This design comes from an exercise in tuning for small area and a short achievable clock period on the open sky130 flow, not from production work. Where RTL was checked, it was by simulation tests only, not by an equivalence proof against the original. The series may have gaps, and a smaller design here may also do less where the tests do not look. For runs 2 and 3, only the layout was checked, not whether the RTL still works. Power figures rest on the tool's default switching activity, not on a simulated workload.

==> flow/design.v <==
module adder #(parameter N = 64)
					(input logic [N-1:0] a, b,
					output logic [N-1:0] y);
	assign y = a + b;
endmodule
module mux2 #(parameter N = 64)
				(input logic [N-1:0] d0, d1,
				input logic s,
				output logic [N-1:0] y);
	assign y = s ? d1 : d0;
endmodule
module flopr
				#(parameter N = 64)  
				(input logic clk,
				 input logic reset,
				 input logic [N-1:0] d,
				 output logic [N-1:0] q);
always_ff @(posedge clk, posedge reset)
if (reset) q <= 4'b0;
else q <= d;
endmodule
module sl2 #(parameter N = 64)
				(input logic [N-1:0] a,					
				output logic [N-1:0] y);
	assign y[0] = 1'b0;
	assign y[1] = 1'b0;
	assign y[63:2] = a[61:0];
endmodule
module signext (input logic [31:0] a,
					 output logic [63:0] y);
	always_comb
	casez(a[31:21])
		11'b111_1100_0010: y= { {56{a[20]}}, a[19:12]};
		11'b111_1100_0000: y= {{56{a[20]}}, a[19:12]};		
		11'b101_1010_0???: y= {{46{a[23]}}, a[22:5]};		
		default:y = 64'b0;
	endcase
endmodule
module alu (input logic [63:0] a,
				input logic [63:0] b,
				input logic [3:0] ALUControl,
				output logic [63:0] result,
				output logic zero);
	always_comb
		begin
			casez(ALUControl)
				4'b0000: result = a & b;
				4'b0001: result = a | b;
				4'b0010: result = a + b;
				4'b0110: result = a - b;
				4'b0111: result = b;
				4'b1100: result = ~(a | b);
				default: result = 64'b0;
			endcase
			if (result === 64'b0) zero = 1;
			else zero = 0;
		end
endmodule
module aludec (input  logic [10:0] funct,  
					input  logic [1:0]  aluop,  
					output logic [3:0] alucontrol);  				
	always_comb
		if (aluop == 2'b00) alucontrol = 4'b0010;			 
		else if (aluop == 2'b01) alucontrol = 4'b0111; 	 
		else if((aluop == 2'b10)  & (funct == 11'b10001011000)) alucontrol = 4'b0010;	 
		else if((aluop == 2'b10)  & (funct == 11'b11001011000)) alucontrol = 4'b0110;	 
		else if((aluop == 2'b10)  & (funct == 11'b10001010000)) alucontrol = 4'b0000;	 
		else if((aluop == 2'b10)  & (funct == 11'b10101010000)) alucontrol = 4'b0001;	 
		else alucontrol = 4'b0000;
endmodule
module maindec (input logic [10:0] Op,
					 output logic Reg2Loc, ALUSrc, MemtoReg, RegWrite, MemRead, MemWrite, Branch,
					 output logic [1:0] ALUOp);
		always_comb
		begin
			casez(Op)
			11'b100_0101_1000,11'b110_0101_1000,11'b100_0101_0000,11'b101_0101_0000: begin
				{ Reg2Loc, ALUSrc, MemtoReg, RegWrite, MemRead, MemWrite, Branch, ALUOp } = 9'b000100010;
			end
			11'b111_1100_0010 : { Reg2Loc, ALUSrc, MemtoReg, RegWrite, MemRead, MemWrite, Branch, ALUOp } = 9'b011110000;
			11'b111_1100_0000 : { Reg2Loc, ALUSrc, MemtoReg, RegWrite, MemRead, MemWrite, Branch, ALUOp } = 9'b110001000;
			11'b101_1010_0??? : { Reg2Loc, ALUSrc, MemtoReg, RegWrite, MemRead, MemWrite, Branch, ALUOp } = 9'b100000101;
			default: { Reg2Loc, ALUSrc, MemtoReg, RegWrite, MemRead, MemWrite, Branch, ALUOp } = 9'b0;
			endcase
		end
endmodule
module controller(input logic [10:0] instr,
						output logic [3:0] AluControl,						
						output logic reg2loc, regWrite, AluSrc, Branch,
											memtoReg, memRead, memWrite);
	logic [1:0] AluOp_s;
	maindec 	decPpal 	(.Op(instr), 
							.Reg2Loc(reg2loc), 
							.ALUSrc(AluSrc), 
							.MemtoReg(memtoReg), 
							.RegWrite(regWrite), 
							.MemRead(memRead), 
							.MemWrite(memWrite), 
							.Branch(Branch), 
							.ALUOp(AluOp_s));	
	aludec 	decAlu 	(.funct(instr), 
							.aluop(AluOp_s), 
							.alucontrol(AluControl));
endmodule
module regfile (input logic clk, we3,
					 input logic [4:0] ra1, ra2, wa3,
					 input logic [63:0] wd3,
					 output logic [63:0] rd1, rd2);
	logic [63:0] regs [31];
	assign rd1 = (wa3==ra1 && (we3 && wa3 != 31)) ? wd3 : (ra1 == 5'd31) ? 64'b0 : regs[ra1];
	assign rd2 = (wa3==ra2 && (we3 && wa3 != 31)) ? wd3 : (ra2 == 5'd31) ? 64'b0 : regs[ra2];
	always_ff @(posedge clk)
	begin
		if(we3 && (wa3 != 31)) regs[wa3] <= wd3;
	end
endmodule
module fetch #(parameter N = 64)
					(input logic PCSrc_F, clk, reset,
					input logic [N-1:0] PCBranch_F,
					output logic [N-1:0] imem_addr_F);
	logic [63:0] result_adder;
	logic [63:0] pc_final;
	adder Add (.a(imem_addr_F), .b(64'b100), .y(result_adder));
	mux2 MUX (.d0(result_adder), .d1(PCBranch_F), .s(PCSrc_F), .y(pc_final));
	flopr PC (.clk(clk), .reset(reset), .d(pc_final), .q(imem_addr_F));
endmodule
module decode #(parameter N = 64)
					(input logic regWrite_D, reg2loc_D, clk,
					input logic [N-1:0] writeData3_D,
					input logic [31:0] instr_D,
					output logic [N-1:0] signImm_D, readData1_D, readData2_D, 
					input logic [4:0] wa3_D);  
	logic [4:0] ra2;			
	mux2 	#(5) 	ra2mux	(.d0(instr_D[20:16]), .d1(instr_D[4:0]), .s(reg2loc_D), .y(ra2));
	regfile 		registers(.clk(clk), .we3(regWrite_D), .ra1(instr_D[9:5]), .ra2(ra2), .wa3(wa3_D), 
								 .wd3(writeData3_D), .rd1(readData1_D), .rd2(readData2_D));
	signext 		ext		(.a(instr_D), .y(signImm_D));	
endmodule
module execute #(parameter N = 64)    (
													input logic AluSrc,
                                       input logic [3:0] AluControl,
                                       input logic [63:0] PC_E, signImm_E, readData1_E, readData2_E,
                                       output logic [63:0] PCBranch_E, aluResult_E, writeData_E,
                                       output logic zero_E);
    logic [N-1:0] Sl2ToAdd, MuxToALU;             
    mux2     #(N)        MUX            (.d0(readData2_E), .d1(signImm_E), .s(AluSrc), .y(MuxToALU));
    adder #(N)        Add            (.a(Sl2ToAdd), .b(PC_E), .y(PCBranch_E));
    sl2     #(N)        ShiftLeft2    (.a(signImm_E), .y(Sl2ToAdd));
    alu                 ALU            (.a(readData1_E), .b(MuxToALU), .ALUControl(AluControl), .result(aluResult_E), .zero(zero_E));
    assign writeData_E = readData2_E;
endmodule
module memory 	(input logic Branch_M, zero_M,					
					output logic PCSrc_M);
	assign PCSrc_M = Branch_M & zero_M;
endmodule
module writeback #(parameter N = 64)
					(input logic [N-1:0] aluResult_W, DM_readData_W,
					input logic memtoReg,
					output logic [N-1:0] writeData3_W);					
	mux2 #(64) MtoRmux (.d0(aluResult_W), .d1(DM_readData_W), .s(memtoReg), .y(writeData3_W));
endmodule
module datapath #(parameter N = 64)
					(input logic reset, clk,
					input logic reg2loc,									
					input logic AluSrc,
					input logic [3:0] AluControl,
					input logic	Branch,
					input logic memRead,
					input logic memWrite,
					input logic regWrite,	
					input logic memtoReg,									
					input logic [31:0] IM_readData,
					input logic [N-1:0] DM_readData,
					output logic [N-1:0] IM_addr, DM_addr, DM_writeData,
					output logic DM_writeEnable, DM_readEnable );					
	logic PCSrc;
	logic [N-1:0] PCBranch_E, aluResult_E, writeData_E, writeData3; 
	logic [N-1:0] signImm_D, readData1_D, readData2_D;
	logic zero_E;
	logic [95:0] qIF_ID;
	logic [270:0] qID_EX;
	logic [202:0] qEX_MEM;
	logic [134:0] qMEM_WB;
	fetch 	#(64) 	FETCH 	(.PCSrc_F(PCSrc),
										.clk(clk),
										.reset(reset),
										.PCBranch_F(qEX_MEM[197:134]),
										.imem_addr_F(IM_addr));								
	flopr 	#(96)		IF_ID 	(.clk(clk),
										.reset(reset), 
										.d({IM_addr, IM_readData}),
										.q(qIF_ID));
	decode 	#(64) 	DECODE 	(.regWrite_D(qMEM_WB[134]),
										.reg2loc_D(reg2loc), 
										.clk(clk),
										.writeData3_D(writeData3),
										.instr_D(qIF_ID[31:0]), 
										.signImm_D(signImm_D), 
										.readData1_D(readData1_D),
										.readData2_D(readData2_D),
										.wa3_D(qMEM_WB[4:0]));				
	flopr 	#(271)	ID_EX 	(.clk(clk),
										.reset(reset), 
										.d({AluSrc, AluControl, Branch, memRead, memWrite, regWrite, memtoReg,	
											qIF_ID[95:32], signImm_D, readData1_D, readData2_D, qIF_ID[4:0]}),
										.q(qID_EX));	
	execute 	#(64) 	EXECUTE 	(.AluSrc(qID_EX[270]),
										.AluControl(qID_EX[269:266]),
										.PC_E(qID_EX[260:197]), 
										.signImm_E(qID_EX[196:133]), 
										.readData1_E(qID_EX[132:69]), 
										.readData2_E(qID_EX[68:5]), 
										.PCBranch_E(PCBranch_E), 
										.aluResult_E(aluResult_E), 
										.writeData_E(writeData_E), 
										.zero_E(zero_E));											
	flopr 	#(203)	EX_MEM 	(.clk(clk),
										.reset(reset), 
										.d({qID_EX[265:261], PCBranch_E, zero_E, aluResult_E, writeData_E, qID_EX[4:0]}),
										.q(qEX_MEM));	
	memory				MEMORY	(.Branch_M(qEX_MEM[202]), 
										.zero_M(qEX_MEM[133]), 
										.PCSrc_M(PCSrc));
	assign DM_writeData = qEX_MEM[68:5];
	assign DM_addr = qEX_MEM[132:69];
	assign DM_writeEnable = qEX_MEM[200];
	assign DM_readEnable = qEX_MEM[201];
	flopr 	#(135)	MEM_WB 	(.clk(clk),
										.reset(reset), 
										.d({qEX_MEM[199:198], qEX_MEM[132:69],	DM_readData, qEX_MEM[4:0]}),
										.q(qMEM_WB));
	writeback #(64) 	WRITEBACK (.aluResult_W(qMEM_WB[132:69]), 
										.DM_readData_W(qMEM_WB[68:5]), 
										.memtoReg(qMEM_WB[133]), 
										.writeData3_W(writeData3));		
endmodule
module processor_arm #(parameter N = 64)
							(input logic CLOCK_50, reset,
							output logic [N-1:0] IM_addr,
							input logic [31:0] IM_readData,
							output logic [N-1:0] DM_writeData, DM_addr,
							output logic DM_writeEnable, DM_readEnable,
							input logic [N-1:0] DM_readData);
	logic [31:0] q;
	logic [3:0] AluControl;
	logic reg2loc, regWrite, AluSrc, Branch, memtoReg, memRead, memWrite;
	logic [10:0] instr;
	assign q = IM_readData;
	controller 		c 			(.instr(instr),
									.AluControl(AluControl),
									.reg2loc(reg2loc),
									.regWrite(regWrite),
									.AluSrc(AluSrc),
									.Branch(Branch),
									.memtoReg(memtoReg),
									.memRead(memRead),
									.memWrite(memWrite));
	datapath #(64) dp 		(.reset(reset),
									.clk(CLOCK_50),
									.reg2loc(reg2loc),
									.AluSrc(AluSrc),
									.AluControl(AluControl),
									.Branch(Branch),
									.memRead(memRead),
									.memWrite(memWrite),
									.regWrite(regWrite),
									.memtoReg(memtoReg),
									.IM_readData(q),
									.DM_readData(DM_readData),
									.IM_addr(IM_addr),
									.DM_addr(DM_addr),
									.DM_writeData(DM_writeData),
									.DM_writeEnable(DM_writeEnable),
									.DM_readEnable(DM_readEnable));
	flopr #(11)		IF_ID_TOP(.clk(CLOCK_50),
									.reset(reset),
									.d(q[31:21]),
									.q(instr));
endmodule
==> flow/run.sh <==
#!/bin/bash
# synth_recipe.tcl (not shown) runs the flow's synth.tcl, then flattens the netlist and writes it again
# the make line also repeats each setting of config.mk as NAME=value (left out here)
make -C /OpenROAD-flow-scripts/flow DESIGN_CONFIG=/design/flow/config.mk WORK_HOME=/design/flow/orfs CLKGATE_MAP_FILE= SYNTH_SCRIPT=/design/flow/synth_recipe.tcl finish
==> flow/config.mk <==
export PLATFORM = sky130hd
export DESIGN_NAME = processor_arm
export DESIGN_NICKNAME = processor_arm
export VERILOG_FILES = /design/flow/design.v
export SDC_FILE = /design/flow/constraint.sdc
export NUM_CORES = 4
export LEC_CHECK = 0
export CAP_MARGIN = 20
export CORE_MARGIN = 2
export CORE_UTILIZATION = 40
export SLEW_MARGIN = 20
==> flow/constraint.sdc <==
create_clock -name core_clock -period 7.0 [get_ports {CLOCK_50}]
set_input_delay 1.4000 -clock core_clock [delete_from_list [all_inputs] [get_ports {CLOCK_50}]]
set_output_delay 1.4000 -clock core_clock [all_outputs]
set_load 0.01 [all_outputs]
Fig. 1: run 1, the metal 3 layer
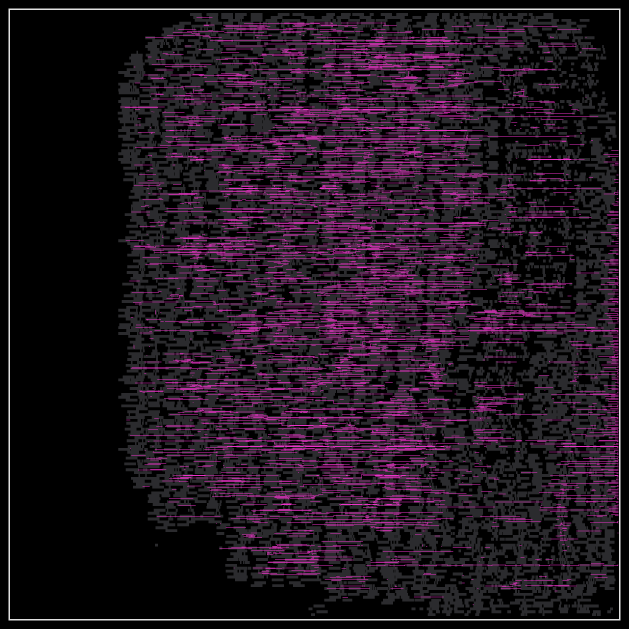
main direction: horizontal
share of all routed wire: 11%
nets with wire on the layer: 1168
longest straight run: 265 µm
Vias: 92600
met3 usage: 0.06335
Routed Wire Length: 453300 µm

Fig. 2: run 1, track usage over the die
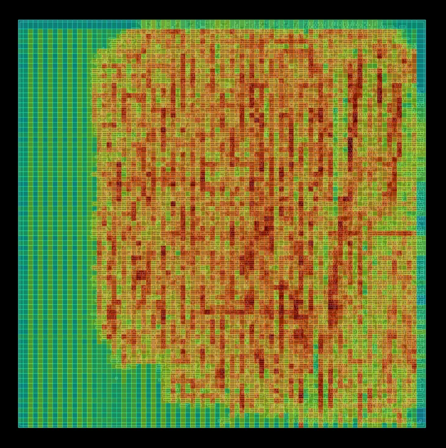
busiest layer in global routing: met2
GR Util met2: 0.4155

==> summary.txt, run 1 <==
nature of the critical path startpoint register; Max Cap Violations 0; die height approximately 570 µm; Seq. pwr between 0.02 and 0.025 W; Rows 208; power per cell area ~290 nW/µm²; sequential power share 0.466; Syn-to-layout area delta 14.43%; Syn Inst Count between 10000 and 15000; Root Driver clkbuf_16; Adder-Cell Fraction of Synth Area 0.01713; mux cell area share after synthesis 0.1188; crit path max fanout 5; total design power ~0.043 W; combinational family with the most area after synthesis simple AND/OR/NAND/NOR gates; die area approximately 330000 µm²; RD Place Congestion roughly 0.92; Int Power 0.03077 W; Synth Area in Compound Gates 0.07609; Initial DRT Pass Iterations 7; fraction of layout cells with a size suffix above 1 0.1481; cell taking the most area after synthesis edfxtp_1; setup TNS 0 ns; count of pins over their slew limit 0; Comb pwr share 0.177; main flop type after synthesis edfxtp_1; DRC Markers 0; worst slack, placed -0.5341 ns; Post-synth EDFFs 1984; initial DRC count around 12000; Final Hold Fails 0; Clk. pwr about 0.015 W; Crit. End Element register; status complete, no violations; largest net degree at the start of global routing approximately 160; # hold bufs at CTS 0; CTS H-tree lvls 5; Critical Path AT roughly 7.5 ns; post-layout util 0.4596; Placed Instances roughly 14000; critical path class register to register; num ports 292; vias in the first global route ~90000; XOR/XNOR Fraction of Synth Area 0.01544; CTS clock-pin slew for the worst setup and hold paths around 0.06 ns; comb pwr around 0.0076 W
Fig. 3: run 1, clock routing
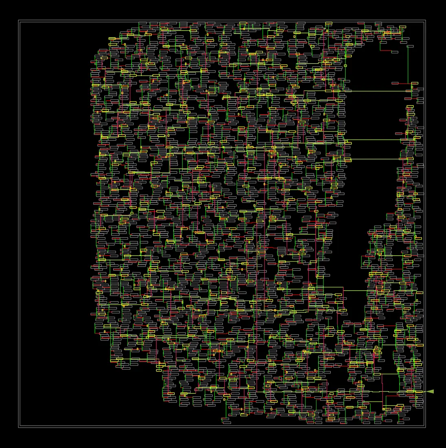
total CTS buffers: 288
Sink Count: 2705
Seq cells: 2705
worst clock skew: 0.04541 ns

==> run 1: worst max-delay path by stage <==
| stage | start | end | slack [ns] | depth (start not counted) |
|---|---|---|---|---|
| 6_report | dp.ID_EX.q[270]$_DFF_PP0_ | dp.EX_MEM.q[133]$_DFF_PP0_ | 0.24 | 26 |
| 5_1_grt | dp.ID_EX.q[270]$_DFF_PP0_ | dp.EX_MEM.q[133]$_DFF_PP0_ | -0.03 | 25 |
| 4_1_cts | dp.ID_EX.q[270]$_DFF_PP0_ | dp.EX_MEM.q[133]$_DFF_PP0_ | 0.008 | 33 |
| 3_5_place_dp | dp.ID_EX.q[270]$_DFF_PP0_ | dp.EX_MEM.q[133]$_DFF_PP0_ | -0.53 | 24 |
| 3_3_place_gp | dp.ID_EX.q[270]$_DFF_PP0_ | dp.EX_MEM.q[133]$_DFF_PP0_ | -0.59 | 26 |
| 2_1_floorplan | reset | IF_ID_TOP.q[0]$_DFF_PP0_ | -4.28 | 1 |
==> run 1: repair_timing <==
action	4_1_cts	5_1_grt
gates resized for setup	11	98
gates cloned	0	0
buffers inserted	10	8
pin swaps	5	34
endpoints found under the setup margin	1	2
hold endpoints to repair	0	0
==> run 1: layout by cell type (no fill, tap or decap), types with 26 or more instances in the layout <==
cell type	n
nand2_1	2230
edfxtp_1	1984
nand3_1	1044
dfrtp_1	712
mux4_2	576
buf_4	316
clkbuf_16	295
clkdlybuf4s50_1	291
a21oi_1	273
nor2_1	257
o21ai_0	245
a311oi_1	240
mux2i_1	200
a31oi_1	142
xnor2_1	137
inv_1	133
ha_1	124
a21o_1	122
and3_1	121
xor2_1	89
a22oi_1	73
o22ai_1	71
buf_12	71
nor3_1	57
nand4_1	55
maj3_1	53
clkbuf_1	51
clkinv_2	50
clkinv_1	47
o211ai_1	33
nor2_4	33
bufinv_16	26
==> run 1: area by class of cell <==
class	count	area (µm²)	share of cell area
Antenna cell	9	22.52	0.0001528
Clock buffer	367	7856	0.05332
Clock inverter	141	1431	0.009714
Inverter	140	529.3	0.003592
Multi-Input combinational cell	6670	47730	0.3239
Sequential cell	2705	77650	0.5269
Tap cell	4305	5386	0.03655
Timing Repair Buffer	681	6748	0.04579
==> run 1: per-layer routing <==
layer  vias up  global-route usage  wire length (µm)
li1      38990                   -                 -
met1     46910              0.3757            178900
met2      5613              0.4155            204200
met3      1072             0.06335             52080
met4        24             0.09992             18020
met5         -                   0               147
Fig. 4: run 1, close-up of the layout
Region (133, 419) to (153, 439) µm. Cells in grey, sequential cells in the stronger grey; small squares are vias.
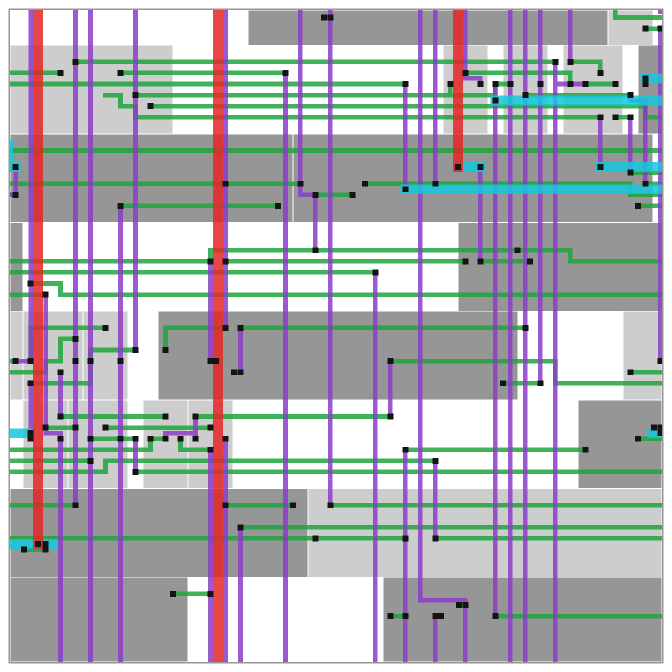

==> run 1 -> run 2 <==
==> flow/design.v (replaced) <==
module regfile (input  logic        clk, we3,
                input  logic [4:0]  ra1, ra2, wa3,
                input  logic [63:0] wd3,
                output logic [63:0] rd1, rd2);
	logic [63:0] regs [31];
	logic [30:0] s1, s2;
	always_comb begin
		rd1 = 64'b0;
		rd2 = 64'b0;
		for (int i = 0; i < 31; i++) begin
			s1[i] = (ra1 == i[4:0]);
			s2[i] = (ra2 == i[4:0]);
			rd1 = rd1 | ({64{s1[i]}} & regs[i]);
			rd2 = rd2 | ({64{s2[i]}} & regs[i]);
		end
	end
	always_ff @(posedge clk)
		if (we3) regs[wa3] <= wd3;
endmodule
module processor_arm #(parameter N = 64)
	(input  logic CLOCK_50, reset,
	 output logic [N-1:0] IM_addr,
	 input  logic [31:0] IM_readData,
	 output logic [N-1:0] DM_writeData, DM_addr,
	 output logic DM_writeEnable, DM_readEnable,
	 input  logic [N-1:0] DM_readData);
	logic clk;
	assign clk = CLOCK_50;
	logic [63:2] pc;
	logic [31:0] ins;
	logic [10:0] op;
	assign ins = IM_readData;
	assign op  = ins[31:21];
	assign IM_addr = {pc, 2'b00};
	logic dADD, dSUB, dAND, dORR, dLD, dST, dCBZ;
	assign dADD = (op == 11'b10001011000);
	assign dSUB = (op == 11'b11001011000);
	assign dAND = (op == 11'b10001010000);
	assign dORR = (op == 11'b10101010000);
	assign dLD  = (op == 11'b11111000010);
	assign dST  = (op == 11'b11111000000);
	assign dCBZ = (op[10:3] == 8'b10110100);
	logic [63:2] f_pc;
	logic [4:0]  f_ra1, f_ra2, f_rd;
	logic [18:0] f_off;
	logic        f_sub, f_and, f_orr, f_immD;
	logic        f_ld, f_st, f_cbz, f_rw;
	always_ff @(posedge clk) begin
		f_pc  <= pc;
		f_ra1 <= ins[9:5];
		f_ra2 <= ins[28] ? ins[4:0] : ins[20:16];
		f_rd  <= ins[4:0];
		f_off <= ins[23:5];
		f_sub <= dSUB;
		f_and <= dAND;
		f_orr <= dORR;
		f_immD <= dLD | dST;
	end
	always_ff @(posedge clk, posedge reset)
		if (reset) begin
			f_ld <= 1'b0; f_st <= 1'b0; f_cbz <= 1'b0; f_rw <= 1'b0;
		end else begin
			f_ld  <= dLD;
			f_st  <= dST;
			f_cbz <= dCBZ;
			f_rw  <= (dADD | dSUB | dAND | dORR | dLD) & (ins[4:0] != 5'd31);
		end
	logic [63:0] rd1, rd2;
	logic        m_rw, m_ld;
	logic [4:0]  m_rd;
	logic [63:0] m_res, wd;
	regfile registers (.clk(clk), .we3(m_rw), .ra1(f_ra1), .ra2(f_ra2), .wa3(m_rd),
	                   .wd3(wd), .rd1(rd1), .rd2(rd2));
	logic [63:0] e_A, e_B;
	logic [18:0] e_off;
	logic [4:0]  e_rd;
	logic        e_sub, e_and, e_orr, e_immD, e_immB;
	logic        e_ld, e_st, e_cbz, e_rw;
	always_ff @(posedge clk) begin
		e_A    <= f_cbz ? {f_pc, 2'b00} : rd1;
		e_B    <= rd2 ^ {64{f_sub}};
		e_off  <= f_off;
		e_rd   <= f_rd;
		e_sub  <= f_sub;
		e_and  <= f_and;
		e_orr  <= f_orr;
		e_immD <= f_immD;
		e_immB <= f_cbz;
	end
	always_ff @(posedge clk, posedge reset)
		if (reset) begin
			e_ld <= 1'b0; e_st <= 1'b0; e_cbz <= 1'b0; e_rw <= 1'b0;
		end else begin
			e_ld  <= f_ld;
			e_st  <= f_st;
			e_cbz <= f_cbz;
			e_rw  <= f_rw;
		end
	logic [63:0] b, sum, res;
	logic        zero;
	always_comb begin
		if (e_immD)      b = {{55{e_off[15]}}, e_off[15:7]};
		else if (e_immB) b = {{43{e_off[18]}}, e_off, 2'b00};
		else             b = e_B;
	end
	assign sum  = e_A + b + {63'b0, e_sub};
	assign res  = e_and ? (e_A & b) : e_orr ? (e_A | b) : sum;
	assign zero = (e_B == 64'b0);
	logic [63:0] m_sd;
	logic        m_st, m_taken;
	always_ff @(posedge clk) begin
		m_res <= res;
		m_sd  <= e_B;
		m_rd  <= e_rd;
	end
	always_ff @(posedge clk, posedge reset)
		if (reset) begin
			m_ld <= 1'b0; m_st <= 1'b0; m_taken <= 1'b0; m_rw <= 1'b0;
		end else begin
			m_ld    <= e_ld;
			m_st    <= e_st;
			m_taken <= e_cbz & zero;
			m_rw    <= e_rw;
		end
	assign DM_addr        = m_res;
	assign DM_writeData   = m_sd;
	assign DM_writeEnable = m_st;
	assign DM_readEnable  = m_ld;
	assign wd = m_ld ? DM_readData : m_res;
	always_ff @(posedge clk, posedge reset)
		if (reset) pc <= 62'b0;
		else       pc <= m_taken ? m_res[63:2] : pc + 62'd1;
endmodule
Fig. 5: run 2, close-up of the layout
Region (117, 372) to (137, 392) µm. Cells in grey, sequential cells in the stronger grey; small squares are vias.
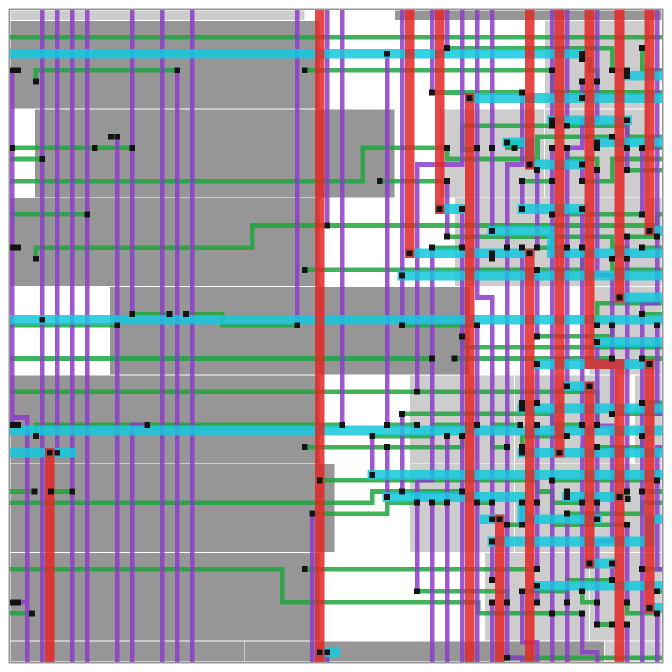
legend:
  metal 3:
    colour: cyan
  metal 2:
    colour: purple
  metal 1:
    colour: green
  metal 4:
    colour: red
sequential cells in the window: 7
most frequent: edfxtp_1 (7), a221oi_1 (6), a22o_1 (5)
netlist names of flops here include: `registers.regs` (7)
cells with their middle in the window: 20

Fig. 6: run 2, metal layers overlaid
Bar = 200 µm. Only two layers are drawn.
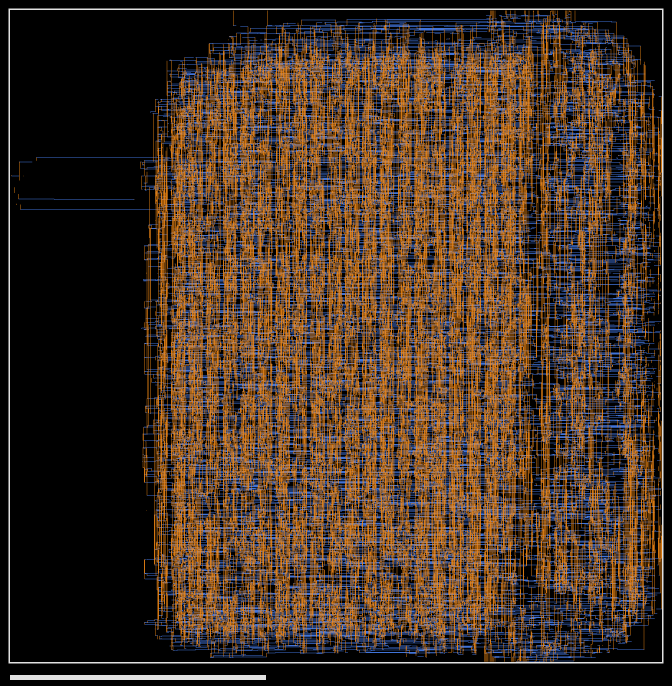
legend:
  metal 1:
    colour: blue
    wire_length: 165 mm
  metal 2:
    colour: orange
    wire_length: 199 mm

==> run 2 against run 1 <==
Final area fell by 20%. Clock skew decreased by 0.0059 ns. Synthesized cell count shrank 31%. Via count fell by 10%. Core utilization rose by 0.59 points. Sequential share of layout area up 5.9 points. Fmax grew 25%. Sequential power is 7% lower. Global-route usage is 10 points higher. Critical endpoint is now m_res[61]$_DFF_P_.
==> summary.txt, run 2 <==
nature of the critical path startpoint register (unchanged); commonest non-fill, non-tap cell in the layout edfxtp_1 (was nand2_1); power per cell area 324.4 nW/µm² (was 292.1 nW/µm²); most frequent cells in the layout edfxtp_1 (1984), a221oi_1 (624), a22o_1 (622) (was nand2_1 (2230), edfxtp_1 (1984), nand3_1 (1044)); Crit. End Element register (unchanged); die area 258800 µm² (was 326500 µm²); CP top delay family compound AO/OA/AOI/OAI gates (was simple AND/OR/NAND/NOR gates); DRC Markers 0 (unchanged); setup TNS 0 ns (unchanged); Critical Path AT 6.23 ns (was 7.54 ns); Fill cells 22070 (was 28360); CTS H-tree lvls 4 (was 5); Sink Count 2443 (was 2705); Crit path depth 15 (was 26); setup slack after layout 1.575 ns (was 0.2426 ns); total design power 0.03831 W (was 0.04305 W); Final Hold Fails 0 (unchanged); GRT overflow 0 (unchanged); wire length per cell 45.35 µm (was 30.19 µm); register area 69160 µm² (was 77650 µm²); initial DRC count 20870 (was 11950); # hold bufs at CTS 0 (unchanged); RD Place Congestion 0.9682 (was 0.9188); Post-CTS Repair Setup Buffers 0 (was 10); status complete, no violations (unchanged); die height 508.7 µm (was 571.4 µm); Max Cap Violations 0 (unchanged); total track usage 0.3720 (was 0.2711); Worst Tran Pin Value 1.333 ns (was 1.260 ns); cell taking the most area after synthesis edfxtp_1 (unchanged); Rows 185 (was 208); count of pins over their slew limit 0 (unchanged); crit path max fanout 44 (was 5); max reg flops 1984 (unchanged); multi-input logic area 30710 µm² (was 47730 µm²); Syn-to-layout area delta 15.90% (was 14.43%); num ports 292 (unchanged); worst clock skew 0.03953 ns (was 0.04541 ns); main flop type after synthesis edfxtp_1 (unchanged); Syn Inst Count 7207 (was 10390); fmax 184.3 MHz (was 148.0 MHz); total CTS buffers 229 (was 288); critical path class register to register (unchanged); worst slack, placed 1.547 ns (was -0.5341 ns); vias in the first global route 76690 (was 90760); initial antenna violation count 24 (was 43); CTS clock-pin slew for the worst setup and hold paths 0.06 ns (about the same); Avg Inst Size Synth 14.14 µm² (was 12.40 µm²); fraction of layout cells with a size suffix above 1 0.1162 (was 0.1481); largest net degree at the start of global routing 88 (was 158); post-CTS sizing 0 (was 11); Post-synth EDFFs 1984 (unchanged); Root Driver clkbuf_16 (unchanged); Initial DRT Pass Iterations 11 (was 7)
Fig. 7: run 2, the metal 3 layer
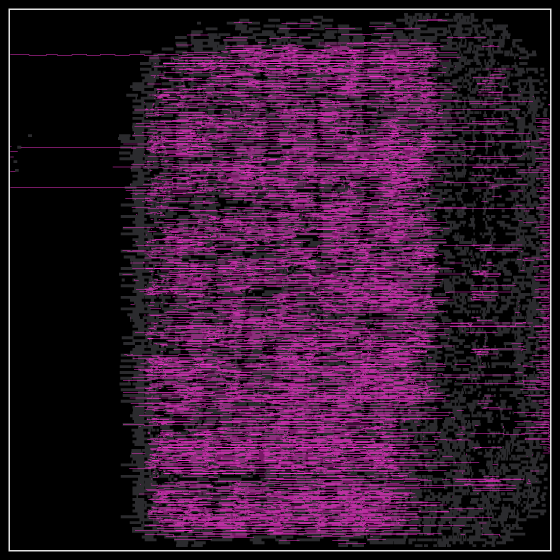
share of all routed wire: 20%
main direction: horizontal
met3 usage: 0.1929
Vias: 83370
Routed Wire Length: 500900 µm

-- run 2: cell types whose count changed after synthesis, sizes merged, moves of 223 or more --
cell,change
a311oi,-239
dfxtp,+385
buf,-223
a22o,+606
a221oi,+614
dfrtp,-647
mux4,-576
nand3,-792
a22oi,+539
nand2,-2036
-- run 2: cell type report --
class | instances | share of cell area
clock buffer | 283 | 0.05160
antenna | 10 | 0.0002119
inverter | 221 | 0.007045
clock inverter | 149 | 0.01296
multi-input combinational | 4046 | 0.2600
tap | 3366 | 0.03566
sequential | 2443 | 0.5856
timing repair buffer | 528 | 0.04690
-- run 2: cells by family after synthesis --
group | share of synthesized area
buffers and inverters | 0.02914
other | 0.00003680
XOR/XNOR | 0.01496
multiplexers | 0.01557
AND/OR/NAND/NOR | 0.05578
flip-flops | 0.6785
AO/OA/AOI/OAI | 0.1898
adder cells (fa/ha/maj) | 0.01623
-- run 2: path summary, 6_finish.rpt --
| check | from | to | slack, ns |
|---|---|---|---|
| worst max-delay path | e_immB$_DFF_P_ | m_res[61]$_DFF_P_ | 1.58 |
| worst min-delay path | f_and$_DFF_P_ | e_and$_DFF_P_ | 0.32 |
| worst max register to register | e_immB$_DFF_P_ | m_res[61]$_DFF_P_ | 1.58 |
| worst min register to register | f_and$_DFF_P_ | e_and$_DFF_P_ | 0.32 |
| max in group asynchronous | reset | m_ld$_DFF_PP0_ | 4.94 |
| min in group asynchronous | reset | pc[43]$_DFF_PP0_ | 0.85 |
-- run 2: power by group --
part / switching [W] / internal (W)
registers: 0.000709 / 0.0180
logic: 0.00476 / 0.00194
clock network: 0.00581 / 0.00709
total: 0.0113 / 0.0270
-- run 2: per-stage QoR --
stage	std cells	util	area (µm²)
after floorplan	7208	-	101900
after global placement	10600	0.4343	110200
after detailed placement	10600	0.4346	110200
after CTS	11030	0.4646	117900
after global routing	11040	0.4654	118100
final	11050	0.4655	118100
-- run 2: routing by layer --
layer  up-vias  share of wire  GRT usage
li1      30250              -          -
met1     40300           0.33     0.4582
met2     10120           0.40     0.5207
met3      2668           0.20     0.1929
met4        38          0.076     0.2093
met5         -         0.0012   0.005370
Fig. 8: run 2, cell density map
Bar = 200 µm. The die is cut into 25 by 25 equal tiles; black is low, pale yellow is high, 0 to 100% covered.
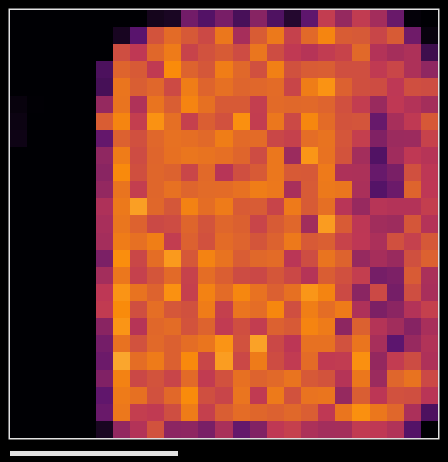

==> run 2 -> run 3 <==
--- a/flow/design.v
+++ b/flow/design.v
@@ -1,17 +1,17 @@
 module regfile (input  logic        clk, we3,
-                input  logic [4:0]  ra1, ra2, wa3,
+                input  logic [31:0] sel1,
+                input  logic [30:0] sel2,
+                input  logic [63:0] ext1,
+                input  logic [4:0]  wa3,
                 input  logic [63:0] wd3,
                 output logic [63:0] rd1, rd2);
 	logic [63:0] regs [31];
-	logic [30:0] s1, s2;
 	always_comb begin
-		rd1 = 64'b0;
+		rd1 = {64{sel1[31]}} & ext1;
 		rd2 = 64'b0;
 		for (int i = 0; i < 31; i++) begin
-			s1[i] = (ra1 == i[4:0]);
-			s2[i] = (ra2 == i[4:0]);
-			rd1 = rd1 | ({64{s1[i]}} & regs[i]);
-			rd2 = rd2 | ({64{s2[i]}} & regs[i]);
+			rd1 = rd1 | ({64{sel1[i]}} & regs[i]);
+			rd2 = rd2 | ({64{sel2[i]}} & regs[i]);
 		end
 	end
 	always_ff @(posedge clk)
@@ -32,6 +32,9 @@
 	assign ins = IM_readData;
 	assign op  = ins[31:21];
 	assign IM_addr = {pc, 2'b00};
+	logic [4:0] ra1, ra2;
+	assign ra1 = ins[9:5];
+	assign ra2 = ins[28] ? ins[4:0] : ins[20:16];
 	logic dADD, dSUB, dAND, dORR, dLD, dST, dCBZ;
 	assign dADD = (op == 11'b10001011000);
 	assign dSUB = (op == 11'b11001011000);
@@ -41,14 +44,19 @@
 	assign dST  = (op == 11'b11111000000);
 	assign dCBZ = (op[10:3] == 8'b10110100);
 	logic [63:2] f_pc;
-	logic [4:0]  f_ra1, f_ra2, f_rd;
+	logic [31:0] f_s1;
+	logic [30:0] f_s2;
+	logic [4:0]  f_rd;
 	logic [18:0] f_off;
 	logic        f_sub, f_and, f_orr, f_immD;
 	logic        f_ld, f_st, f_cbz, f_rw;
 	always_ff @(posedge clk) begin
 		f_pc  <= pc;
-		f_ra1 <= ins[9:5];
-		f_ra2 <= ins[28] ? ins[4:0] : ins[20:16];
+		for (int i = 0; i < 31; i++) begin
+			f_s1[i] <= ~dCBZ & (ra1 == i[4:0]);
+			f_s2[i] <= (ra2 == i[4:0]);
+		end
+		f_s1[31] <= dCBZ;
 		f_rd  <= ins[4:0];
 		f_off <= ins[23:5];
 		f_sub <= dSUB;
@@ -69,15 +77,15 @@
 	logic        m_rw, m_ld;
 	logic [4:0]  m_rd;
 	logic [63:0] m_res, wd;
-	regfile registers (.clk(clk), .we3(m_rw), .ra1(f_ra1), .ra2(f_ra2), .wa3(m_rd),
-	                   .wd3(wd), .rd1(rd1), .rd2(rd2));
+	regfile registers (.clk(clk), .we3(m_rw), .sel1(f_s1), .sel2(f_s2),
+	                   .ext1({f_pc, 2'b00}), .wa3(m_rd), .wd3(wd), .rd1(rd1), .rd2(rd2));
 	logic [63:0] e_A, e_B;
 	logic [18:0] e_off;
 	logic [4:0]  e_rd;
 	logic        e_sub, e_and, e_orr, e_immD, e_immB;
 	logic        e_ld, e_st, e_cbz, e_rw;
 	always_ff @(posedge clk) begin
-		e_A    <= f_cbz ? {f_pc, 2'b00} : rd1;
+		e_A    <= rd1;
 		e_B    <= rd2 ^ {64{f_sub}};
 		e_off  <= f_off;
 		e_rd   <= f_rd;
--- a/flow/config.mk
+++ b/flow/config.mk
@@ -5,7 +5,9 @@
 export SDC_FILE = /design/flow/constraint.sdc
 export NUM_CORES = 4
 export LEC_CHECK = 0
+export ABC_CLOCK_PERIOD_IN_PS = 2500
 export CAP_MARGIN = 20
 export CORE_MARGIN = 2
 export CORE_UTILIZATION = 40
+export SETUP_SLACK_MARGIN = 4.2
 export SLEW_MARGIN = 20
Fig. 9: run 3, cell density map
Bar = 200 µm. The die is cut into 26 by 26 equal tiles; black is low, pale yellow is high, 0 to 100% covered.
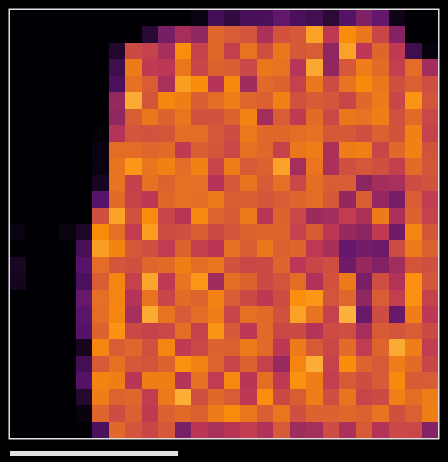
tiles over 75% full: 4.4%
emptiest ninth of the die: top left
mean over tiles: 46%
fullest tile: 83%
nearly empty tiles: 20%

Fig. 10: run 3, track usage over the die
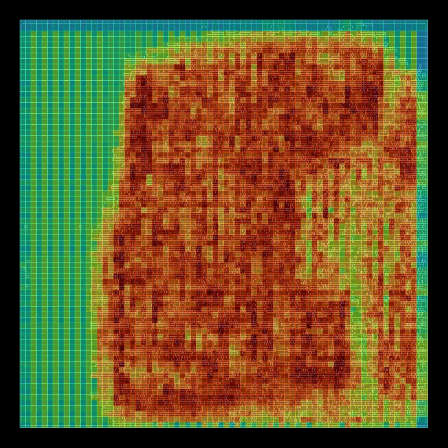
met1 usage: 0.4756
met3 usage: 0.2169
post-layout util: 0.4823
GR Util met2: 0.5373

==> run 3 against run 2 <==
Final area is 4.0% higher. Non-clock buffer count is 216 higher. Global-route usage increased by 2.3 points. Synthesized cell count is 0.85% higher. Sequential power increased by 4%. Flip-flop and latch count grew 58. Cell count grew 2.5%. Still clean. Critical path depth up 3. Clock power grew 6%. Wire length up 6.8%. Core utilization increased by 1.7 points.
==> summary.txt, run 3 <==
status complete, no violations (unchanged); total track usage 0.3950 (was 0.3720); Post-synth EDFFs 1984 (unchanged); fraction of layout cells with a size suffix above 1 0.2074 (was 0.1162); CTS clock-pin slew for the worst setup and hold paths 0.06 ns (about the same); Vias 86750 (was 83370); register area 70910 µm² (was 69160 µm²); critical path class register to register (unchanged); Fill cells 21610 (was 22070); DRC Markers 0 (unchanged); Final Hold Fails 0 (unchanged); CTS H-tree lvls 4 (unchanged); Max Cap Violations 0 (unchanged); multi-input logic area 31440 µm² (was 30710 µm²); Sink Count 2501 (was 2443); total design power 0.04018 W (was 0.03831 W); fmax 254.7 MHz (was 184.3 MHz); most frequent cells in the layout edfxtp_1 (1984), a22oi_1 (1078), a22o_1 (419), a221oi_1 (419), buf_4 (336) (was edfxtp_1 (1984), a221oi_1 (624), a22o_1 (622)); register-to-register setup slack 3.07 ns (was 1.58 ns); Avg Inst Size Synth 14.12 µm² (was 14.14 µm²); worst slack, placed 2.069 ns (was 1.547 ns); power per cell area 327.2 nW/µm² (was 324.4 nW/µm²); RD Place Congestion 0.9745 (was 0.9682); cell taking the most area after synthesis edfxtp_1 (unchanged); main flop type after synthesis edfxtp_1 (unchanged); die height 510.5 µm (was 508.7 µm); # hold bufs at CTS 0 (unchanged); Rows 185 (unchanged); Initial DRT Pass Iterations 14 (was 11); setup TNS 0 ns (unchanged); final instance area 122800 µm² (was 118100 µm²); Critical Path AT 4.76 ns (was 6.23 ns); Worst Tran Pin Value 1.280 ns (was 1.333 ns); crit path max fanout 5 (was 44); largest net degree at the start of global routing 81 (was 88); Placed Instances 10550 (was 10600)
Fig. 11: run 3, clock routing
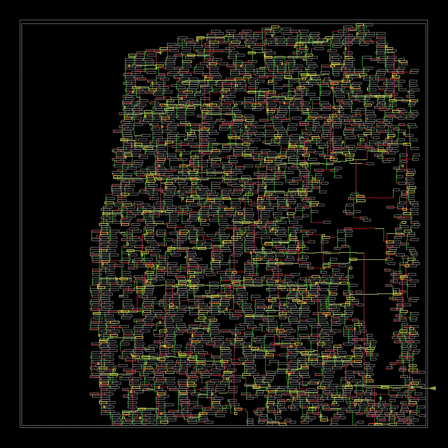
Seq cells: 2501
Clk. pwr: 0.0137 W
Worst-Skew Late Latency: 0.96 ns
clock buffers: 314
total CTS buffers: 235

[run 3: what timing repair did]
| action | 4_1_cts | 5_1_grt |
|---|---|---|
| buffers inserted | 241 | 49 |
| pin swaps | 117 | 83 |
| setup endpoints to repair | 963 | 1606 |
| gates resized for setup | 1404 | 167 |
[run 3: path summary, 6_finish.rpt]
check / startpoint / endpoint / cells past startpoint
setup reg to reg: e_immB$_DFF_P_ / m_res[60]$_DFF_P_ / 18
max in group asynchronous: reset / pc[49]$_DFF_PP0_ / 3
setup / recovery: e_immB$_DFF_P_ / m_res[60]$_DFF_P_ / 18
hold / removal: f_orr$_DFF_P_ / e_orr$_DFF_P_ / 0
min in group asynchronous: reset / f_rw$_DFF_PP0_ / 2
hold reg to reg: f_orr$_DFF_P_ / e_orr$_DFF_P_ / 0
[run 3: kinds of logic after synthesis]
| logic type | count (synthesis) | share of synthesized area |
|---|---|---|
| xor gates and xnor gates | 167 | 0.01425 |
| buffers and inverters | 706 | 0.02707 |
| other | 1 | 0.00003654 |
| AOI/OAI and AO/OA | 2456 | 0.1856 |
| and+or+nand+nor | 1208 | 0.06135 |
| adders and majority gates | 131 | 0.01612 |
| DFF | 2501 | 0.6850 |
| muxes | 98 | 0.01060 |
[run 3: power by group]
part           switching, W  internal (W)  total, W
sequential         0.000959        0.0184    0.0194
clock               0.00603       0.00765    0.0137
combinational       0.00483       0.00230   0.00713
[run 3: final cells by class]
class                   instances  share of cell area
diodes                         39           0.0007947
clock buffers                 314             0.05279
clock inverters               132             0.01358
inverters                     163            0.005023
multi-input cells            4062              0.2561
flip-flops and latches       2501              0.5774
well taps                    3366             0.03430
repair buffers                744             0.06002
[run 3: metal layers]
metal / global-route usage / share of wire
met5: 0.01626 / 0.0016
met4: 0.2629 / 0.088
met3: 0.2169 / 0.19
met2: 0.5373 / 0.39
met1: 0.4756 / 0.33
[run 3: worst max-delay path: stages (launching register included)]
cell	delay (ns)
dfxtp_4	0.36
buf_12	0.14
nor2_4	0.12
buf_6	0.12
a22oi_2	0.07
fa_2	0.39
inv_2	0.07
fa_2	0.20
a211o_1	0.15
a21o_4	0.16
o21ai_4	0.09
a2111oi_4	0.46
o311ai_4	0.12
buf_6	0.15
a21oi_4	0.23
a31oi_4	0.17
o41ai_2	0.24
mux2_2	0.38
a311oi_2	0.18
Fig. 12: run 3, metal layers overlaid
Bar = 200 µm. Only two layers are drawn.
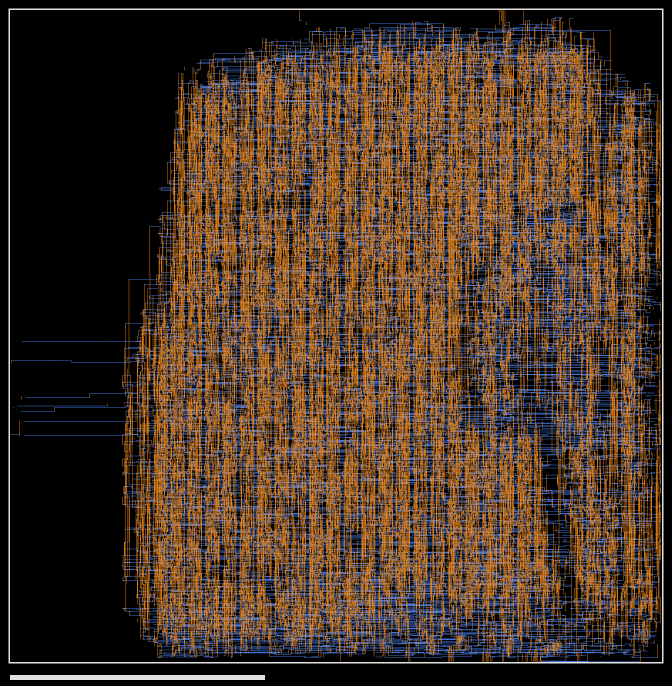

## Run 4: files that changed since run 3, shown whole
removed: flow/run.sh
==> flow/design.v <==
module adder (input  logic [63:0] g0, p0,
              output logic [63:0] s);
	logic [63:0] ng1, np1, g2, p2, ng3, np3, g4, p4, ng5, np5, g6, p6;
	pfx_inv  #(1)  l1 (.g(g0),  .p(p0),  .ng(ng1), .np(np1));
	pfx_true #(2)  l2 (.ng(ng1), .np(np1), .g(g2),  .p(p2));
	pfx_inv  #(4)  l3 (.g(g2),  .p(p2),  .ng(ng3), .np(np3));
	pfx_true #(8)  l4 (.ng(ng3), .np(np3), .g(g4),  .p(p4));
	pfx_inv  #(16) l5 (.g(g4),  .p(p4),  .ng(ng5), .np(np5));
	pfx_true #(32) l6 (.ng(ng5), .np(np5), .g(g6),  .p(p6));
	assign s = p0 ^ {g6[62:0], 1'b0};
endmodule
module pfx_inv #(parameter D = 1)
	(input  logic [63:0] g, p,
	 output logic [63:0] ng, np);
	genvar i;
	generate
		for (i = 0; i < 64; i++) begin : b
			if (i >= D) begin : c
				assign ng[i] = ~(g[i] | (p[i] & g[i-D]));
				assign np[i] = ~(p[i] & p[i-D]);
			end else begin : t
				assign ng[i] = ~g[i];
				assign np[i] = ~p[i];
			end
		end
	endgenerate
endmodule
module pfx_true #(parameter D = 2)
	(input  logic [63:0] ng, np,
	 output logic [63:0] g, p);
	genvar i;
	generate
		for (i = 0; i < 64; i++) begin : b
			if (i >= D) begin : c
				assign g[i] = ~(ng[i] & (np[i] | ng[i-D]));
				assign p[i] = ~(np[i] | np[i-D]);
			end else begin : t
				assign g[i] = ~ng[i];
				assign p[i] = ~np[i];
			end
		end
	endgenerate
endmodule
module incr (input  logic [63:2] a,
             output logic [63:2] y);
	logic [63:0] z, p0, ng1, np1, g2, p2, ng3, np3, g4, p4, ng5, np5, g6, p6;
	assign z  = 64'b0;
	assign p0 = {2'b0, a};
	pfx_inv  #(1)  l1 (.g(z),   .p(p0),  .ng(ng1), .np(np1));
	pfx_true #(2)  l2 (.ng(ng1), .np(np1), .g(g2),  .p(p2));
	pfx_inv  #(4)  l3 (.g(g2),  .p(p2),  .ng(ng3), .np(np3));
	pfx_true #(8)  l4 (.ng(ng3), .np(np3), .g(g4),  .p(p4));
	pfx_inv  #(16) l5 (.g(g4),  .p(p4),  .ng(ng5), .np(np5));
	pfx_true #(32) l6 (.ng(ng5), .np(np5), .g(g6),  .p(p6));
	assign y = a ^ {p6[60:0], 1'b1};
endmodule
module regfile (input  logic        clk, we3,
                input  logic [31:0] sel1,
                input  logic [30:0] sel2,
                input  logic [63:0] ext1,
                input  logic [4:0]  wa3,
                input  logic [63:0] wd3,
                output logic [63:0] rd1, rd2);
	logic [63:0] regs [31];
	always_comb begin
		rd1 = {64{sel1[31]}} & ext1;
		rd2 = 64'b0;
		for (int i = 0; i < 31; i++) begin
			rd1 = rd1 | ({64{sel1[i]}} & regs[i]);
			rd2 = rd2 | ({64{sel2[i]}} & regs[i]);
		end
	end
	always_ff @(posedge clk)
		if (we3) regs[wa3] <= wd3;
endmodule
module processor_arm #(parameter N = 64)
	(input  logic CLOCK_50, reset,
	 output logic [N-1:0] IM_addr,
	 input  logic [31:0] IM_readData,
	 output logic [N-1:0] DM_writeData, DM_addr,
	 output logic DM_writeEnable, DM_readEnable,
	 input  logic [N-1:0] DM_readData);
	logic clk;
	assign clk = CLOCK_50;
	logic [63:2] pc;
	logic [31:0] ins;
	logic [10:0] op;
	assign ins = IM_readData;
	assign op  = ins[31:21];
	assign IM_addr = {pc, 2'b00};
	logic [4:0] ra1, ra2;
	assign ra1 = ins[9:5];
	assign ra2 = ins[28] ? ins[4:0] : ins[20:16];
	logic dADD, dSUB, dAND, dORR, dLD, dST, dCBZ;
	assign dADD = (op == 11'b10001011000);
	assign dSUB = (op == 11'b11001011000);
	assign dAND = (op == 11'b10001010000);
	assign dORR = (op == 11'b10101010000);
	assign dLD  = (op == 11'b11111000010);
	assign dST  = (op == 11'b11111000000);
	assign dCBZ = (op[10:3] == 8'b10110100);
	logic [63:2] f_pc;
	logic [31:0] f_s1;
	logic [30:0] f_s2;
	logic [4:0]  f_rd;
	logic [18:0] f_off;
	logic        f_sub, f_and, f_orr, f_immD;
	logic        f_ld, f_st, f_cbz, f_rw;
	always_ff @(posedge clk) begin
		f_pc  <= pc;
		for (int i = 0; i < 31; i++) begin
			f_s1[i] <= ~dCBZ & (ra1 == i[4:0]);
			f_s2[i] <= (ra2 == i[4:0]);
		end
		f_s1[31] <= dCBZ;
		f_rd  <= ins[4:0];
		f_off <= ins[23:5];
		f_sub <= dSUB;
		f_and <= dAND;
		f_orr <= dORR;
		f_immD <= dLD | dST;
	end
	always_ff @(posedge clk, posedge reset)
		if (reset) begin
			f_ld <= 1'b0; f_st <= 1'b0; f_cbz <= 1'b0; f_rw <= 1'b0;
		end else begin
			f_ld  <= dLD;
			f_st  <= dST;
			f_cbz <= dCBZ;
			f_rw  <= (dADD | dSUB | dAND | dORR | dLD) & (ins[4:0] != 5'd31);
		end
	logic [63:0] rd1, rd2;
	logic        m_rw, m_ld;
	logic [4:0]  m_rd;
	logic [63:0] m_res, wd;
	regfile registers (.clk(clk), .we3(m_rw), .sel1(f_s1), .sel2(f_s2),
	                   .ext1({f_pc, 2'b00}), .wa3(m_rd), .wd3(wd), .rd1(rd1), .rd2(rd2));
	logic [63:0] bop;
	always_comb begin
		if (f_immD)     bop = {{55{f_off[15]}}, f_off[15:7]};
		else if (f_cbz) bop = {{43{f_off[18]}}, f_off, 2'b00};
		else            bop = rd2 ^ {64{f_sub}};
	end
	logic [63:0] ga, pa;
	assign ga = rd1 & bop;
	assign pa = rd1 ^ bop;
	logic [63:0] e_g, e_p, e_sd;
	logic [4:0]  e_rd;
	logic        e_and, e_orr;
	logic        e_ld, e_st, e_cbz, e_rw;
	always_ff @(posedge clk) begin
		e_g    <= {ga[63:1], ga[0] | (pa[0] & f_sub)};
		e_p    <= {pa[63:1], pa[0] ^ f_sub};
		e_sd   <= rd2;
		e_rd   <= f_rd;
		e_and  <= f_and;
		e_orr  <= f_orr;
	end
	always_ff @(posedge clk, posedge reset)
		if (reset) begin
			e_ld <= 1'b0; e_st <= 1'b0; e_cbz <= 1'b0; e_rw <= 1'b0;
		end else begin
			e_ld  <= f_ld;
			e_st  <= f_st;
			e_cbz <= f_cbz;
			e_rw  <= f_rw;
		end
	logic [63:0] sum, res;
	logic        zero;
	adder alu_add (.g0(e_g), .p0(e_p), .s(sum));
	assign res  = e_and ? e_g : e_orr ? (e_g | e_p) : sum;
	assign zero = (e_sd == 64'b0);
	logic [63:0] m_sd;
	logic        m_st, m_taken, m_ldsel;
	always_ff @(posedge clk) begin
		m_res <= res;
		m_ldsel <= e_ld;     
		m_sd  <= e_sd;
		m_rd  <= e_rd;
	end
	always_ff @(posedge clk, posedge reset)
		if (reset) begin
			m_ld <= 1'b0; m_st <= 1'b0; m_taken <= 1'b0; m_rw <= 1'b0;
		end else begin
			m_ld    <= e_ld;
			m_st    <= e_st;
			m_taken <= e_cbz & zero;
			m_rw    <= e_rw;
		end
	assign DM_addr        = m_res;
	assign DM_writeData   = m_sd;
	assign DM_writeEnable = m_st;
	assign DM_readEnable  = m_ld;
	assign wd = m_ldsel ? DM_readData : m_res;
	logic [63:2] pc_inc;
	incr pc_add (.a(pc), .y(pc_inc));
	always_ff @(posedge clk, posedge reset)
		if (reset) pc <= 62'b0;
		else       pc <= m_taken ? m_res[63:2] : pc_inc;
endmodule
==> flow/flow/run.sh <==
#!/bin/bash
# Layout flow: the standard ORFS flow (standard synthesis unchanged), with
# the I/O port buffers made with buf_4 instead of the default pick and with
# cell sizing not restricted to the same footprint. Each tool's output goes
# to its own log file in this folder (ORFS keeps per-step logs in orfs/logs).
set -euo pipefail
export BUFFER_PORTS_ARGS="-buffer_cell sky130_fd_sc_hd__buf_4"
bash standard.sh synth > synth.log 2>&1
bash standard.sh MATCH_CELL_FOOTPRINT=0 finish > layout.log 2>&1
==> flow/standard.sh <==
#!/bin/bash
# synth_recipe.tcl (not shown) runs the flow's synth.tcl, then flattens the netlist and writes it again
# the make line also repeats each setting of config.mk as NAME=value (left out here)
make -C /OpenROAD-flow-scripts/flow DESIGN_CONFIG=/design/flow/config.mk WORK_HOME=/design/flow/orfs CLKGATE_MAP_FILE= SYNTH_SCRIPT=/design/flow/synth_recipe.tcl "${@:-finish}"
==> flow/config.mk <==
export PLATFORM = sky130hd
export DESIGN_NAME = processor_arm
export DESIGN_NICKNAME = processor_arm
export VERILOG_FILES = /design/flow/design.v
export SDC_FILE = /design/flow/constraint.sdc
export NUM_CORES = 4
export LEC_CHECK = 0
export CAP_MARGIN = 20
export CORE_MARGIN = 2
export CORE_UTILIZATION = 40
export CTS_CLUSTER_DIAMETER = 150
export CTS_CLUSTER_SIZE = 25
export SETUP_SLACK_MARGIN = 4.05
export SLEW_MARGIN = 20
export SYNTH_HIERARCHICAL = 1
Fig. 13: run 4, metal layers overlaid
Bar = 200 µm. Only two layers are drawn.
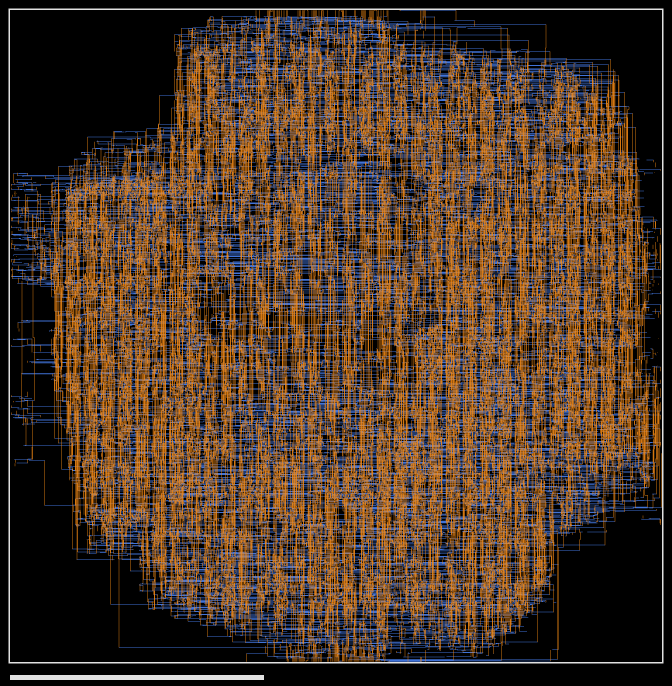
legend:
  metal 1:
    colour: blue
    wire_length: 183 mm
  metal 2:
    colour: orange
    wire_length: 220 mm
Routed Wire Length: 549700 µm
wire length per cell: 48.58 µm
total track usage: 0.3990

Fig. 14: run 4, the metal 3 layer
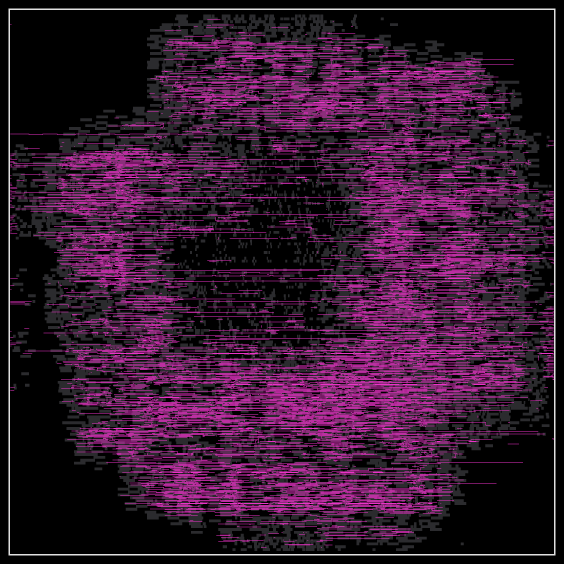
wire length on this layer: 94.4 mm
share of all routed wire: 17%
main direction: horizontal
longest straight run: 338 µm
nets with wire on the layer: 1820
Vias: 84830
met3 usage: 0.1832

Fig. 15: run 4, clock routing
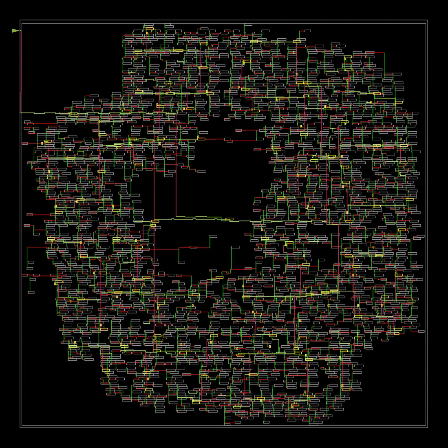
clock buffers: 202
Clk. pwr: 0.00810 W
total CTS buffers: 112
Sink Count: 2544

==> run 4 against run 3 <==
Die area grew 0.93%. Core utilization shrank 3.2 points. Highest routed layer unchanged. First-iteration DRC count fell by 5.7%. Non-clock buffer count down 126. Sequential power is 4% higher. Largest power group unchanged. Clock-buffer cell count decreased by 112.
==> summary.txt, run 4 <==
post-route insts no fill 11310 (was 11320); fmax 321.9 MHz (was 254.7 MHz); crit-path cells or3b_2 > nor2_4 > buf_4 (was buf_12 > nor2_4 > buf_6 > a22oi_2 > fa_2 > inv_2 > fa_2 > a211o_1 > a21o_4 > o21ai_4 > a2111oi_4 > o311ai_4 > buf_6 > a21oi_4 > a31oi_4 > o41ai_2 > mux2_2 > a311oi_2); DRC Markers 0 (unchanged); Final Hold Fails 0 (unchanged); most frequent cells in the layout edfxtp_1 (1984), a22oi_1 (1788), buf_4 (463) (was edfxtp_1 (1984), a22oi_1 (1078), a22o_1 (419), a221oi_1 (419), buf_4 (336)); Worst-Skew Late Latency 0.91 ns (was 0.96 ns); Rows 186 (was 185); GR Util met2 0.5540 (was 0.5373); Placed Instances 10890 (was 10550); final instance area 115800 µm² (was 122800 µm²); setup TNS 0 ns (unchanged); Root Driver clkbuf_16 (unchanged); Worst Tran Pin Value 1.290 ns (was 1.280 ns); power per cell area 294.4 nW/µm² (was 327.2 nW/µm²); RSZ-0062 raised after global routing true (unchanged); count of pins over their slew limit 0 (unchanged); status complete, no violations (unchanged); max incr delay on CP 0.85 ns (was 0.46 ns); Slowest cell on crit path buf_4 (was a2111oi_4); Syn-to-layout area delta 11.75% (was 19.66%); fraction of layout cells with a size suffix above 1 0.1467 (was 0.2074); largest net degree at the start of global routing 59 (was 81); Avg Inst Size Synth 13.71 µm² (was 14.12 µm²); CTS clock-pin slew for the worst setup and hold paths 0.11 ns (was 0.06 ns); Initial DRT Pass Iterations 13 (was 14); Crit. End Element register (unchanged); critical path class register to register (unchanged); crit path max fanout 27 (was 5); num ports 292 (unchanged); worst clock skew 0.1012 ns (was 0.08004 ns); nature of the critical path startpoint register (unchanged); die area 263100 µm² (was 260600 µm²); die height 512.9 µm (was 510.5 µm); Max Cap Violations 0 (unchanged); busiest layer in global routing met2 (unchanged); RD Place Congestion 1.106 (was 0.9745); worst path bufs/invs 1 (was 4); worst slack, placed 3.615 ns (was 2.069 ns); initial antenna violation count 48 (was 47); initial DRC count 21470 (was 22770)
run 4: changes by cell type in the layout (fill, tap and decap cells not counted), sizes merged, moves of 121 or more:
cell and change:
a21oi +135, a221oi -356, a22o -354, a22oi +713
nand2 +121, nand3 -145, nand4 +132, nor2 +187
run 4: area by class of cell:
cell class,instances,area (µm²)
inverter,202,762.0
timing repair buffer,618,5838
clock buffer,202,3141
tap,3384,4234
sequential,2544,71630
clock inverter,11,162.7
multi-input combinational,4304,29880
antenna,49,122.6
fill,22810,141400
run 4: layer usage:
layer	up-vias	routed length, µm
li1	30960	-
met1	41500	182900
met2	9774	220400
met3	2558	94370
met4	38	51260
met5	-	731
run 4: what timing repair did:
action | in CTS | in global routing
setup buffers | 117 | 46
setup endpoints to repair | 457 | 122
resized for setup | 253 | 59
pin swaps | 6 | 12
cloned | 2 | 1
run 4: per-stage QoR:
step | hold WS [ns] | power (W) | utilization
2_1_floorplan | 0.3096 | 0.02212 | -
5_1_grt | 0.3473 | 0.03451 | 0.4497
6_report | 0.3400 | 0.03408 | 0.4502
3_5_place_dp | 0.3118 | 0.02555 | 0.4268
3_3_place_gp | 0.3169 | 0.02550 | 0.4266
4_1_cts | 0.3399 | 0.03349 | 0.4469
run 4: power breakdown:
group          internal, W  switching [W]  total [W]
Sequential          0.0187        0.00146     0.0202
Combinational      0.00158        0.00424    0.00582
Clock              0.00310        0.00500    0.00810
run 4: worst paths after layout:
path / startpoint / endpoint / slack (ns) / depth (start not counted)
worst min register to register: f_rd[1]$_DFF_P_ / e_rd[1]$_DFF_P_ / 0.34 / 0
worst max register to register: m_rw$_DFF_PP0_ / registers.regs[4][1]$_DFFE_PP_ / 3.89 / 3
worst max-delay path: m_rw$_DFF_PP0_ / registers.regs[4][1]$_DFFE_PP_ / 3.89 / 3
worst min-delay path: f_rd[1]$_DFF_P_ / e_rd[1]$_DFF_P_ / 0.34 / 0
min in group asynchronous: reset / m_ld$_DFF_PP0_ / 0.55 / 2
max in group asynchronous: reset / pc[30]$_DFF_PP0_ / 4.66 / 4
run 4: worst reg2reg max path: cells and delay by family, from the launching register on:
family                 cells  cell delay, ns
DFF                        1            0.41
buffers and inverters      1            0.85
and+or+nand+nor            2            1.35
Fig. 16: run 4, track usage over the die
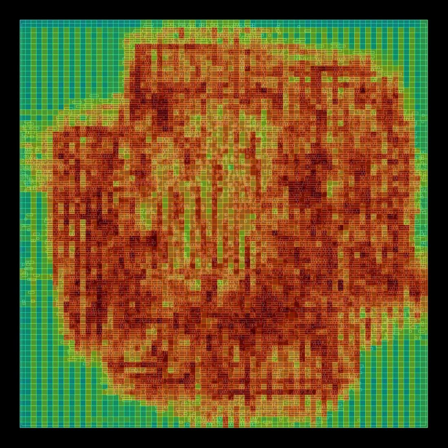

==> run 4 -> run 5 <==
--- a/flow/design.v
+++ b/flow/design.v
@@ -54,6 +54,14 @@
 	pfx_true #(32) l6 (.ng(ng5), .np(np5), .g(g6),  .p(p6));
 	assign y = a ^ {p6[60:0], 1'b1};
 endmodule
+module flopr #(parameter N = 64)
+	(input  logic clk, reset,
+	 input  logic [N-1:0] d,
+	 output logic [N-1:0] q);
+	always_ff @(posedge clk, posedge reset)
+		if (reset) q <= '0;
+		else       q <= d;
+endmodule
 module regfile (input  logic        clk, we3,
                 input  logic [31:0] sel1,
                 input  logic [30:0] sel2,
@@ -62,16 +70,44 @@
                 input  logic [63:0] wd3,
                 output logic [63:0] rd1, rd2);
 	logic [63:0] regs [31];
-	always_comb begin
-		rd1 = {64{sel1[31]}} & ext1;
-		rd2 = 64'b0;
-		for (int i = 0; i < 31; i++) begin
-			rd1 = rd1 | ({64{sel1[i]}} & regs[i]);
-			rd2 = rd2 | ({64{sel2[i]}} & regs[i]);
-		end
-	end
+	logic [10:0][63:0] x1, x2;
+	genvar k;
+	generate
+		for (k = 0; k < 10; k++) begin : grp
+			aoi222 p1 (.s0(sel1[3*k]), .s1(sel1[3*k+1]), .s2(sel1[3*k+2]),
+			           .d0(regs[3*k]), .d1(regs[3*k+1]), .d2(regs[3*k+2]), .y(x1[k]));
+			aoi222 p2 (.s0(sel2[3*k]), .s1(sel2[3*k+1]), .s2(sel2[3*k+2]),
+			           .d0(regs[3*k]), .d1(regs[3*k+1]), .d2(regs[3*k+2]), .y(x2[k]));
+		end
+	endgenerate
+	aoi22 p1_last (.s0(sel1[30]), .s1(sel1[31]), .d0(regs[30]), .d1(ext1), .y(x1[10]));
+	nand_sel p2_last (.s0(sel2[30]), .d0(regs[30]), .y(x2[10]));
+	nand11 o1 (.x(x1), .y(rd1));
+	nand11 o2 (.x(x2), .y(rd2));
 	always_ff @(posedge clk)
 		if (we3) regs[wa3] <= wd3;
+endmodule
+module aoi222 (input  logic s0, s1, s2,
+               input  logic [63:0] d0, d1, d2,
+               output logic [63:0] y);
+	assign y = ~(({64{s0}} & d0) | ({64{s1}} & d1) | ({64{s2}} & d2));
+endmodule
+module aoi22 (input  logic s0, s1,
+              input  logic [63:0] d0, d1,
+              output logic [63:0] y);
+	assign y = ~(({64{s0}} & d0) | ({64{s1}} & d1));
+endmodule
+module nand_sel (input  logic s0,
+                 input  logic [63:0] d0,
+                 output logic [63:0] y);
+	assign y = ~({64{s0}} & d0);
+endmodule
+module nand11 (input  logic [10:0][63:0] x,
+               output logic [63:0] y);
+	always_comb begin
+		y = 64'b0;
+		for (int i = 0; i < 11; i++) y = y | ~x[i];
+	end
 endmodule
 module processor_arm #(parameter N = 64)
 	(input  logic CLOCK_50, reset,
@@ -87,7 +123,8 @@
 	logic [10:0] op;
 	assign ins = IM_readData;
 	assign op  = ins[31:21];
-	assign IM_addr = {pc, 2'b00};
+	logic [63:2] pc_o, pc_next;
+	assign IM_addr = {pc_o, 2'b00};
 	logic [4:0] ra1, ra2;
 	assign ra1 = ins[9:5];
 	assign ra2 = ins[28] ? ins[4:0] : ins[20:16];
@@ -194,7 +231,9 @@
 	assign wd = m_ldsel ? DM_readData : m_res;
 	logic [63:2] pc_inc;
 	incr pc_add (.a(pc), .y(pc_inc));
+	assign pc_next = m_taken ? m_res[63:2] : pc_inc;
 	always_ff @(posedge clk, posedge reset)
 		if (reset) pc <= 62'b0;
-		else       pc <= m_taken ? m_res[63:2] : pc_inc;
-endmodule
+		else       pc <= pc_next;
+	flopr #(62) pc_out (.clk(clk), .reset(reset), .d(pc_next), .q(pc_o));
+endmodule
Fig. 17: run 5, track usage over the die
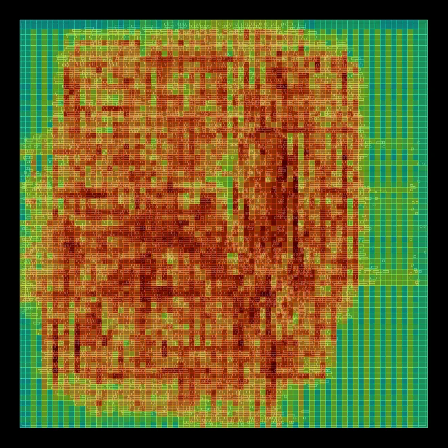
GR Util met2: 0.4816
met1 usage: 0.4360

Fig. 18: run 5, metal layers overlaid
Bar = 200 µm. Only two layers are drawn.
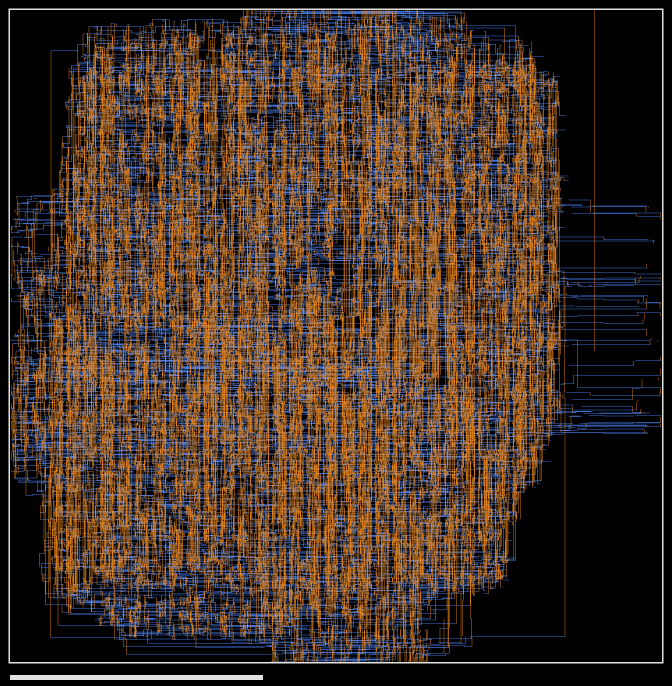
legend:
  metal 1:
    colour: blue
    wire_length: 163 mm
  metal 2:
    colour: orange
    wire_length: 194 mm

Fig. 19: run 5, close-up of the layout
Region (119, 376) to (139, 396) µm. Cells in grey, sequential cells in the stronger grey; small squares are vias.
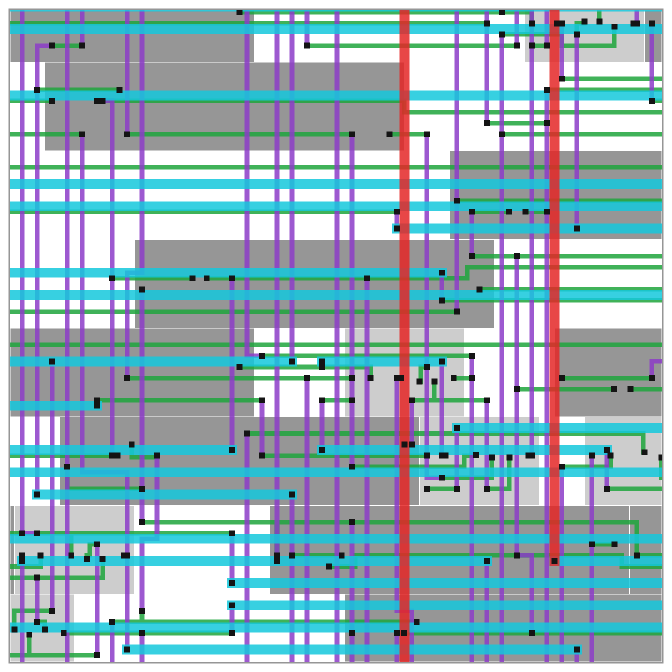
legend:
  metal 2:
    colour: purple
  metal 3:
    colour: cyan
  metal 1:
    colour: green
  metal 4:
    colour: red
sequential cells in the window: 8
cells with their middle in the window: 14
most frequent: edfxtp_1 (8), a222oi_1 (6)
netlist names of flops here include: `registers.regs` (8)

==> run 5 against run 4 <==
Largest power group unchanged. Global-route usage down 6.3 points. First-iteration DRC count increased by 8.5%. Critical path type unchanged. Via count is 8.9% lower. Die area increased by 0.89%. Register-to-register slack worse by 0.16 ns. Clock-buffer cell count rose by 7. Sequential share of layout area is 2.2 points higher. Combinational power rose by 11%. Power rose by 2.8%.
==> summary.txt, run 5 <==
status complete, no violations (unchanged); commonest non-fill, non-tap cell in the layout edfxtp_1 (unchanged); Avg Inst Size Synth 15.10 µm² (was 13.71 µm²); initial DRC count 23300 (was 21470); worst slack, placed 3.619 ns (was 3.615 ns); worst clock skew 0.06265 ns (was 0.1012 ns); crit path max fanout 44 (was 27); Final Hold Fails 0 (unchanged); Sw Ratio 0.3181 (was 0.3139); sequential power share 0.583 (was 0.592); Comb pwr share 0.184 (was 0.171); count of pins over their slew limit 0 (unchanged); Initial DRT Pass Iterations 14 (was 13); nature of the critical path startpoint register (unchanged); Rows 187 (was 186); Worst-Skew Late Latency 0.91 ns (about the same); Clk pwr share 0.233 (was 0.238); die height 515.2 µm (was 512.9 µm); Int Power 0.02389 W (was 0.02338 W); initial antenna violation count 80 (was 48); register area 73040 µm² (was 71630 µm²); Critical Path AT 3.77 ns (was 3.58 ns); critical path class register to register (unchanged); Sink Count 2606 (was 2544); CTS H-tree lvls 3 (unchanged); setup TNS 0 ns (unchanged); fraction of layout cells with a size suffix above 1 0.1309 (was 0.1467); power per cell area 307.3 nW/µm² (was 294.4 nW/µm²); total CTS buffers 115 (was 112); Syn Inst Count 6921 (was 7554); fmax 305.8 MHz (was 321.9 MHz); RSZ-0062 raised after global routing true (unchanged); die area 265400 µm² (was 263100 µm²); RD Place Congestion 1.056 (was 1.106); CTS clock-pin slew for the worst setup and hold paths 0.10 ns (was 0.11 ns); most frequent cells in the layout edfxtp_1 (1984), a222oi_1 (1280), buf_4 (444) (was edfxtp_1 (1984), a22oi_1 (1788), buf_4 (463)); max reg flops 1984 (unchanged); Fill cells 23270 (was 22810); R2R cell count 3 (unchanged); vias in the first global route 70740 (was 78860); final instance area 114000 µm² (was 115800 µm²); Vias 77270 (was 84830); Crit. End Element register (unchanged); DRC Markers 0 (unchanged); num ports 292 (unchanged); total track usage 0.3363 (was 0.3990); switching pwr 0.01114 W (was 0.01070 W); Worst Hold Depth 0 (unchanged)
==> run 5: power by group through the flow <==
stage               Sequential [W]  Clock, W  Combinational, W
finish                      0.0204   0.00816           0.00646
detailed placement          0.0206         0           0.00592
global route                0.0204   0.00867           0.00659
global placement            0.0206         0           0.00579
floorplan                   0.0199         0           0.00268
CTS                         0.0203   0.00817           0.00601
==> run 5: per-stage QoR <==
stage / power, W / utilization / instances / hold slack [ns]
final: 0.03503 / 0.4389 / 10620 / 0.3188
after global routing: 0.03564 / 0.4387 / 10600 / 0.3349
after CTS: 0.03449 / 0.4337 / 10530 / 0.3317
after detailed placement: 0.02654 / 0.4178 / 10280 / 0.3135
after global placement: 0.02642 / 0.4172 / 10280 / 0.3107
after floorplan: 0.02255 / - / 6924 / 0.3096
==> run 5: path summary, 6_finish.rpt <==
check,start,to
worst max-delay path,m_rw$_DFF_PP0_,registers.regs[6][57]$_DFFE_PP_
worst min register to register,f_orr$_DFF_P_,e_orr$_DFF_P_
worst min-delay path,f_orr$_DFF_P_,e_orr$_DFF_P_
worst max register to register,m_rw$_DFF_PP0_,registers.regs[6][57]$_DFFE_PP_
max in group asynchronous,reset,m_taken$_DFF_PP0_
min in group asynchronous,reset,pc_out.q[58]$_DFF_PP0_
==> run 5: critical path, cell delays in order (launching register included) <==
cell and delay (ns):
dfrtp_1 0.49, nand4b_1 0.44, nor2_4 0.98, buf_4 0.89
==> run 5: repair_timing <==
item,CTS,global route
hold buffers,0,0
endpoints found under the setup margin,1180,451
gates cloned,5,7
endpoints found under the hold margin,0,0
gates resized for setup,148,117
setup buffers,22,60
pin swaps,30,83
==> run 5: routing by layer <==
metal  up-vias  track usage  part of all wire
li1      29610            -                 -
met1     38820       0.4360              0.35
met2      7592       0.4816              0.41
met3      1211       0.1412              0.18
met4        46       0.1654             0.067
met5         -     0.003653            0.0010
==> run 5: area by class of cell <==
type	count	share of cell area
timing repair buffer	555	0.04546
antenna	19	0.0004171
clock buffer	209	0.02853
inverter	202	0.006707
multi-input combinational	3612	0.2393
clock inverter	10	0.001416
sequential	2606	0.6408
tap	3402	0.03735
Fig. 20: run 5, clock routing
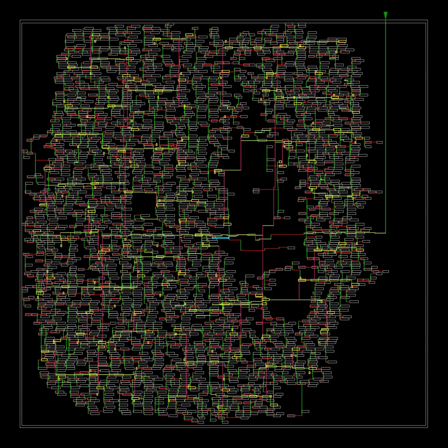

==> run 5 -> run 6 <==
--- a/flow/design.v
+++ b/flow/design.v
@@ -181,13 +181,16 @@
 	logic [63:0] ga, pa;
 	assign ga = rd1 & bop;
 	assign pa = rd1 ^ bop;
+	logic g0, p0;
+	assign p0 = f_sub ? (rd1[0] ^ rd2[0]) : pa[0];
+	assign g0 = f_sub ? (rd1[0] | ~rd2[0]) : ga[0];
 	logic [63:0] e_g, e_p, e_sd;
 	logic [4:0]  e_rd;
 	logic        e_and, e_orr;
 	logic        e_ld, e_st, e_cbz, e_rw;
 	always_ff @(posedge clk) begin
-		e_g    <= {ga[63:1], ga[0] | (pa[0] & f_sub)};
-		e_p    <= {pa[63:1], pa[0] ^ f_sub};
+		e_g    <= {ga[63:1], g0};
+		e_p    <= {pa[63:1], p0};
 		e_sd   <= rd2;
 		e_rd   <= f_rd;
 		e_and  <= f_and;
--- a/flow/config.mk
+++ b/flow/config.mk
@@ -7,9 +7,9 @@
 export LEC_CHECK = 0
 export CAP_MARGIN = 20
 export CORE_MARGIN = 2
-export CORE_UTILIZATION = 40
+export CORE_UTILIZATION = 50
 export CTS_CLUSTER_DIAMETER = 150
 export CTS_CLUSTER_SIZE = 25
-export SETUP_SLACK_MARGIN = 4.05
+export SETUP_SLACK_MARGIN = 4.2
 export SLEW_MARGIN = 20
 export SYNTH_HIERARCHICAL = 1
Fig. 21: run 6, clock routing
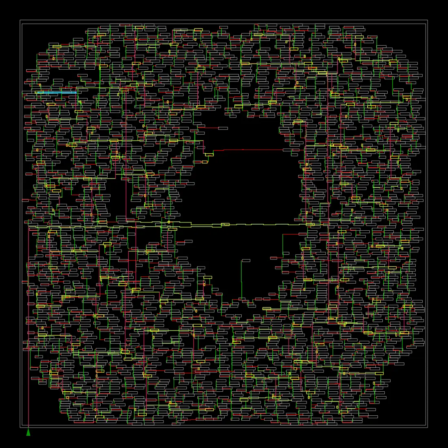
Sink Count: 2606
clock buffers: 212

Fig. 22: run 6, cell density map
Bar = 100 µm. The die is cut into 23 by 23 equal tiles; black is low, pale yellow is high, 0 to 100% covered.
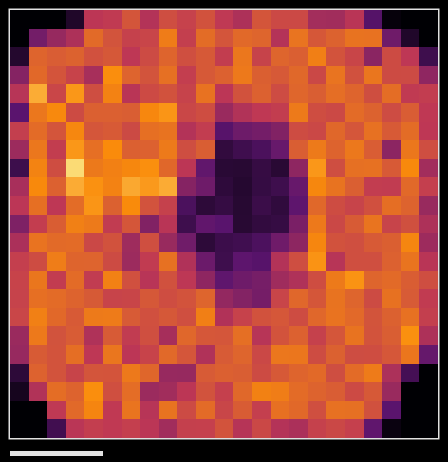
fullest tile: 92%
nearly empty tiles: 3.6%
tiles over 75% full: 3.4%
emptiest ninth of the die: middle
mean over tiles: 52%
initial core utilization: 0.5038
post-layout util: 0.5509
Core Footprint: 207500 µm²

==> run 6 against run 5 <==
Via count is 2.0% higher. Non-clock buffer count up 24. Critical path depth increased by 4. First-iteration DRC count is 1.1% higher. Flip-flop and latch count stayed put. Largest power group unchanged. Global-route usage rose by 8.2 points. Critical endpoint is now e_p[51]$_DFF_P_. Die area down 20%. Clock power is 0.6% lower. Sequential share of layout area down 0.056 points. Highest routed layer unchanged. Clock-buffer cell count up 3. Cell count shrank 5.4%.
==> summary.txt, run 6 <==
status complete, no violations (unchanged); Crit. End Element register (unchanged); GRT overflow 0 (unchanged); busiest layer in global routing met2 (unchanged); worst clock skew 0.05277 ns (was 0.06265 ns); fmax 325.8 MHz (was 305.8 MHz); fraction of layout cells with a size suffix above 1 0.1504 (was 0.1309); initial antenna violation count 61 (was 80); max reg flops 1984 (unchanged); Fill cells 16840 (was 23270); total CTS buffers 114 (was 115); initial DRC count 23550 (was 23300); total track usage 0.4183 (was 0.3363); Syn Inst Count 6924 (was 6921); GR Util met2 0.6011 (was 0.4816); Worst-Skew Late Latency 0.87 ns (was 0.91 ns); DRC Markers 0 (unchanged); Syn-to-layout area delta 9.342% (was 9.051%); CTS H-tree lvls 3 (unchanged); RD Place Congestion 1.080 (was 1.056); post-route insts no fill 10040 (was 10620); met1 usage 0.5615 (was 0.4360); wire length per cell 47.34 µm (was 44.43 µm); multi-input logic area 27260 µm² (was 27270 µm²); Initial DRT Pass Iterations 17 (was 14); Avg Inst Size Synth 15.10 µm² (about the same); Rows 167 (was 187); num ports 292 (unchanged); commonest non-fill, non-tap cell in the layout edfxtp_1 (unchanged); Root Driver clkbuf_16 (unchanged); count of pins over their slew limit 0 (unchanged)
Fig. 23: run 6, the metal 3 layer
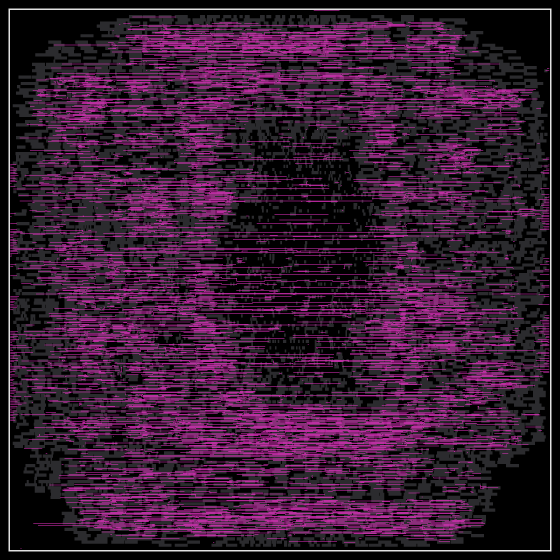
main direction: horizontal
wire length on this layer: 81.7 mm
share of all routed wire: 17%
nets with wire on the layer: 1795
longest straight run: 333 µm
met3 usage: 0.1494
Routed Wire Length: 475300 µm
Vias: 78860

-- run 6: what timing repair did --
item                       CTS  global route
setup buffers               77            59
setup endpoints to repair  753           471
hold buffers                 0             0
cloned                       7            18
resized for setup          363            93
pin swaps                   34            92
-- run 6: where the power goes --
part           total (W)  switching (W)  internal (W)
Combinational    0.00623        0.00449       0.00174
Clock            0.00811        0.00491       0.00320
Sequential        0.0203        0.00120        0.0191
Total             0.0347         0.0106        0.0241
-- run 6: per-layer routing --
| metal | routed length, µm | part of all wire |
|---|---|---|
| met1 | 165000 | 0.35 |
| met2 | 196900 | 0.41 |
| met3 | 81690 | 0.17 |
| met4 | 31310 | 0.066 |
| met5 | 433 | 0.00091 |
-- run 6: worst paths after layout --
check | start | endpoint | cells past startpoint
setup reg to reg | f_s2[15]$_DFF_P_ | e_p[51]$_DFF_P_ | 7
hold / removal | f_orr$_DFF_P_ | e_orr$_DFF_P_ | 0
setup / recovery | f_s2[15]$_DFF_P_ | e_p[51]$_DFF_P_ | 7
max in group asynchronous | reset | pc[41]$_DFF_PP0_ | 4
min in group asynchronous | reset | pc_out.q[61]$_DFF_PP0_ | 2
hold reg to reg | f_orr$_DFF_P_ | e_orr$_DFF_P_ | 0
-- run 6: critical path: stages (launching register included) --
cell and delay, ns:
dfxtp_4 0.46, buf_4 0.23, a222oi_1 0.58, nand4_1 0.52, or3_1 0.57, xnor2_1 0.15
a21oi_1 0.19, ha_1 0.24
-- run 6: stage by stage --
stage                 util  setup WS [ns]  hold WS [ns]
finish              0.5509          3.931        0.3311
global route        0.5505          4.095        0.3444
CTS                 0.5438          3.784        0.3314
detailed placement  0.5175          3.599        0.3120
global placement    0.5173          3.630        0.3119
floorplan                -          3.168        0.3096
-- run 6: cell type report --
| type | count | area share |
|---|---|---|
| Antenna cell | 35 | 0.0007662 |
| Timing Repair Buffer | 579 | 0.05419 |
| Clock inverter | 4 | 0.0003503 |
| Inverter | 201 | 0.006666 |
| Multi-Input combinational cell | 3614 | 0.2385 |
| Clock buffer | 212 | 0.02873 |
| Tap cell | 2788 | 0.03052 |
| Sequential cell | 2606 | 0.6403 |
Fig. 24: run 6, metal layers overlaid
Bar = 100 µm. Only two layers are drawn.
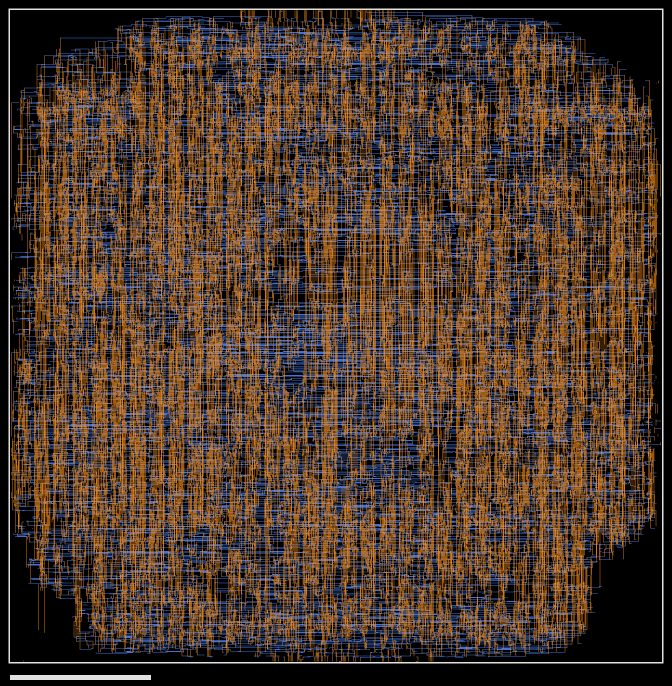

==> run 6 -> run 7 <==
--- a/flow/config.mk
+++ b/flow/config.mk
@@ -10,6 +10,6 @@
 export CORE_UTILIZATION = 50
 export CTS_CLUSTER_DIAMETER = 150
 export CTS_CLUSTER_SIZE = 25
-export SETUP_SLACK_MARGIN = 4.2
+export SETUP_SLACK_MARGIN = 4.4
 export SLEW_MARGIN = 20
 export SYNTH_HIERARCHICAL = 1
Fig. 25: run 7, metal layers overlaid
Bar = 100 µm. Only two layers are drawn.
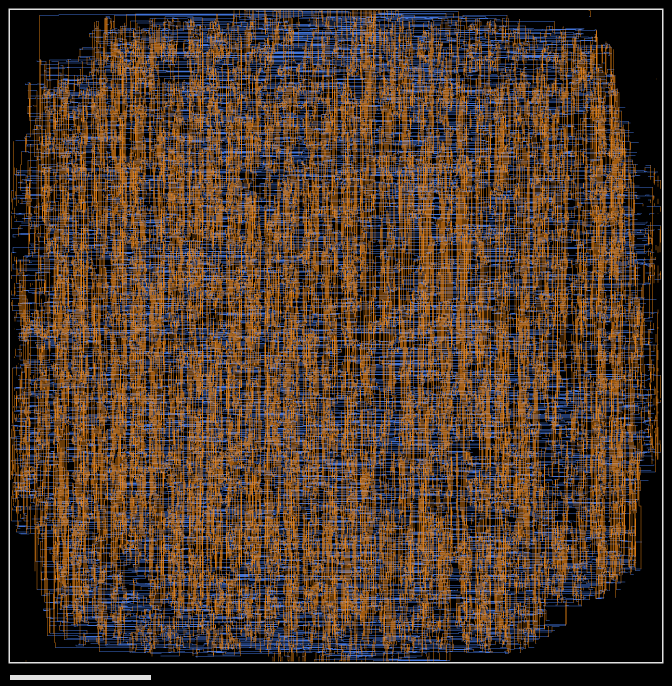
legend:
  metal 1:
    colour: blue
    wire_length: 165 mm
  metal 2:
    colour: orange
    wire_length: 198 mm

Fig. 26: run 7, the metal 3 layer
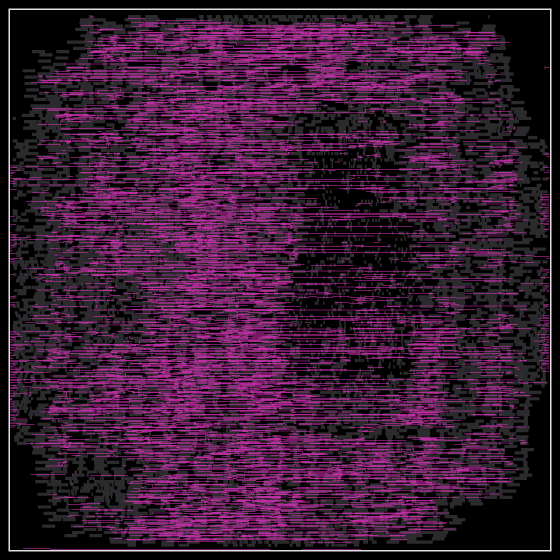
main direction: horizontal
wire length on this layer: 88.7 mm
share of all routed wire: 18%
nets with wire on the layer: 1874

==> run 7 against run 6 <==
Register-to-register slack better by 0.15 ns. Highest routed layer unchanged. Core utilization rose by 1.6 points. First-iteration DRC count is 2.4% lower. Critical path depth is the same. Area after synthesis did not move. Clock-buffer cell count did not move. Final area up 2.9%. Power rose by 2.2%. Die area stayed put. Still clean on timing, DRC and antenna. Combinational power increased by 9.8%. Critical endpoint is now e_p[42]$_DFF_P_.
==> summary.txt, run 7 <==
GRT overflow 0 (unchanged); Hold Crit Endpoint e_and$_DFF_P_ (was e_orr$_DFF_P_); wire length per cell 47.56 µm (was 47.34 µm); Vias 79820 (was 78860); total CTS buffers 115 (was 114); worst clock skew 0.06699 ns (was 0.05277 ns); fmax 342.8 MHz (was 325.8 MHz); initial antenna violation count 48 (was 61); die height 461.3 µm (unchanged); Syn Inst Count 6924 (unchanged); total track usage 0.4320 (was 0.4183); RSZ-0062 raised after global routing true (unchanged); Crit path depth 7 (unchanged); vias in the first global route 73010 (was 71880); Syn-to-layout area delta 12.51% (was 9.342%); most frequent cells in the layout edfxtp_1 (1984), a222oi_1 (1280), nand2_1 (395) (unchanged); Initial DRT Pass Iterations 17 (unchanged); commonest non-fill, non-tap cell in the layout edfxtp_1 (unchanged); largest net degree at the start of global routing 64 (was 65); endpoint of the worst register-to-register path e_p[42]$_DFF_P_ (was e_p[51]$_DFF_P_); status complete, no violations (unchanged); setup TNS 0 ns (unchanged); num ports 292 (unchanged); Root Driver clkbuf_16 (unchanged); RD Place Congestion 1.130 (was 1.080); initial DRC count 22970 (was 23550); Avg Inst Size Synth 15.10 µm² (unchanged); switching pwr 0.01104 W (was 0.01060 W); worst path bufs/invs 1 (unchanged); Rows 167 (unchanged); CTS clock-pin slew for the worst setup and hold paths 0.11 ns (about the same); Crit. End Element register (unchanged); Worst Hold Depth 0 (unchanged); count of pins over their slew limit 0 (unchanged); register-to-register setup slack 4.08 ns (was 3.93 ns); Int Power 0.02439 W (was 0.02407 W); Routed Wire Length 483700 µm (was 475300 µm); Max Cap Violations 0 (unchanged); Sink Count 2606 (unchanged); power per cell area 301.3 nW/µm² (was 303.2 nW/µm²); Worst Tran Pin Value 1.366 ns (was 1.186 ns); crit-path cells buf_16 > a222oi_1 > nand4_1 > or3_4 > xnor2_2 > a21oi_2 > ha_2 (was buf_4 > a222oi_1 > nand4_1 > or3_1 > xnor2_1 > a21oi_1 > ha_1); crit path max fanout 8 (was 6); max incr delay on CP 0.52 ns (was 0.58 ns); placed inst area 107300 µm² (was 107400 µm²); Critical Path AT 3.64 ns (was 3.81 ns); Sw Ratio 0.3116 (was 0.3057); Comb pwr share 0.193 (was 0.180); CP top delay family simple AND/OR/NAND/NOR gates (unchanged); Core Footprint 207500 µm² (unchanged); critical path class register to register (unchanged); fraction of layout cells with a size suffix above 1 0.2039 (was 0.1504); # hold bufs at CTS 0 (unchanged); DRC Markers 0 (unchanged); nature of the critical path startpoint register (unchanged); final instance area 117600 µm² (was 114300 µm²); max reg flops 1984 (unchanged); Slowest cell on crit path a222oi_1 (unchanged); sequential power share 0.576 (was 0.586)
Fig. 27: run 7, cell density map
Bar = 100 µm. The die is cut into 23 by 23 equal tiles; black is low, pale yellow is high, 0 to 100% covered.
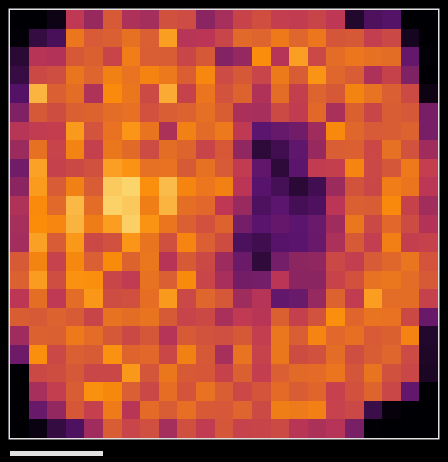
tiles over 75% full: 7.4%
mean over tiles: 54%
fullest tile: 91%
densest ninth of the die: left middle
nearly empty tiles: 3.8%

## run 7: per-stage QoR
step | util | setup slack, ns | power (W) | cells | hold slack [ns]
3_3_place_gp | 0.5171 | 3.537 | 0.02594 | 9627 | 0.3155
6_report | 0.5669 | 4.083 | 0.03543 | 10170 | 0.3421
3_5_place_dp | 0.5172 | 3.594 | 0.02602 | 9627 | 0.3179
4_1_cts | 0.5553 | 3.933 | 0.03470 | 10040 | 0.3317
5_1_grt | 0.5665 | 4.096 | 0.03600 | 10140 | 0.3506
2_1_floorplan | - | 3.939 | 0.02259 | 6927 | 0.3096
## run 7: worst max-delay path by stage
stage	start	to	slack (ns)
floorplan	m_rw$_DFF_PP0_	registers.regs[0][0]$_DFFE_PP_	3.94
global placement	pc[39]$_DFF_PP0_	pc_out.q[41]$_DFF_PP0_	3.54
detailed placement	pc[39]$_DFF_PP0_	pc_out.q[41]$_DFF_PP0_	3.59
CTS	m_rw$_DFF_PP0_	registers.regs[1][22]$_DFFE_PP_	3.93
global route	m_res[12]$_DFF_P_	DM_addr[12]	4.10
finish	f_s2[12]$_DFF_P_	e_p[42]$_DFF_P_	4.08
## run 7: layer usage
| metal | vias up | GRT usage | share of wire |
|---|---|---|---|
| li1 | 29960 | - | - |
| met1 | 39940 | 0.5729 | 0.34 |
| met2 | 8379 | 0.6167 | 0.41 |
| met3 | 1502 | 0.1743 | 0.18 |
| met4 | 38 | 0.2065 | 0.065 |
| met5 | - | 0 | 0.00060 |
## run 7: layout make-up
class	instances	area [µm²]
clock buffers	212	3263
diodes	30	75.07
inverters	201	762.0
repair buffers	703	8282
fillers	16540	89870
flip-flops and latches	2606	73300
multi-input cells	3621	28290
clock inverters	8	152.6
well taps	2788	3488
## run 7: power groups by stage
stage | Sequential [W] | Combinational (W) | Clock (W)
global placement | 0.0205 | 0.00539 | 0
detailed placement | 0.0205 | 0.00549 | 0
global route | 0.0204 | 0.00697 | 0.00864
CTS | 0.0203 | 0.00628 | 0.00813
floorplan | 0.0198 | 0.00274 | 0
finish | 0.0204 | 0.00684 | 0.00819
## run 7: what timing repair did
action	4_1_cts	5_1_grt
hold endpoints to repair	0	0
endpoints found under the setup margin	1522	623
pin swaps	173	248
cloned	31	13
resized for setup	668	301
setup buffers	161	86
Fig. 28: run 7, clock routing
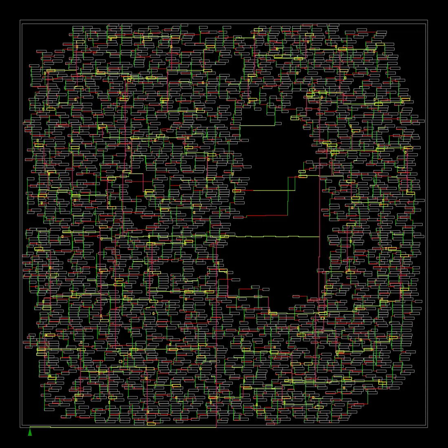

==> run 7 -> run 8 <==
--- a/flow/config.mk
+++ b/flow/config.mk
@@ -8,8 +8,8 @@
 export CAP_MARGIN = 20
 export CORE_MARGIN = 2
 export CORE_UTILIZATION = 50
-export CTS_CLUSTER_DIAMETER = 150
-export CTS_CLUSTER_SIZE = 25
-export SETUP_SLACK_MARGIN = 4.4
+export CTS_CLUSTER_DIAMETER = 100
+export CTS_CLUSTER_SIZE = 20
+export SETUP_SLACK_MARGIN = 4.2
 export SLEW_MARGIN = 20
 export SYNTH_HIERARCHICAL = 1
Fig. 29: run 8, clock routing
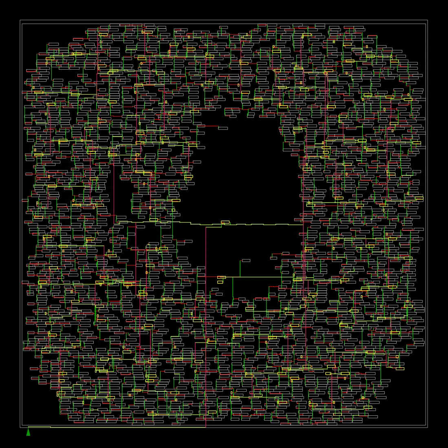
worst clock skew: 0.04566 ns
total CTS buffers: 150
clock buffers: 265

Fig. 30: run 8, close-up of the layout
Region (105, 336) to (125, 356) µm. Cells in grey, sequential cells in the stronger grey; small squares are vias.
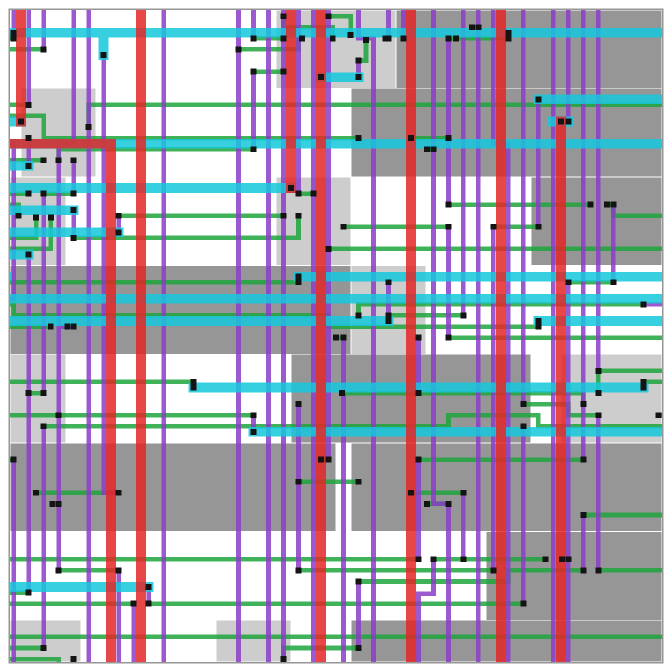
legend:
  metal 2:
    colour: purple
  metal 4:
    colour: red
  metal 1:
    colour: green
  metal 3:
    colour: cyan
most frequent: edfxtp_1 (5), nand4_1 (2), or3_1 (2)
cells with their middle in the window: 12
netlist names of flops here include: `registers.regs` (5), `e_sd` (1)
sequential cells in the window: 6

==> run 8 against run 7 <==
Register-to-register slack worse by 0.12 ns. Clock skew is 0.021 ns lower. Power is 1.7% higher. Synthesized cell count stayed put. Global-route usage is 0.75 points lower. Still clean on timing, DRC and antenna. Core utilization is 0.94 points lower. Combinational power is 8.0% lower. Sequential share of layout area is 0.96 points higher.
==> summary.txt, run 8 <==
status complete, no violations (unchanged); die area 212800 µm² (unchanged); Root Driver clkbuf_16 (unchanged); num ports 292 (unchanged); fraction of layout cells with a size suffix above 1 0.1579 (was 0.2039); endpoint of the worst register-to-register path e_p[19]$_DFF_P_ (was e_p[42]$_DFF_P_); setup TNS 0 ns (unchanged); vias in the first global route 72680 (was 73010); Worst Hold Depth 0 (unchanged); Worst Tran Pin Value 1.279 ns (was 1.366 ns); die height 461.3 µm (unchanged); Rows 167 (unchanged); DRC Markers 0 (unchanged); GRT overflow 0 (unchanged); initial antenna violation count 55 (was 48); fmax 329.4 MHz (was 342.8 MHz); busiest layer in global routing met2 (unchanged); # hold bufs at CTS 0 (unchanged); Crit. End Element register (unchanged); power per cell area 311.4 nW/µm² (was 301.3 nW/µm²); Final Hold Fails 0 (unchanged); Initial DRT Pass Iterations 15 (was 17); RD Place Congestion 1.080 (was 1.130); nature of the critical path startpoint register (unchanged); critical path class register to register (unchanged); register-to-register setup slack 3.96 ns (was 4.08 ns); initial DRC count 23500 (was 22970); FF-to-FF Start f_s2[3]$_DFF_P_ (was f_s2[12]$_DFF_P_); Syn Inst Count 6924 (unchanged); Hold Crit Endpoint e_rd[1]$_DFF_P_ (was e_and$_DFF_P_)
Fig. 31: run 8, the metal 3 layer
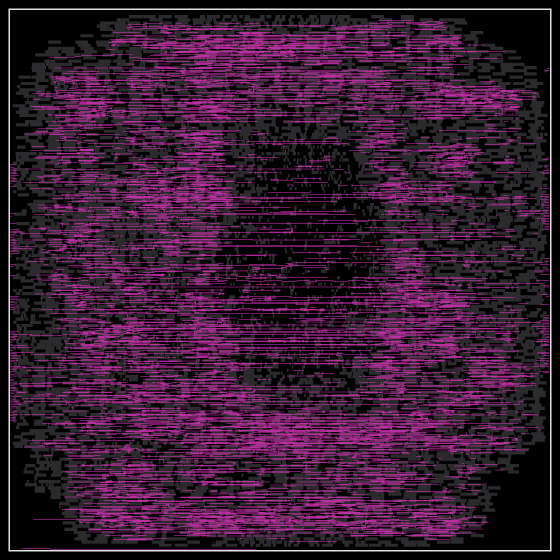
nets with wire on the layer: 1832
wire length on this layer: 83.0 mm
longest straight run: 280 µm
share of all routed wire: 17%
main direction: horizontal
Vias: 79020
Routed Wire Length: 475600 µm
met3 usage: 0.1677

-- run 8: power by group --
group	internal, W	leakage (nW)	switching, W	total, W
registers	0.0191	23.8	0.00119	0.0203
clock network	0.00421	2.11	0.00520	0.00941
logic	0.00178	12.9	0.00451	0.00629
total	0.0251	38.9	0.0109	0.0360
-- run 8: critical path, stage by stage (launching register included) --
cell	delay, ns
dfxtp_4	0.40
buf_16	0.17
a222oi_1	0.43
nand4_1	0.42
or3_4	0.52
xnor2_1	0.14
nor2_1	0.11
a21oi_1	0.06
o21ai_1	0.28
ha_1	0.28
-- run 8: worst max path at each step --
stage / start / end / slack, ns
3_5_place_dp: f_s2[0]$_DFF_P_ / e_p[19]$_DFF_P_ / 3.60
2_1_floorplan: m_rw$_DFF_PP0_ / registers.regs[9][0]$_DFFE_PP_ / 3.17
4_1_cts: m_rw$_DFF_PP0_ / registers.regs[5][16]$_DFFE_PP_ / 3.79
5_1_grt: f_s2[15]$_DFF_P_ / e_p[12]$_DFF_P_ / 4.10
3_3_place_gp: f_s2[0]$_DFF_P_ / e_p[18]$_DFF_P_ / 3.63
6_report: f_s2[3]$_DFF_P_ / e_p[19]$_DFF_P_ / 3.96
-- run 8: layer usage --
| metal | vias to the layer above | share of wire |
|---|---|---|
| met4 | 32 | 0.065 |
| li1 | 29800 | - |
| met3 | 1346 | 0.17 |
| met1 | 39510 | 0.35 |
| met5 | - | 0.0013 |
| met2 | 8335 | 0.41 |
-- run 8: area by class of cell --
type | count | area (µm²)
repair buffers | 590 | 6400
multi-input cells | 3614 | 27300
well taps | 2788 | 3488
diodes | 27 | 67.56
inverters | 201 | 762.0
flip-flops and latches | 2606 | 73200
clock inverters | 13 | 187.7
fillers | 16760 | 91810
clock buffers | 265 | 4270
-- run 8: per-stage QoR --
step	cells	area [µm²]	util	worst slack, ns	hold slack [ns]
after CTS	10010	114400	0.5512	3.786	0.3273
after global placement	9626	107300	0.5173	3.630	0.3119
after detailed placement	9627	107400	0.5175	3.599	0.3120
after floorplan	6927	104600	-	3.168	0.3096
after global routing	10080	115600	0.5572	4.095	0.3372
final	10100	115700	0.5575	3.964	0.3304
-- run 8: timing repair --
action	in CTS	in global routing
gates resized for setup	402	91
gates cloned	14	13
buffers inserted	90	55
setup endpoints to repair	819	415
pin swaps	38	92
Fig. 32: run 8, cell density map
Bar = 100 µm. The die is cut into 23 by 23 equal tiles; black is low, pale yellow is high, 0 to 100% covered.
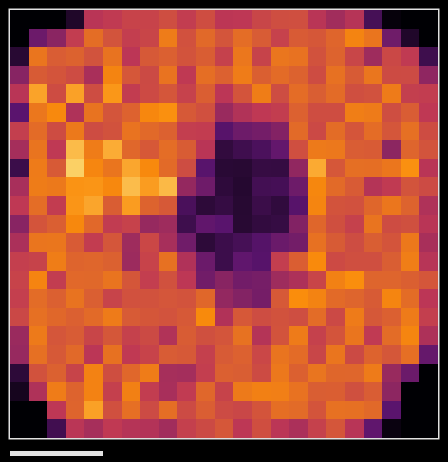

==> run 8 -> run 9 <==
--- a/flow/design.v
+++ b/flow/design.v
@@ -62,11 +62,11 @@
 		if (reset) q <= '0;
 		else       q <= d;
 endmodule
-module regfile (input  logic        clk, we3,
+module regfile (input  logic        clk,
+                input  logic [30:0] we,
                 input  logic [31:0] sel1,
                 input  logic [30:0] sel2,
                 input  logic [63:0] ext1,
-                input  logic [4:0]  wa3,
                 input  logic [63:0] wd3,
                 output logic [63:0] rd1, rd2);
 	logic [63:0] regs [31];
@@ -85,7 +85,8 @@
 	nand11 o1 (.x(x1), .y(rd1));
 	nand11 o2 (.x(x2), .y(rd2));
 	always_ff @(posedge clk)
-		if (we3) regs[wa3] <= wd3;
+		for (int i = 0; i < 31; i++)
+			if (we[i]) regs[i] <= wd3;
 endmodule
 module aoi222 (input  logic s0, s1, s2,
                input  logic [63:0] d0, d1, d2,
@@ -167,11 +168,11 @@
 			f_rw  <= (dADD | dSUB | dAND | dORR | dLD) & (ins[4:0] != 5'd31);
 		end
 	logic [63:0] rd1, rd2;
-	logic        m_rw, m_ld;
-	logic [4:0]  m_rd;
+	logic        m_ld;
+	logic [30:0] m_we;
 	logic [63:0] m_res, wd;
-	regfile registers (.clk(clk), .we3(m_rw), .sel1(f_s1), .sel2(f_s2),
-	                   .ext1({f_pc, 2'b00}), .wa3(m_rd), .wd3(wd), .rd1(rd1), .rd2(rd2));
+	regfile registers (.clk(clk), .we(m_we), .sel1(f_s1), .sel2(f_s2),
+	                   .ext1({f_pc, 2'b00}), .wd3(wd), .rd1(rd1), .rd2(rd2));
 	logic [63:0] bop;
 	always_comb begin
 		if (f_immD)     bop = {{55{f_off[15]}}, f_off[15:7]};
@@ -216,16 +217,15 @@
 		m_res <= res;
 		m_ldsel <= e_ld;     
 		m_sd  <= e_sd;
-		m_rd  <= e_rd;
 	end
 	always_ff @(posedge clk, posedge reset)
 		if (reset) begin
-			m_ld <= 1'b0; m_st <= 1'b0; m_taken <= 1'b0; m_rw <= 1'b0;
+			m_ld <= 1'b0; m_st <= 1'b0; m_taken <= 1'b0; m_we <= 31'b0;
 		end else begin
 			m_ld    <= e_ld;
 			m_st    <= e_st;
 			m_taken <= e_cbz & zero;
-			m_rw    <= e_rw;
+			for (int i = 0; i < 31; i++) m_we[i] <= e_rw & (e_rd == i[4:0]);
 		end
 	assign DM_addr        = m_res;
 	assign DM_writeData   = m_sd;
Fig. 33: run 9, cell density map
Bar = 100 µm. The die is cut into 23 by 23 equal tiles; black is low, pale yellow is high, 0 to 100% covered.
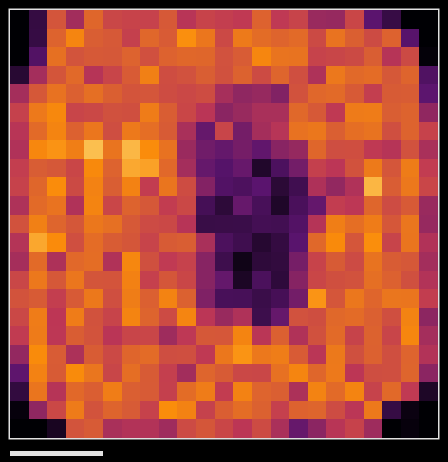
fullest tile: 86%
mean over tiles: 52%
densest ninth of the die: left middle
tiles over 75% full: 2.6%
emptiest ninth of the die: middle

Fig. 34: run 9, close-up of the layout
Region (106, 337) to (126, 357) µm. Cells in grey, sequential cells in the stronger grey; small squares are vias.
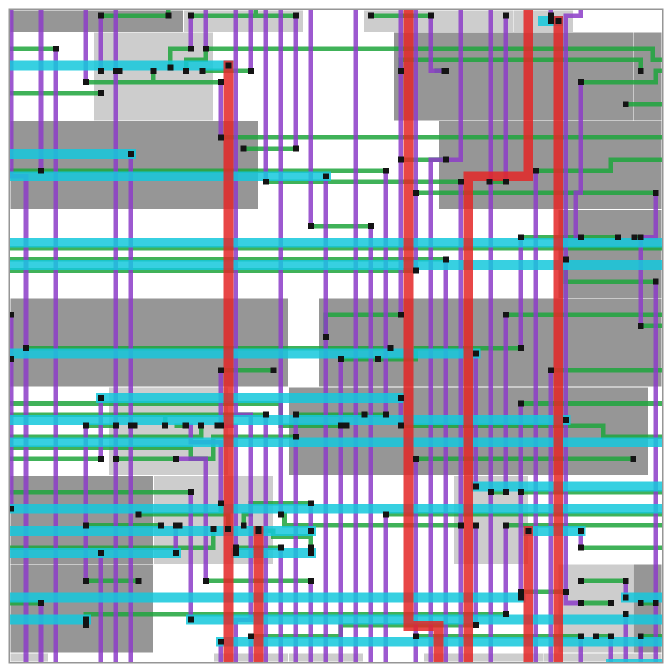
legend:
  metal 1:
    colour: green
  metal 3:
    colour: cyan
  metal 4:
    colour: red
  metal 2:
    colour: purple
cells with their middle in the window: 11
most frequent: edfxtp_1 (4), a222oi_1 (3), dfxtp_1 (2)
netlist names of flops here include: `registers.regs` (4)
sequential cells in the window: 6

Fig. 35: run 9, the metal 3 layer
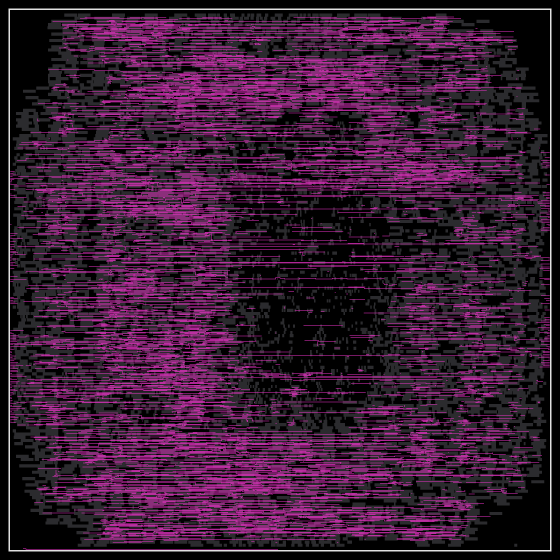
share of all routed wire: 18%
wire length on this layer: 86.7 mm
main direction: horizontal
longest straight run: 353 µm
nets with wire on the layer: 1668
met3 usage: 0.1942
Routed Wire Length: 488400 µm
Vias: 79570

==> run 9 against run 8 <==
Global-route usage increased by 0.81 points. Fmax increased by 2.9%. Sequential power about the same. Core utilization decreased by 0.60 points. First-iteration DRC count increased by 2.1%. Non-clock buffer count decreased by 44. Flip-flop and latch count increased by 25. Hold slack improved by 0.0015 ns. Clock skew decreased by 0.016 ns. Critical path type is now register to output pin.
==> summary.txt, run 9 <==
Initial DRT Pass Iterations 14 (was 15); # hold bufs at CTS 0 (unchanged); Sink Count 2631 (was 2606); GRT overflow 0 (unchanged); die area 214100 µm² (was 212800 µm²); Max Cap Violations 0 (unchanged); Hold Crit Endpoint e_rd[1]$_DFF_P_ (unchanged); Crit. End Element output pin (was register); wire length per cell 48.28 µm (was 47.07 µm); total CTS buffers 152 (was 150); Max Used Layer met5 (unchanged); Root Driver clkbuf_16 (unchanged); count of pins over their slew limit 0 (unchanged); die height 462.7 µm (was 461.3 µm); Worst Tran Pin Value 1.279 ns (about the same); worst clock skew 0.02920 ns (was 0.04566 ns); FF-to-FF Start f_s2[30]$_DFF_P_ (was f_s2[3]$_DFF_P_); most frequent cells in the layout edfxtp_1 (1984), a222oi_1 (1280), nand2_1 (407) (was edfxtp_1 (1984), a222oi_1 (1280), nand2_1 (395)); power per cell area 316.0 nW/µm² (was 311.4 nW/µm²); CP top delay family flip-flops (was simple AND/OR/NAND/NOR gates); Worst-Skew Late Latency 0.88 ns (was 0.89 ns); nature of the critical path startpoint register (unchanged); met1 wire length 168700 µm (was 165000 µm); Worst Hold Depth 0 (unchanged); total design power 0.03648 W (was 0.03603 W); Placed Instances 9657 (was 9627); max reg flops 1984 (unchanged); largest net degree at the start of global routing 105 (was 65); worst hold slack 0.3320 ns (was 0.3304 ns); post-route insts no fill 10120 (was 10100); Rows 168 (was 167); endpoint of the worst register-to-register path e_p[5]$_DFF_P_ (was e_p[19]$_DFF_P_); status complete, no violations (unchanged); Avg Inst Size Synth 15.12 µm² (was 15.10 µm²); worst path bufs/invs 1 (unchanged); RD Place Congestion 1.085 (was 1.080)
-- run 9: routing by layer --
metal / global-route usage / up-vias
met1: 0.5614 / 40020
met2: 0.6123 / 8238
li1: - / 29800
met4: 0.2141 / 52
met5: 0.01560 / -
met3: 0.1942 / 1454
-- run 9: what timing repair did --
item	in CTS	in global routing
setup buffers	97	31
pin swaps	17	55
gates cloned	2	10
setup endpoints to repair	239	137
resized for setup	323	96
-- run 9: cell type report --
type	instances	area, µm²	area share
clock buffers	269	4370	0.03786
well taps	2805	3510	0.03040
inverters	203	769.5	0.006665
flip-flops and latches	2631	73930	0.6403
diodes	36	90.09	0.0007803
repair buffers	546	5679	0.04919
clock inverters	14	177.7	0.001539
multi-input cells	3612	26930	0.2332
-- run 9: worst max-delay path by stage --
stage / start / to / slack [ns] / depth (start not counted)
3_3_place_gp: f_s2[1]$_DFF_P_ / e_p[5]$_DFF_P_ / 3.44 / 9
2_1_floorplan: reset / e_cbz$_DFF_PP0_ / 4.35 / 1
5_1_grt: pc_out.q[59]$_DFF_PP0_ / IM_addr[61] / 4.01 / 1
4_1_cts: pc_out.q[59]$_DFF_PP0_ / IM_addr[61] / 4.02 / 1
6_report: pc_out.q[55]$_DFF_PP0_ / IM_addr[57] / 4.05 / 1
3_5_place_dp: f_s2[1]$_DFF_P_ / e_p[5]$_DFF_P_ / 3.42 / 9
-- run 9: report_power, final --
| group | leakage (nW) | switching, W | internal, W |
|---|---|---|---|
| sequential | 24.1 | 0.00116 | 0.0193 |
| combinational | 12.6 | 0.00474 | 0.00176 |
| clock | 2.16 | 0.00526 | 0.00431 |
-- run 9: through the flow --
step | utilization | cell area, µm²
after floorplan | - | 105200
after global placement | 0.5145 | 107700
after detailed placement | 0.5146 | 107700
after CTS | 0.5462 | 114300
after global routing | 0.5512 | 115400
final | 0.5515 | 115500
Fig. 36: run 9, track usage over the die
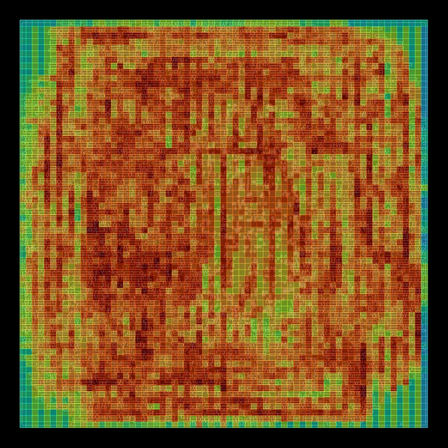

==> run 9 -> run 10 <==
--- a/flow/config.mk
+++ b/flow/config.mk
@@ -10,6 +10,6 @@
 export CORE_UTILIZATION = 50
 export CTS_CLUSTER_DIAMETER = 100
 export CTS_CLUSTER_SIZE = 20
-export SETUP_SLACK_MARGIN = 4.2
+export SETUP_SLACK_MARGIN = 4.45
 export SLEW_MARGIN = 20
 export SYNTH_HIERARCHICAL = 1
Fig. 37: run 10, track usage over the die
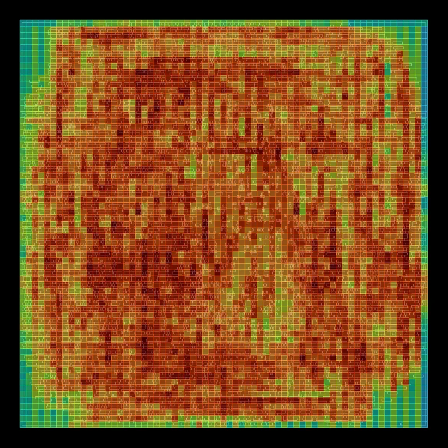
total track usage: 0.4625
post-layout util: 0.5740
wire length per cell: 50.20 µm
met3 usage: 0.2293

Fig. 38: run 10, close-up of the layout
Region (106, 337) to (126, 357) µm. Cells in grey, sequential cells in the stronger grey; small squares are vias.
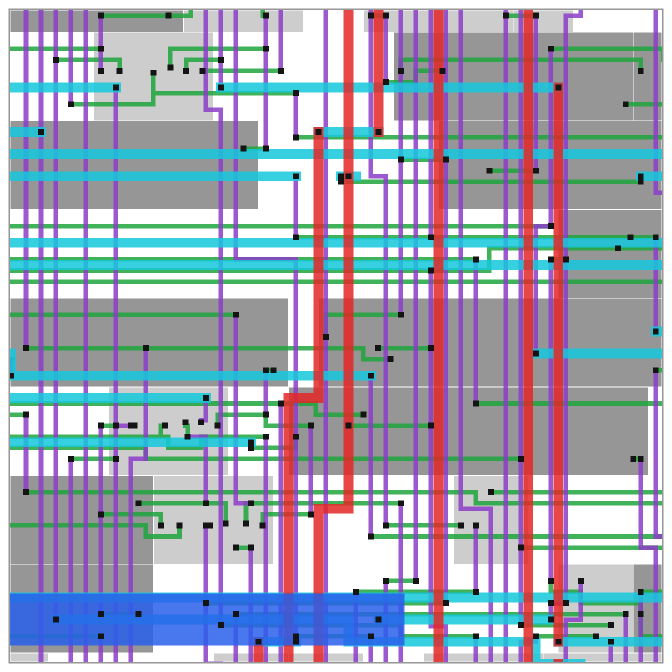
legend:
  metal 4:
    colour: red
  metal 2:
    colour: purple
  metal 5:
    colour: blue
  metal 1:
    colour: green
  metal 3:
    colour: cyan
sequential cells in the window: 6
most frequent: edfxtp_1 (4), a222oi_1 (3), dfxtp_1 (2)
netlist names of flops here include: `registers.regs` (4)
cells with their middle in the window: 11

Fig. 39: run 10, metal layers overlaid
Bar = 100 µm. Only two layers are drawn.
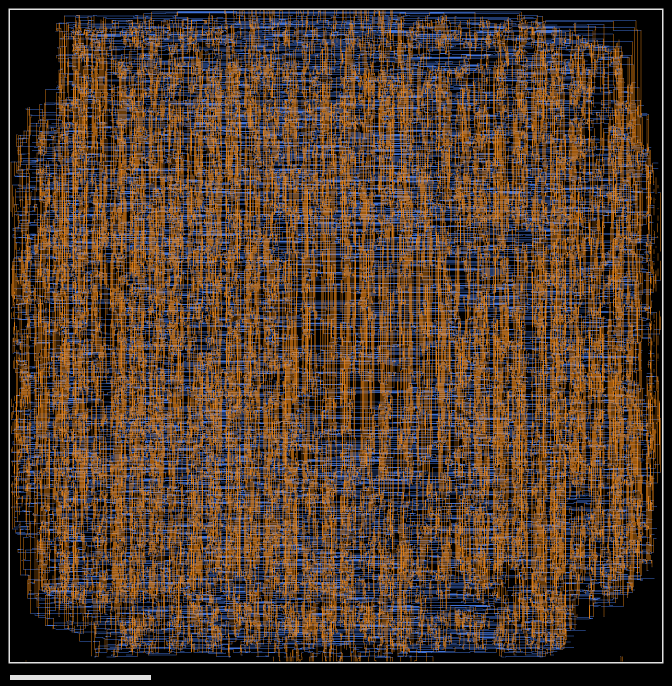
legend:
  metal 1:
    colour: blue
    wire_length: 174 mm
  metal 2:
    colour: orange
    wire_length: 210 mm
Vias: 82530
Routed Wire Length: 518700 µm

==> run 10 against run 9 <==
Hold slack hardly changed. Power is 1.9% higher. Core utilization is 2.3 points higher. Combinational power is 9.2% higher. Via count is 3.7% higher. Flip-flop and latch count stayed put. Still clean. Clock power is 0.6% higher. Wire length is 6.2% higher. First-iteration DRC count is 5.8% higher. Critical path depth stayed put. Non-clock buffer count is 191 higher.
==> summary.txt, run 10 <==
status complete, no violations (unchanged); setup TNS 0 ns (unchanged); final instance area 120200 µm² (was 115500 µm²); Avg Inst Size Synth 15.12 µm² (unchanged); initial DRC count 25380 (was 23990); count of pins over their slew limit 0 (unchanged); CP top delay family flip-flops (unchanged); Crit. End Element output pin (unchanged); initial antenna violation count 66 (was 60); Final Hold Fails 0 (unchanged); initial core utilization 0.5024 (unchanged); R2R cell count 9 (unchanged); metal2 WL 210200 µm (was 201700 µm); largest net degree at the start of global routing 105 (unchanged); Rows 168 (unchanged); endpoint of the worst register-to-register path e_p[5]$_DFF_P_ (unchanged); RSZ-0062 raised after global routing true (unchanged); num ports 292 (unchanged); fraction of layout cells with a size suffix above 1 0.2139 (was 0.1511); Worst-Skew Late Latency 0.88 ns (about the same); max incr delay on CP 0.53 ns (was 0.52 ns); worst path bufs/invs 1 (unchanged); FF-to-FF Start f_s2[13]$_DFF_P_ (was f_s2[30]$_DFF_P_); register-to-register setup slack 4.06 ns (was 4.08 ns); Worst Tran Pin Value 1.159 ns (was 1.279 ns); Slowest cell on crit path dfrtp_2 (unchanged); vias in the first global route 75460 (was 74190); die area 214100 µm² (unchanged); CTS H-tree lvls 4 (unchanged); critical path class register to output pin (unchanged); Initial DRT Pass Iterations 11 (was 14); Syn-to-layout area delta 14.25% (was 9.760%); commonest non-fill, non-tap cell in the layout edfxtp_1 (unchanged); worst slack, placed 3.415 ns (unchanged); Syn Inst Count 6955 (unchanged); GRT overflow 0 (unchanged); Hold Crit Endpoint e_rd[1]$_DFF_P_ (unchanged); Max Used Layer met5 (unchanged); met1 wire length 173900 µm (was 168700 µm); Critical Path AT 1.57 ns (was 1.55 ns); Max Cap Violations 0 (unchanged); Root Driver clkbuf_16 (unchanged); CTS clock-pin slew for the worst setup and hold paths 0.09 ns (about the same); Hold Path Origin f_rd[1]$_DFF_P_ (unchanged); fmax 336.7 MHz (was 339.0 MHz); worst clock skew 0.03553 ns (was 0.02920 ns); setup slack after layout 4.030 ns (was 4.051 ns); die height 462.7 µm (unchanged)
-- run 10: worst max path at each step --
stage                                       from         endpoint  slack [ns]  depth (start not counted)
after CTS                 pc_out.q[59]$_DFF_PP0_      IM_addr[61]        4.02                          1
after floorplan                            reset  e_cbz$_DFF_PP0_        4.35                          1
final                     pc_out.q[55]$_DFF_PP0_      IM_addr[57]        4.03                          1
after global routing      pc_out.q[59]$_DFF_PP0_      IM_addr[61]        4.01                          1
after detailed placement         f_s2[1]$_DFF_P_   e_p[5]$_DFF_P_        3.42                          9
after global placement           f_s2[1]$_DFF_P_   e_p[5]$_DFF_P_        3.44                          9
-- run 10: cell type report --
class | instances | area [µm²]
multi-input combinational | 3612 | 28150
fill | 16630 | 89190
inverter | 203 | 769.5
sequential | 2631 | 74020
timing repair buffer | 737 | 9029
antenna | 61 | 152.6
clock buffer | 269 | 4370
tap | 2805 | 3510
clock inverter | 14 | 177.7
-- run 10: worst register-to-register path: stages, from the launching register on --
cell,delay [ns]
dfxtp_4,0.46
buf_16,0.23
a222oi_1,0.40
nand4_1,0.30
or3_4,0.50
xnor2_2,0.15
nor2_1,0.14
a21oi_2,0.05
o21ai_2,0.27
ha_2,0.34
-- run 10: routing by layer --
| metal | track usage | vias to the layer above |
|---|---|---|
| li1 | - | 30260 |
| met1 | 0.5810 | 41310 |
| met2 | 0.6416 | 9125 |
| met3 | 0.2293 | 1785 |
| met4 | 0.2683 | 46 |
| met5 | 0.01805 | - |
-- run 10: repair_timing --
action	in CTS	in global routing
endpoints found under the setup margin	627	345
setup buffers	226	59
pin swaps	188	238
cloned	35	11
gates resized for setup	801	214
-- run 10: through the flow --
step | cells | total power (W) | util | hold WS [ns]
2_1_floorplan | 6958 | 0.02273 | - | 0.3096
3_3_place_gp | 9656 | 0.02606 | 0.5145 | 0.3122
3_5_place_dp | 9657 | 0.02613 | 0.5146 | 0.3121
4_1_cts | 10200 | 0.03639 | 0.5648 | 0.3305
5_1_grt | 10280 | 0.03765 | 0.5734 | 0.3358
6_report | 10330 | 0.03718 | 0.5740 | 0.3319
-- run 10: where the power goes --
group / internal, W / leakage, nW / switching, W / total (W)
sequential: 0.0193 / 24.1 / 0.00119 / 0.0205
clock: 0.00431 / 2.16 / 0.00532 / 0.00963
combinational: 0.00210 / 14.4 / 0.00499 / 0.00709
Fig. 40: run 10, clock routing
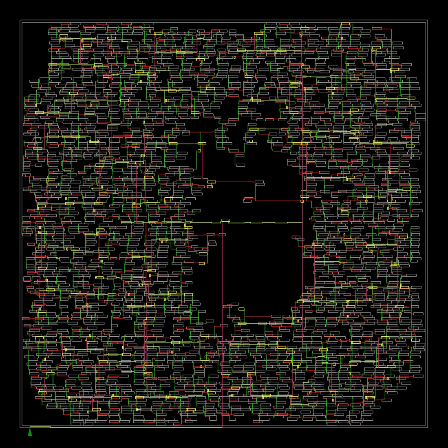

==> run 10 -> run 11 <==
--- a/flow/config.mk
+++ b/flow/config.mk
@@ -10,6 +10,6 @@
 export CORE_UTILIZATION = 50
 export CTS_CLUSTER_DIAMETER = 100
 export CTS_CLUSTER_SIZE = 20
-export SETUP_SLACK_MARGIN = 4.45
-export SLEW_MARGIN = 20
+export SETUP_SLACK_MARGIN = 4.2
+export SLEW_MARGIN = 40
 export SYNTH_HIERARCHICAL = 1
Fig. 41: run 11, clock routing
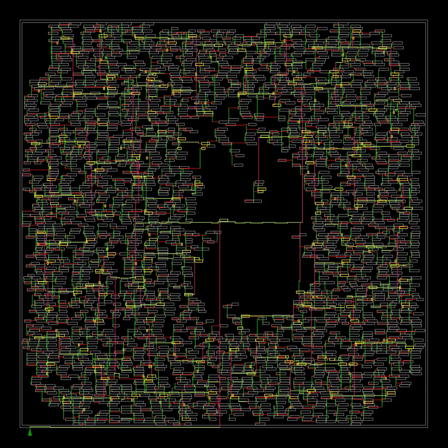
Sink Count: 2631
total CTS buffers: 153
Seq cells: 2631
Worst-Skew Late Latency: 0.89 ns
worst clock skew: 0.04340 ns

Fig. 42: run 11, metal layers overlaid
Bar = 100 µm. Only two layers are drawn.
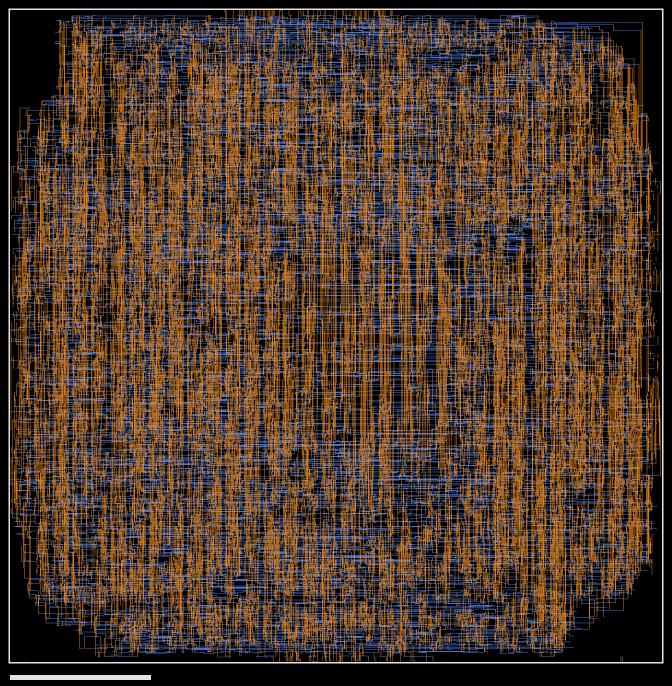
legend:
  metal 1:
    colour: blue
    wire_length: 166 mm
  metal 2:
    colour: orange
    wire_length: 202 mm

Fig. 43: run 11, the metal 3 layer
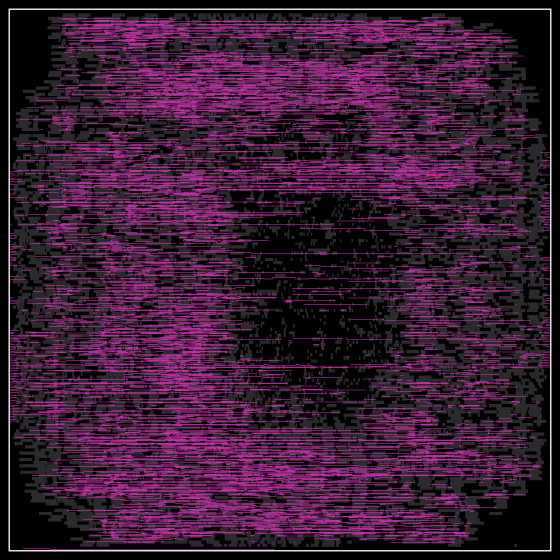
share of all routed wire: 18%
nets with wire on the layer: 1724
longest straight run: 344 µm
main direction: horizontal
Routed Wire Length: 487000 µm
Vias: 79880

==> run 11 against run 10 <==
Cell count decreased by 1.9%. Power shrank 1.6%. Setup slack lost 0.093 ns. Final area down 3.4%. Global-route usage shrank 3.0 points. Combinational power shrank 7.5%. Synthesized cell count stayed put. Flip-flop and latch count is the same. Via count down 3.2%. Area after synthesis unchanged. Critical path type is now register to register. Critical endpoint is now e_p[5]$_DFF_P_. Highest routed layer unchanged.
==> summary.txt, run 11 <==
status complete, no violations (unchanged); # hold bufs at CTS 0 (unchanged); total design power 0.03659 W (was 0.03718 W); total track usage 0.4327 (was 0.4625); wire length per cell 48.04 µm (was 50.20 µm); register bank with the most flops registers.regs (unchanged); fraction of layout cells with a size suffix above 1 0.1556 (was 0.2139); Worst Tran Pin Value 0.9712 ns (was 1.159 ns); Crit. End Element register (was output pin); met3 usage 0.1950 (was 0.2293); Critical Path AT 3.82 ns (was 1.57 ns); critical path class register to register (was register to output pin); Initial DRT Pass Iterations 13 (was 11); DRC Markers 0 (unchanged); num ports 292 (unchanged); GR Util met2 0.6144 (was 0.6416); worst slack, placed 3.429 ns (was 3.415 ns); busiest layer in global routing met2 (unchanged); Syn-to-layout area delta 10.35% (was 14.25%); max reg flops 1984 (unchanged); setup violators final 0 (unchanged); Root Driver clkbuf_16 (unchanged); Max Cap Violations 0 (unchanged); die area 214100 µm² (unchanged); power per cell area 315.3 nW/µm² (was 309.4 nW/µm²); GRT overflow 0 (unchanged); met1 usage 0.5573 (was 0.5810); Syn Inst Count 6955 (unchanged); vias in the first global route 74240 (was 75460); worst hold slack 0.3304 ns (was 0.3319 ns); crit path max fanout 32 (was 1); most frequent cells in the layout edfxtp_1 (1984), a222oi_1 (1280), nand2_1 (407) (was edfxtp_1 (1984), a222oi_1 (1280), nand2_1 (404)); commonest non-fill, non-tap cell in the layout edfxtp_1 (unchanged); initial DRC count 24320 (was 25380); Core Footprint 209400 µm² (unchanged); setup TNS 0 ns (unchanged); die height 462.7 µm (unchanged); Final Hold Fails 0 (unchanged); CTS clock-pin slew for the worst setup and hold paths 0.08 ns (was 0.09 ns); RSZ-0062 raised after global routing true (unchanged); CTS H-tree lvls 4 (unchanged); nature of the critical path startpoint register (unchanged); initial core utilization 0.5024 (unchanged); setup slack after layout 3.937 ns (was 4.030 ns); Avg Inst Size Synth 15.12 µm² (unchanged); RD Place Congestion 1.085 (unchanged); largest net degree at the start of global routing 105 (unchanged); count of pins over their slew limit 0 (unchanged); fmax 326.5 MHz (was 336.7 MHz); initial antenna violation count 57 (was 66); Rows 168 (unchanged)
[run 11: cell types whose count changed in the layout (fill, tap and decap cells not counted), sizes merged]
| cell | previous run | this run |
|---|---|---|
| inv | 212 | 213 |
| buf | 706 | 558 |
| clkinv | 3 | 8 |
| diode | 61 | 32 |
| clkbuf | 300 | 276 |
[run 11: layer usage]
| metal | share of wire | up-vias |
|---|---|---|
| met5 | 0.0023 | - |
| met4 | 0.061 | 40 |
| met3 | 0.18 | 1479 |
| met2 | 0.42 | 8479 |
| met1 | 0.34 | 40010 |
| li1 | - | 29870 |
[run 11: layout make-up]
cell class / instances / area (µm²)
Clock buffer: 267 / 4299
Multi-Input combinational cell: 3612 / 27010
Antenna cell: 32 / 80.08
Inverter: 203 / 769.5
Tap cell: 2805 / 3510
Sequential cell: 2631 / 73930
Clock inverter: 20 / 299.0
Timing Repair Buffer: 567 / 6166
Fill cell: 16940 / 93290
[run 11: power by group]
| group | switching, W | internal, W | leakage [nW] |
|---|---|---|---|
| clock | 0.00534 | 0.00428 | 2.18 |
| combinational | 0.00475 | 0.00181 | 12.8 |
| sequential | 0.00116 | 0.0193 | 24.1 |
[run 11: path summary, 6_finish.rpt]
check	slack, ns	to	startpoint	depth (start not counted)
max	3.94	e_p[5]$_DFF_P_	f_s2[1]$_DFF_P_	9
max in group asynchronous	5.32	pc_out.q[10]$_DFF_PP0_	reset	3
max reg2reg	3.94	e_p[5]$_DFF_P_	f_s2[1]$_DFF_P_	9
min	0.33	e_rd[1]$_DFF_P_	f_rd[1]$_DFF_P_	0
min in group asynchronous	0.51	pc_out.q[49]$_DFF_PP0_	reset	2
min reg2reg	0.33	e_rd[1]$_DFF_P_	f_rd[1]$_DFF_P_	0
[run 11: per-stage QoR]
stage,util,cells,area (µm²)
finish,0.5544,10140,116100
global route,0.5540,10110,116000
CTS,0.5477,10050,114700
detailed placement,0.5155,9664,107900
global placement,0.5145,9656,107700
floorplan,-,6958,105200
[run 11: timing repair]
action / CTS / global route
buffers inserted: 95 / 40
pin swaps: 16 / 69
cloned: 4 / 5
gates resized for setup: 352 / 109
endpoints found under the setup margin: 247 / 153
[run 11: critical path, cell delays in order (launching register included)]
cell      delay [ns]
dfxtp_4         0.39
buf_12          0.18
a222oi_1        0.47
nand4_1         0.38
or3_4           0.48
xnor2_2         0.15
nor2_2          0.14
a21oi_2         0.05
o21ai_2         0.29
ha_2            0.32

port drivers added, routing unchanged:
No port has a modelled driver above. Below, the same layouts with a new extraction and two added sets of constraints.
Step 1: set_driving_cell puts a clkbuf_16 on CLOCK_50 and a buf_2 on each other input, an assumption about the parent block.
Step 2 times the ports against the registers' clock, not the clock port: input delays grow and output delays shrink by t, the midpoint of the rising clock arrivals with the driver on.
Slacks: no drivers / after step 1 / after step 2; pairs: no drivers / after step 1.
| run | t, ns | setup WS [ns] |
|---|---|---|
| run 1 | 0.965 | 0.243 / 0.243 / 0.243 |
| run 2 | 1.004 | 1.575 / 1.575 / 1.575 |
| run 3 | 1.019 | 3.074 / 3.074 / 3.074 |
| run 4 | 0.968 | 3.894 / 3.855 / 3.773 |
| run 5 | 0.964 | 3.730 / 3.730 / 3.515 |
| run 6 | 0.943 | 3.931 / 3.931 / 3.931 |
| run 7 | 0.935 | 4.083 / 4.003 / 3.922 |
| run 8 | 0.959 | 3.964 / 3.964 / 3.964 |
| run 9 | 0.946 | 4.051 / 3.964 / 4.032 |
| run 10 | 0.948 | 4.030 / 3.944 / 4.034 |
| run 11 | 0.951 | 3.937 / 3.931 / 3.937 |
After both steps every run listed still meets setup and hold. Setup slack includes reset recovery checks.
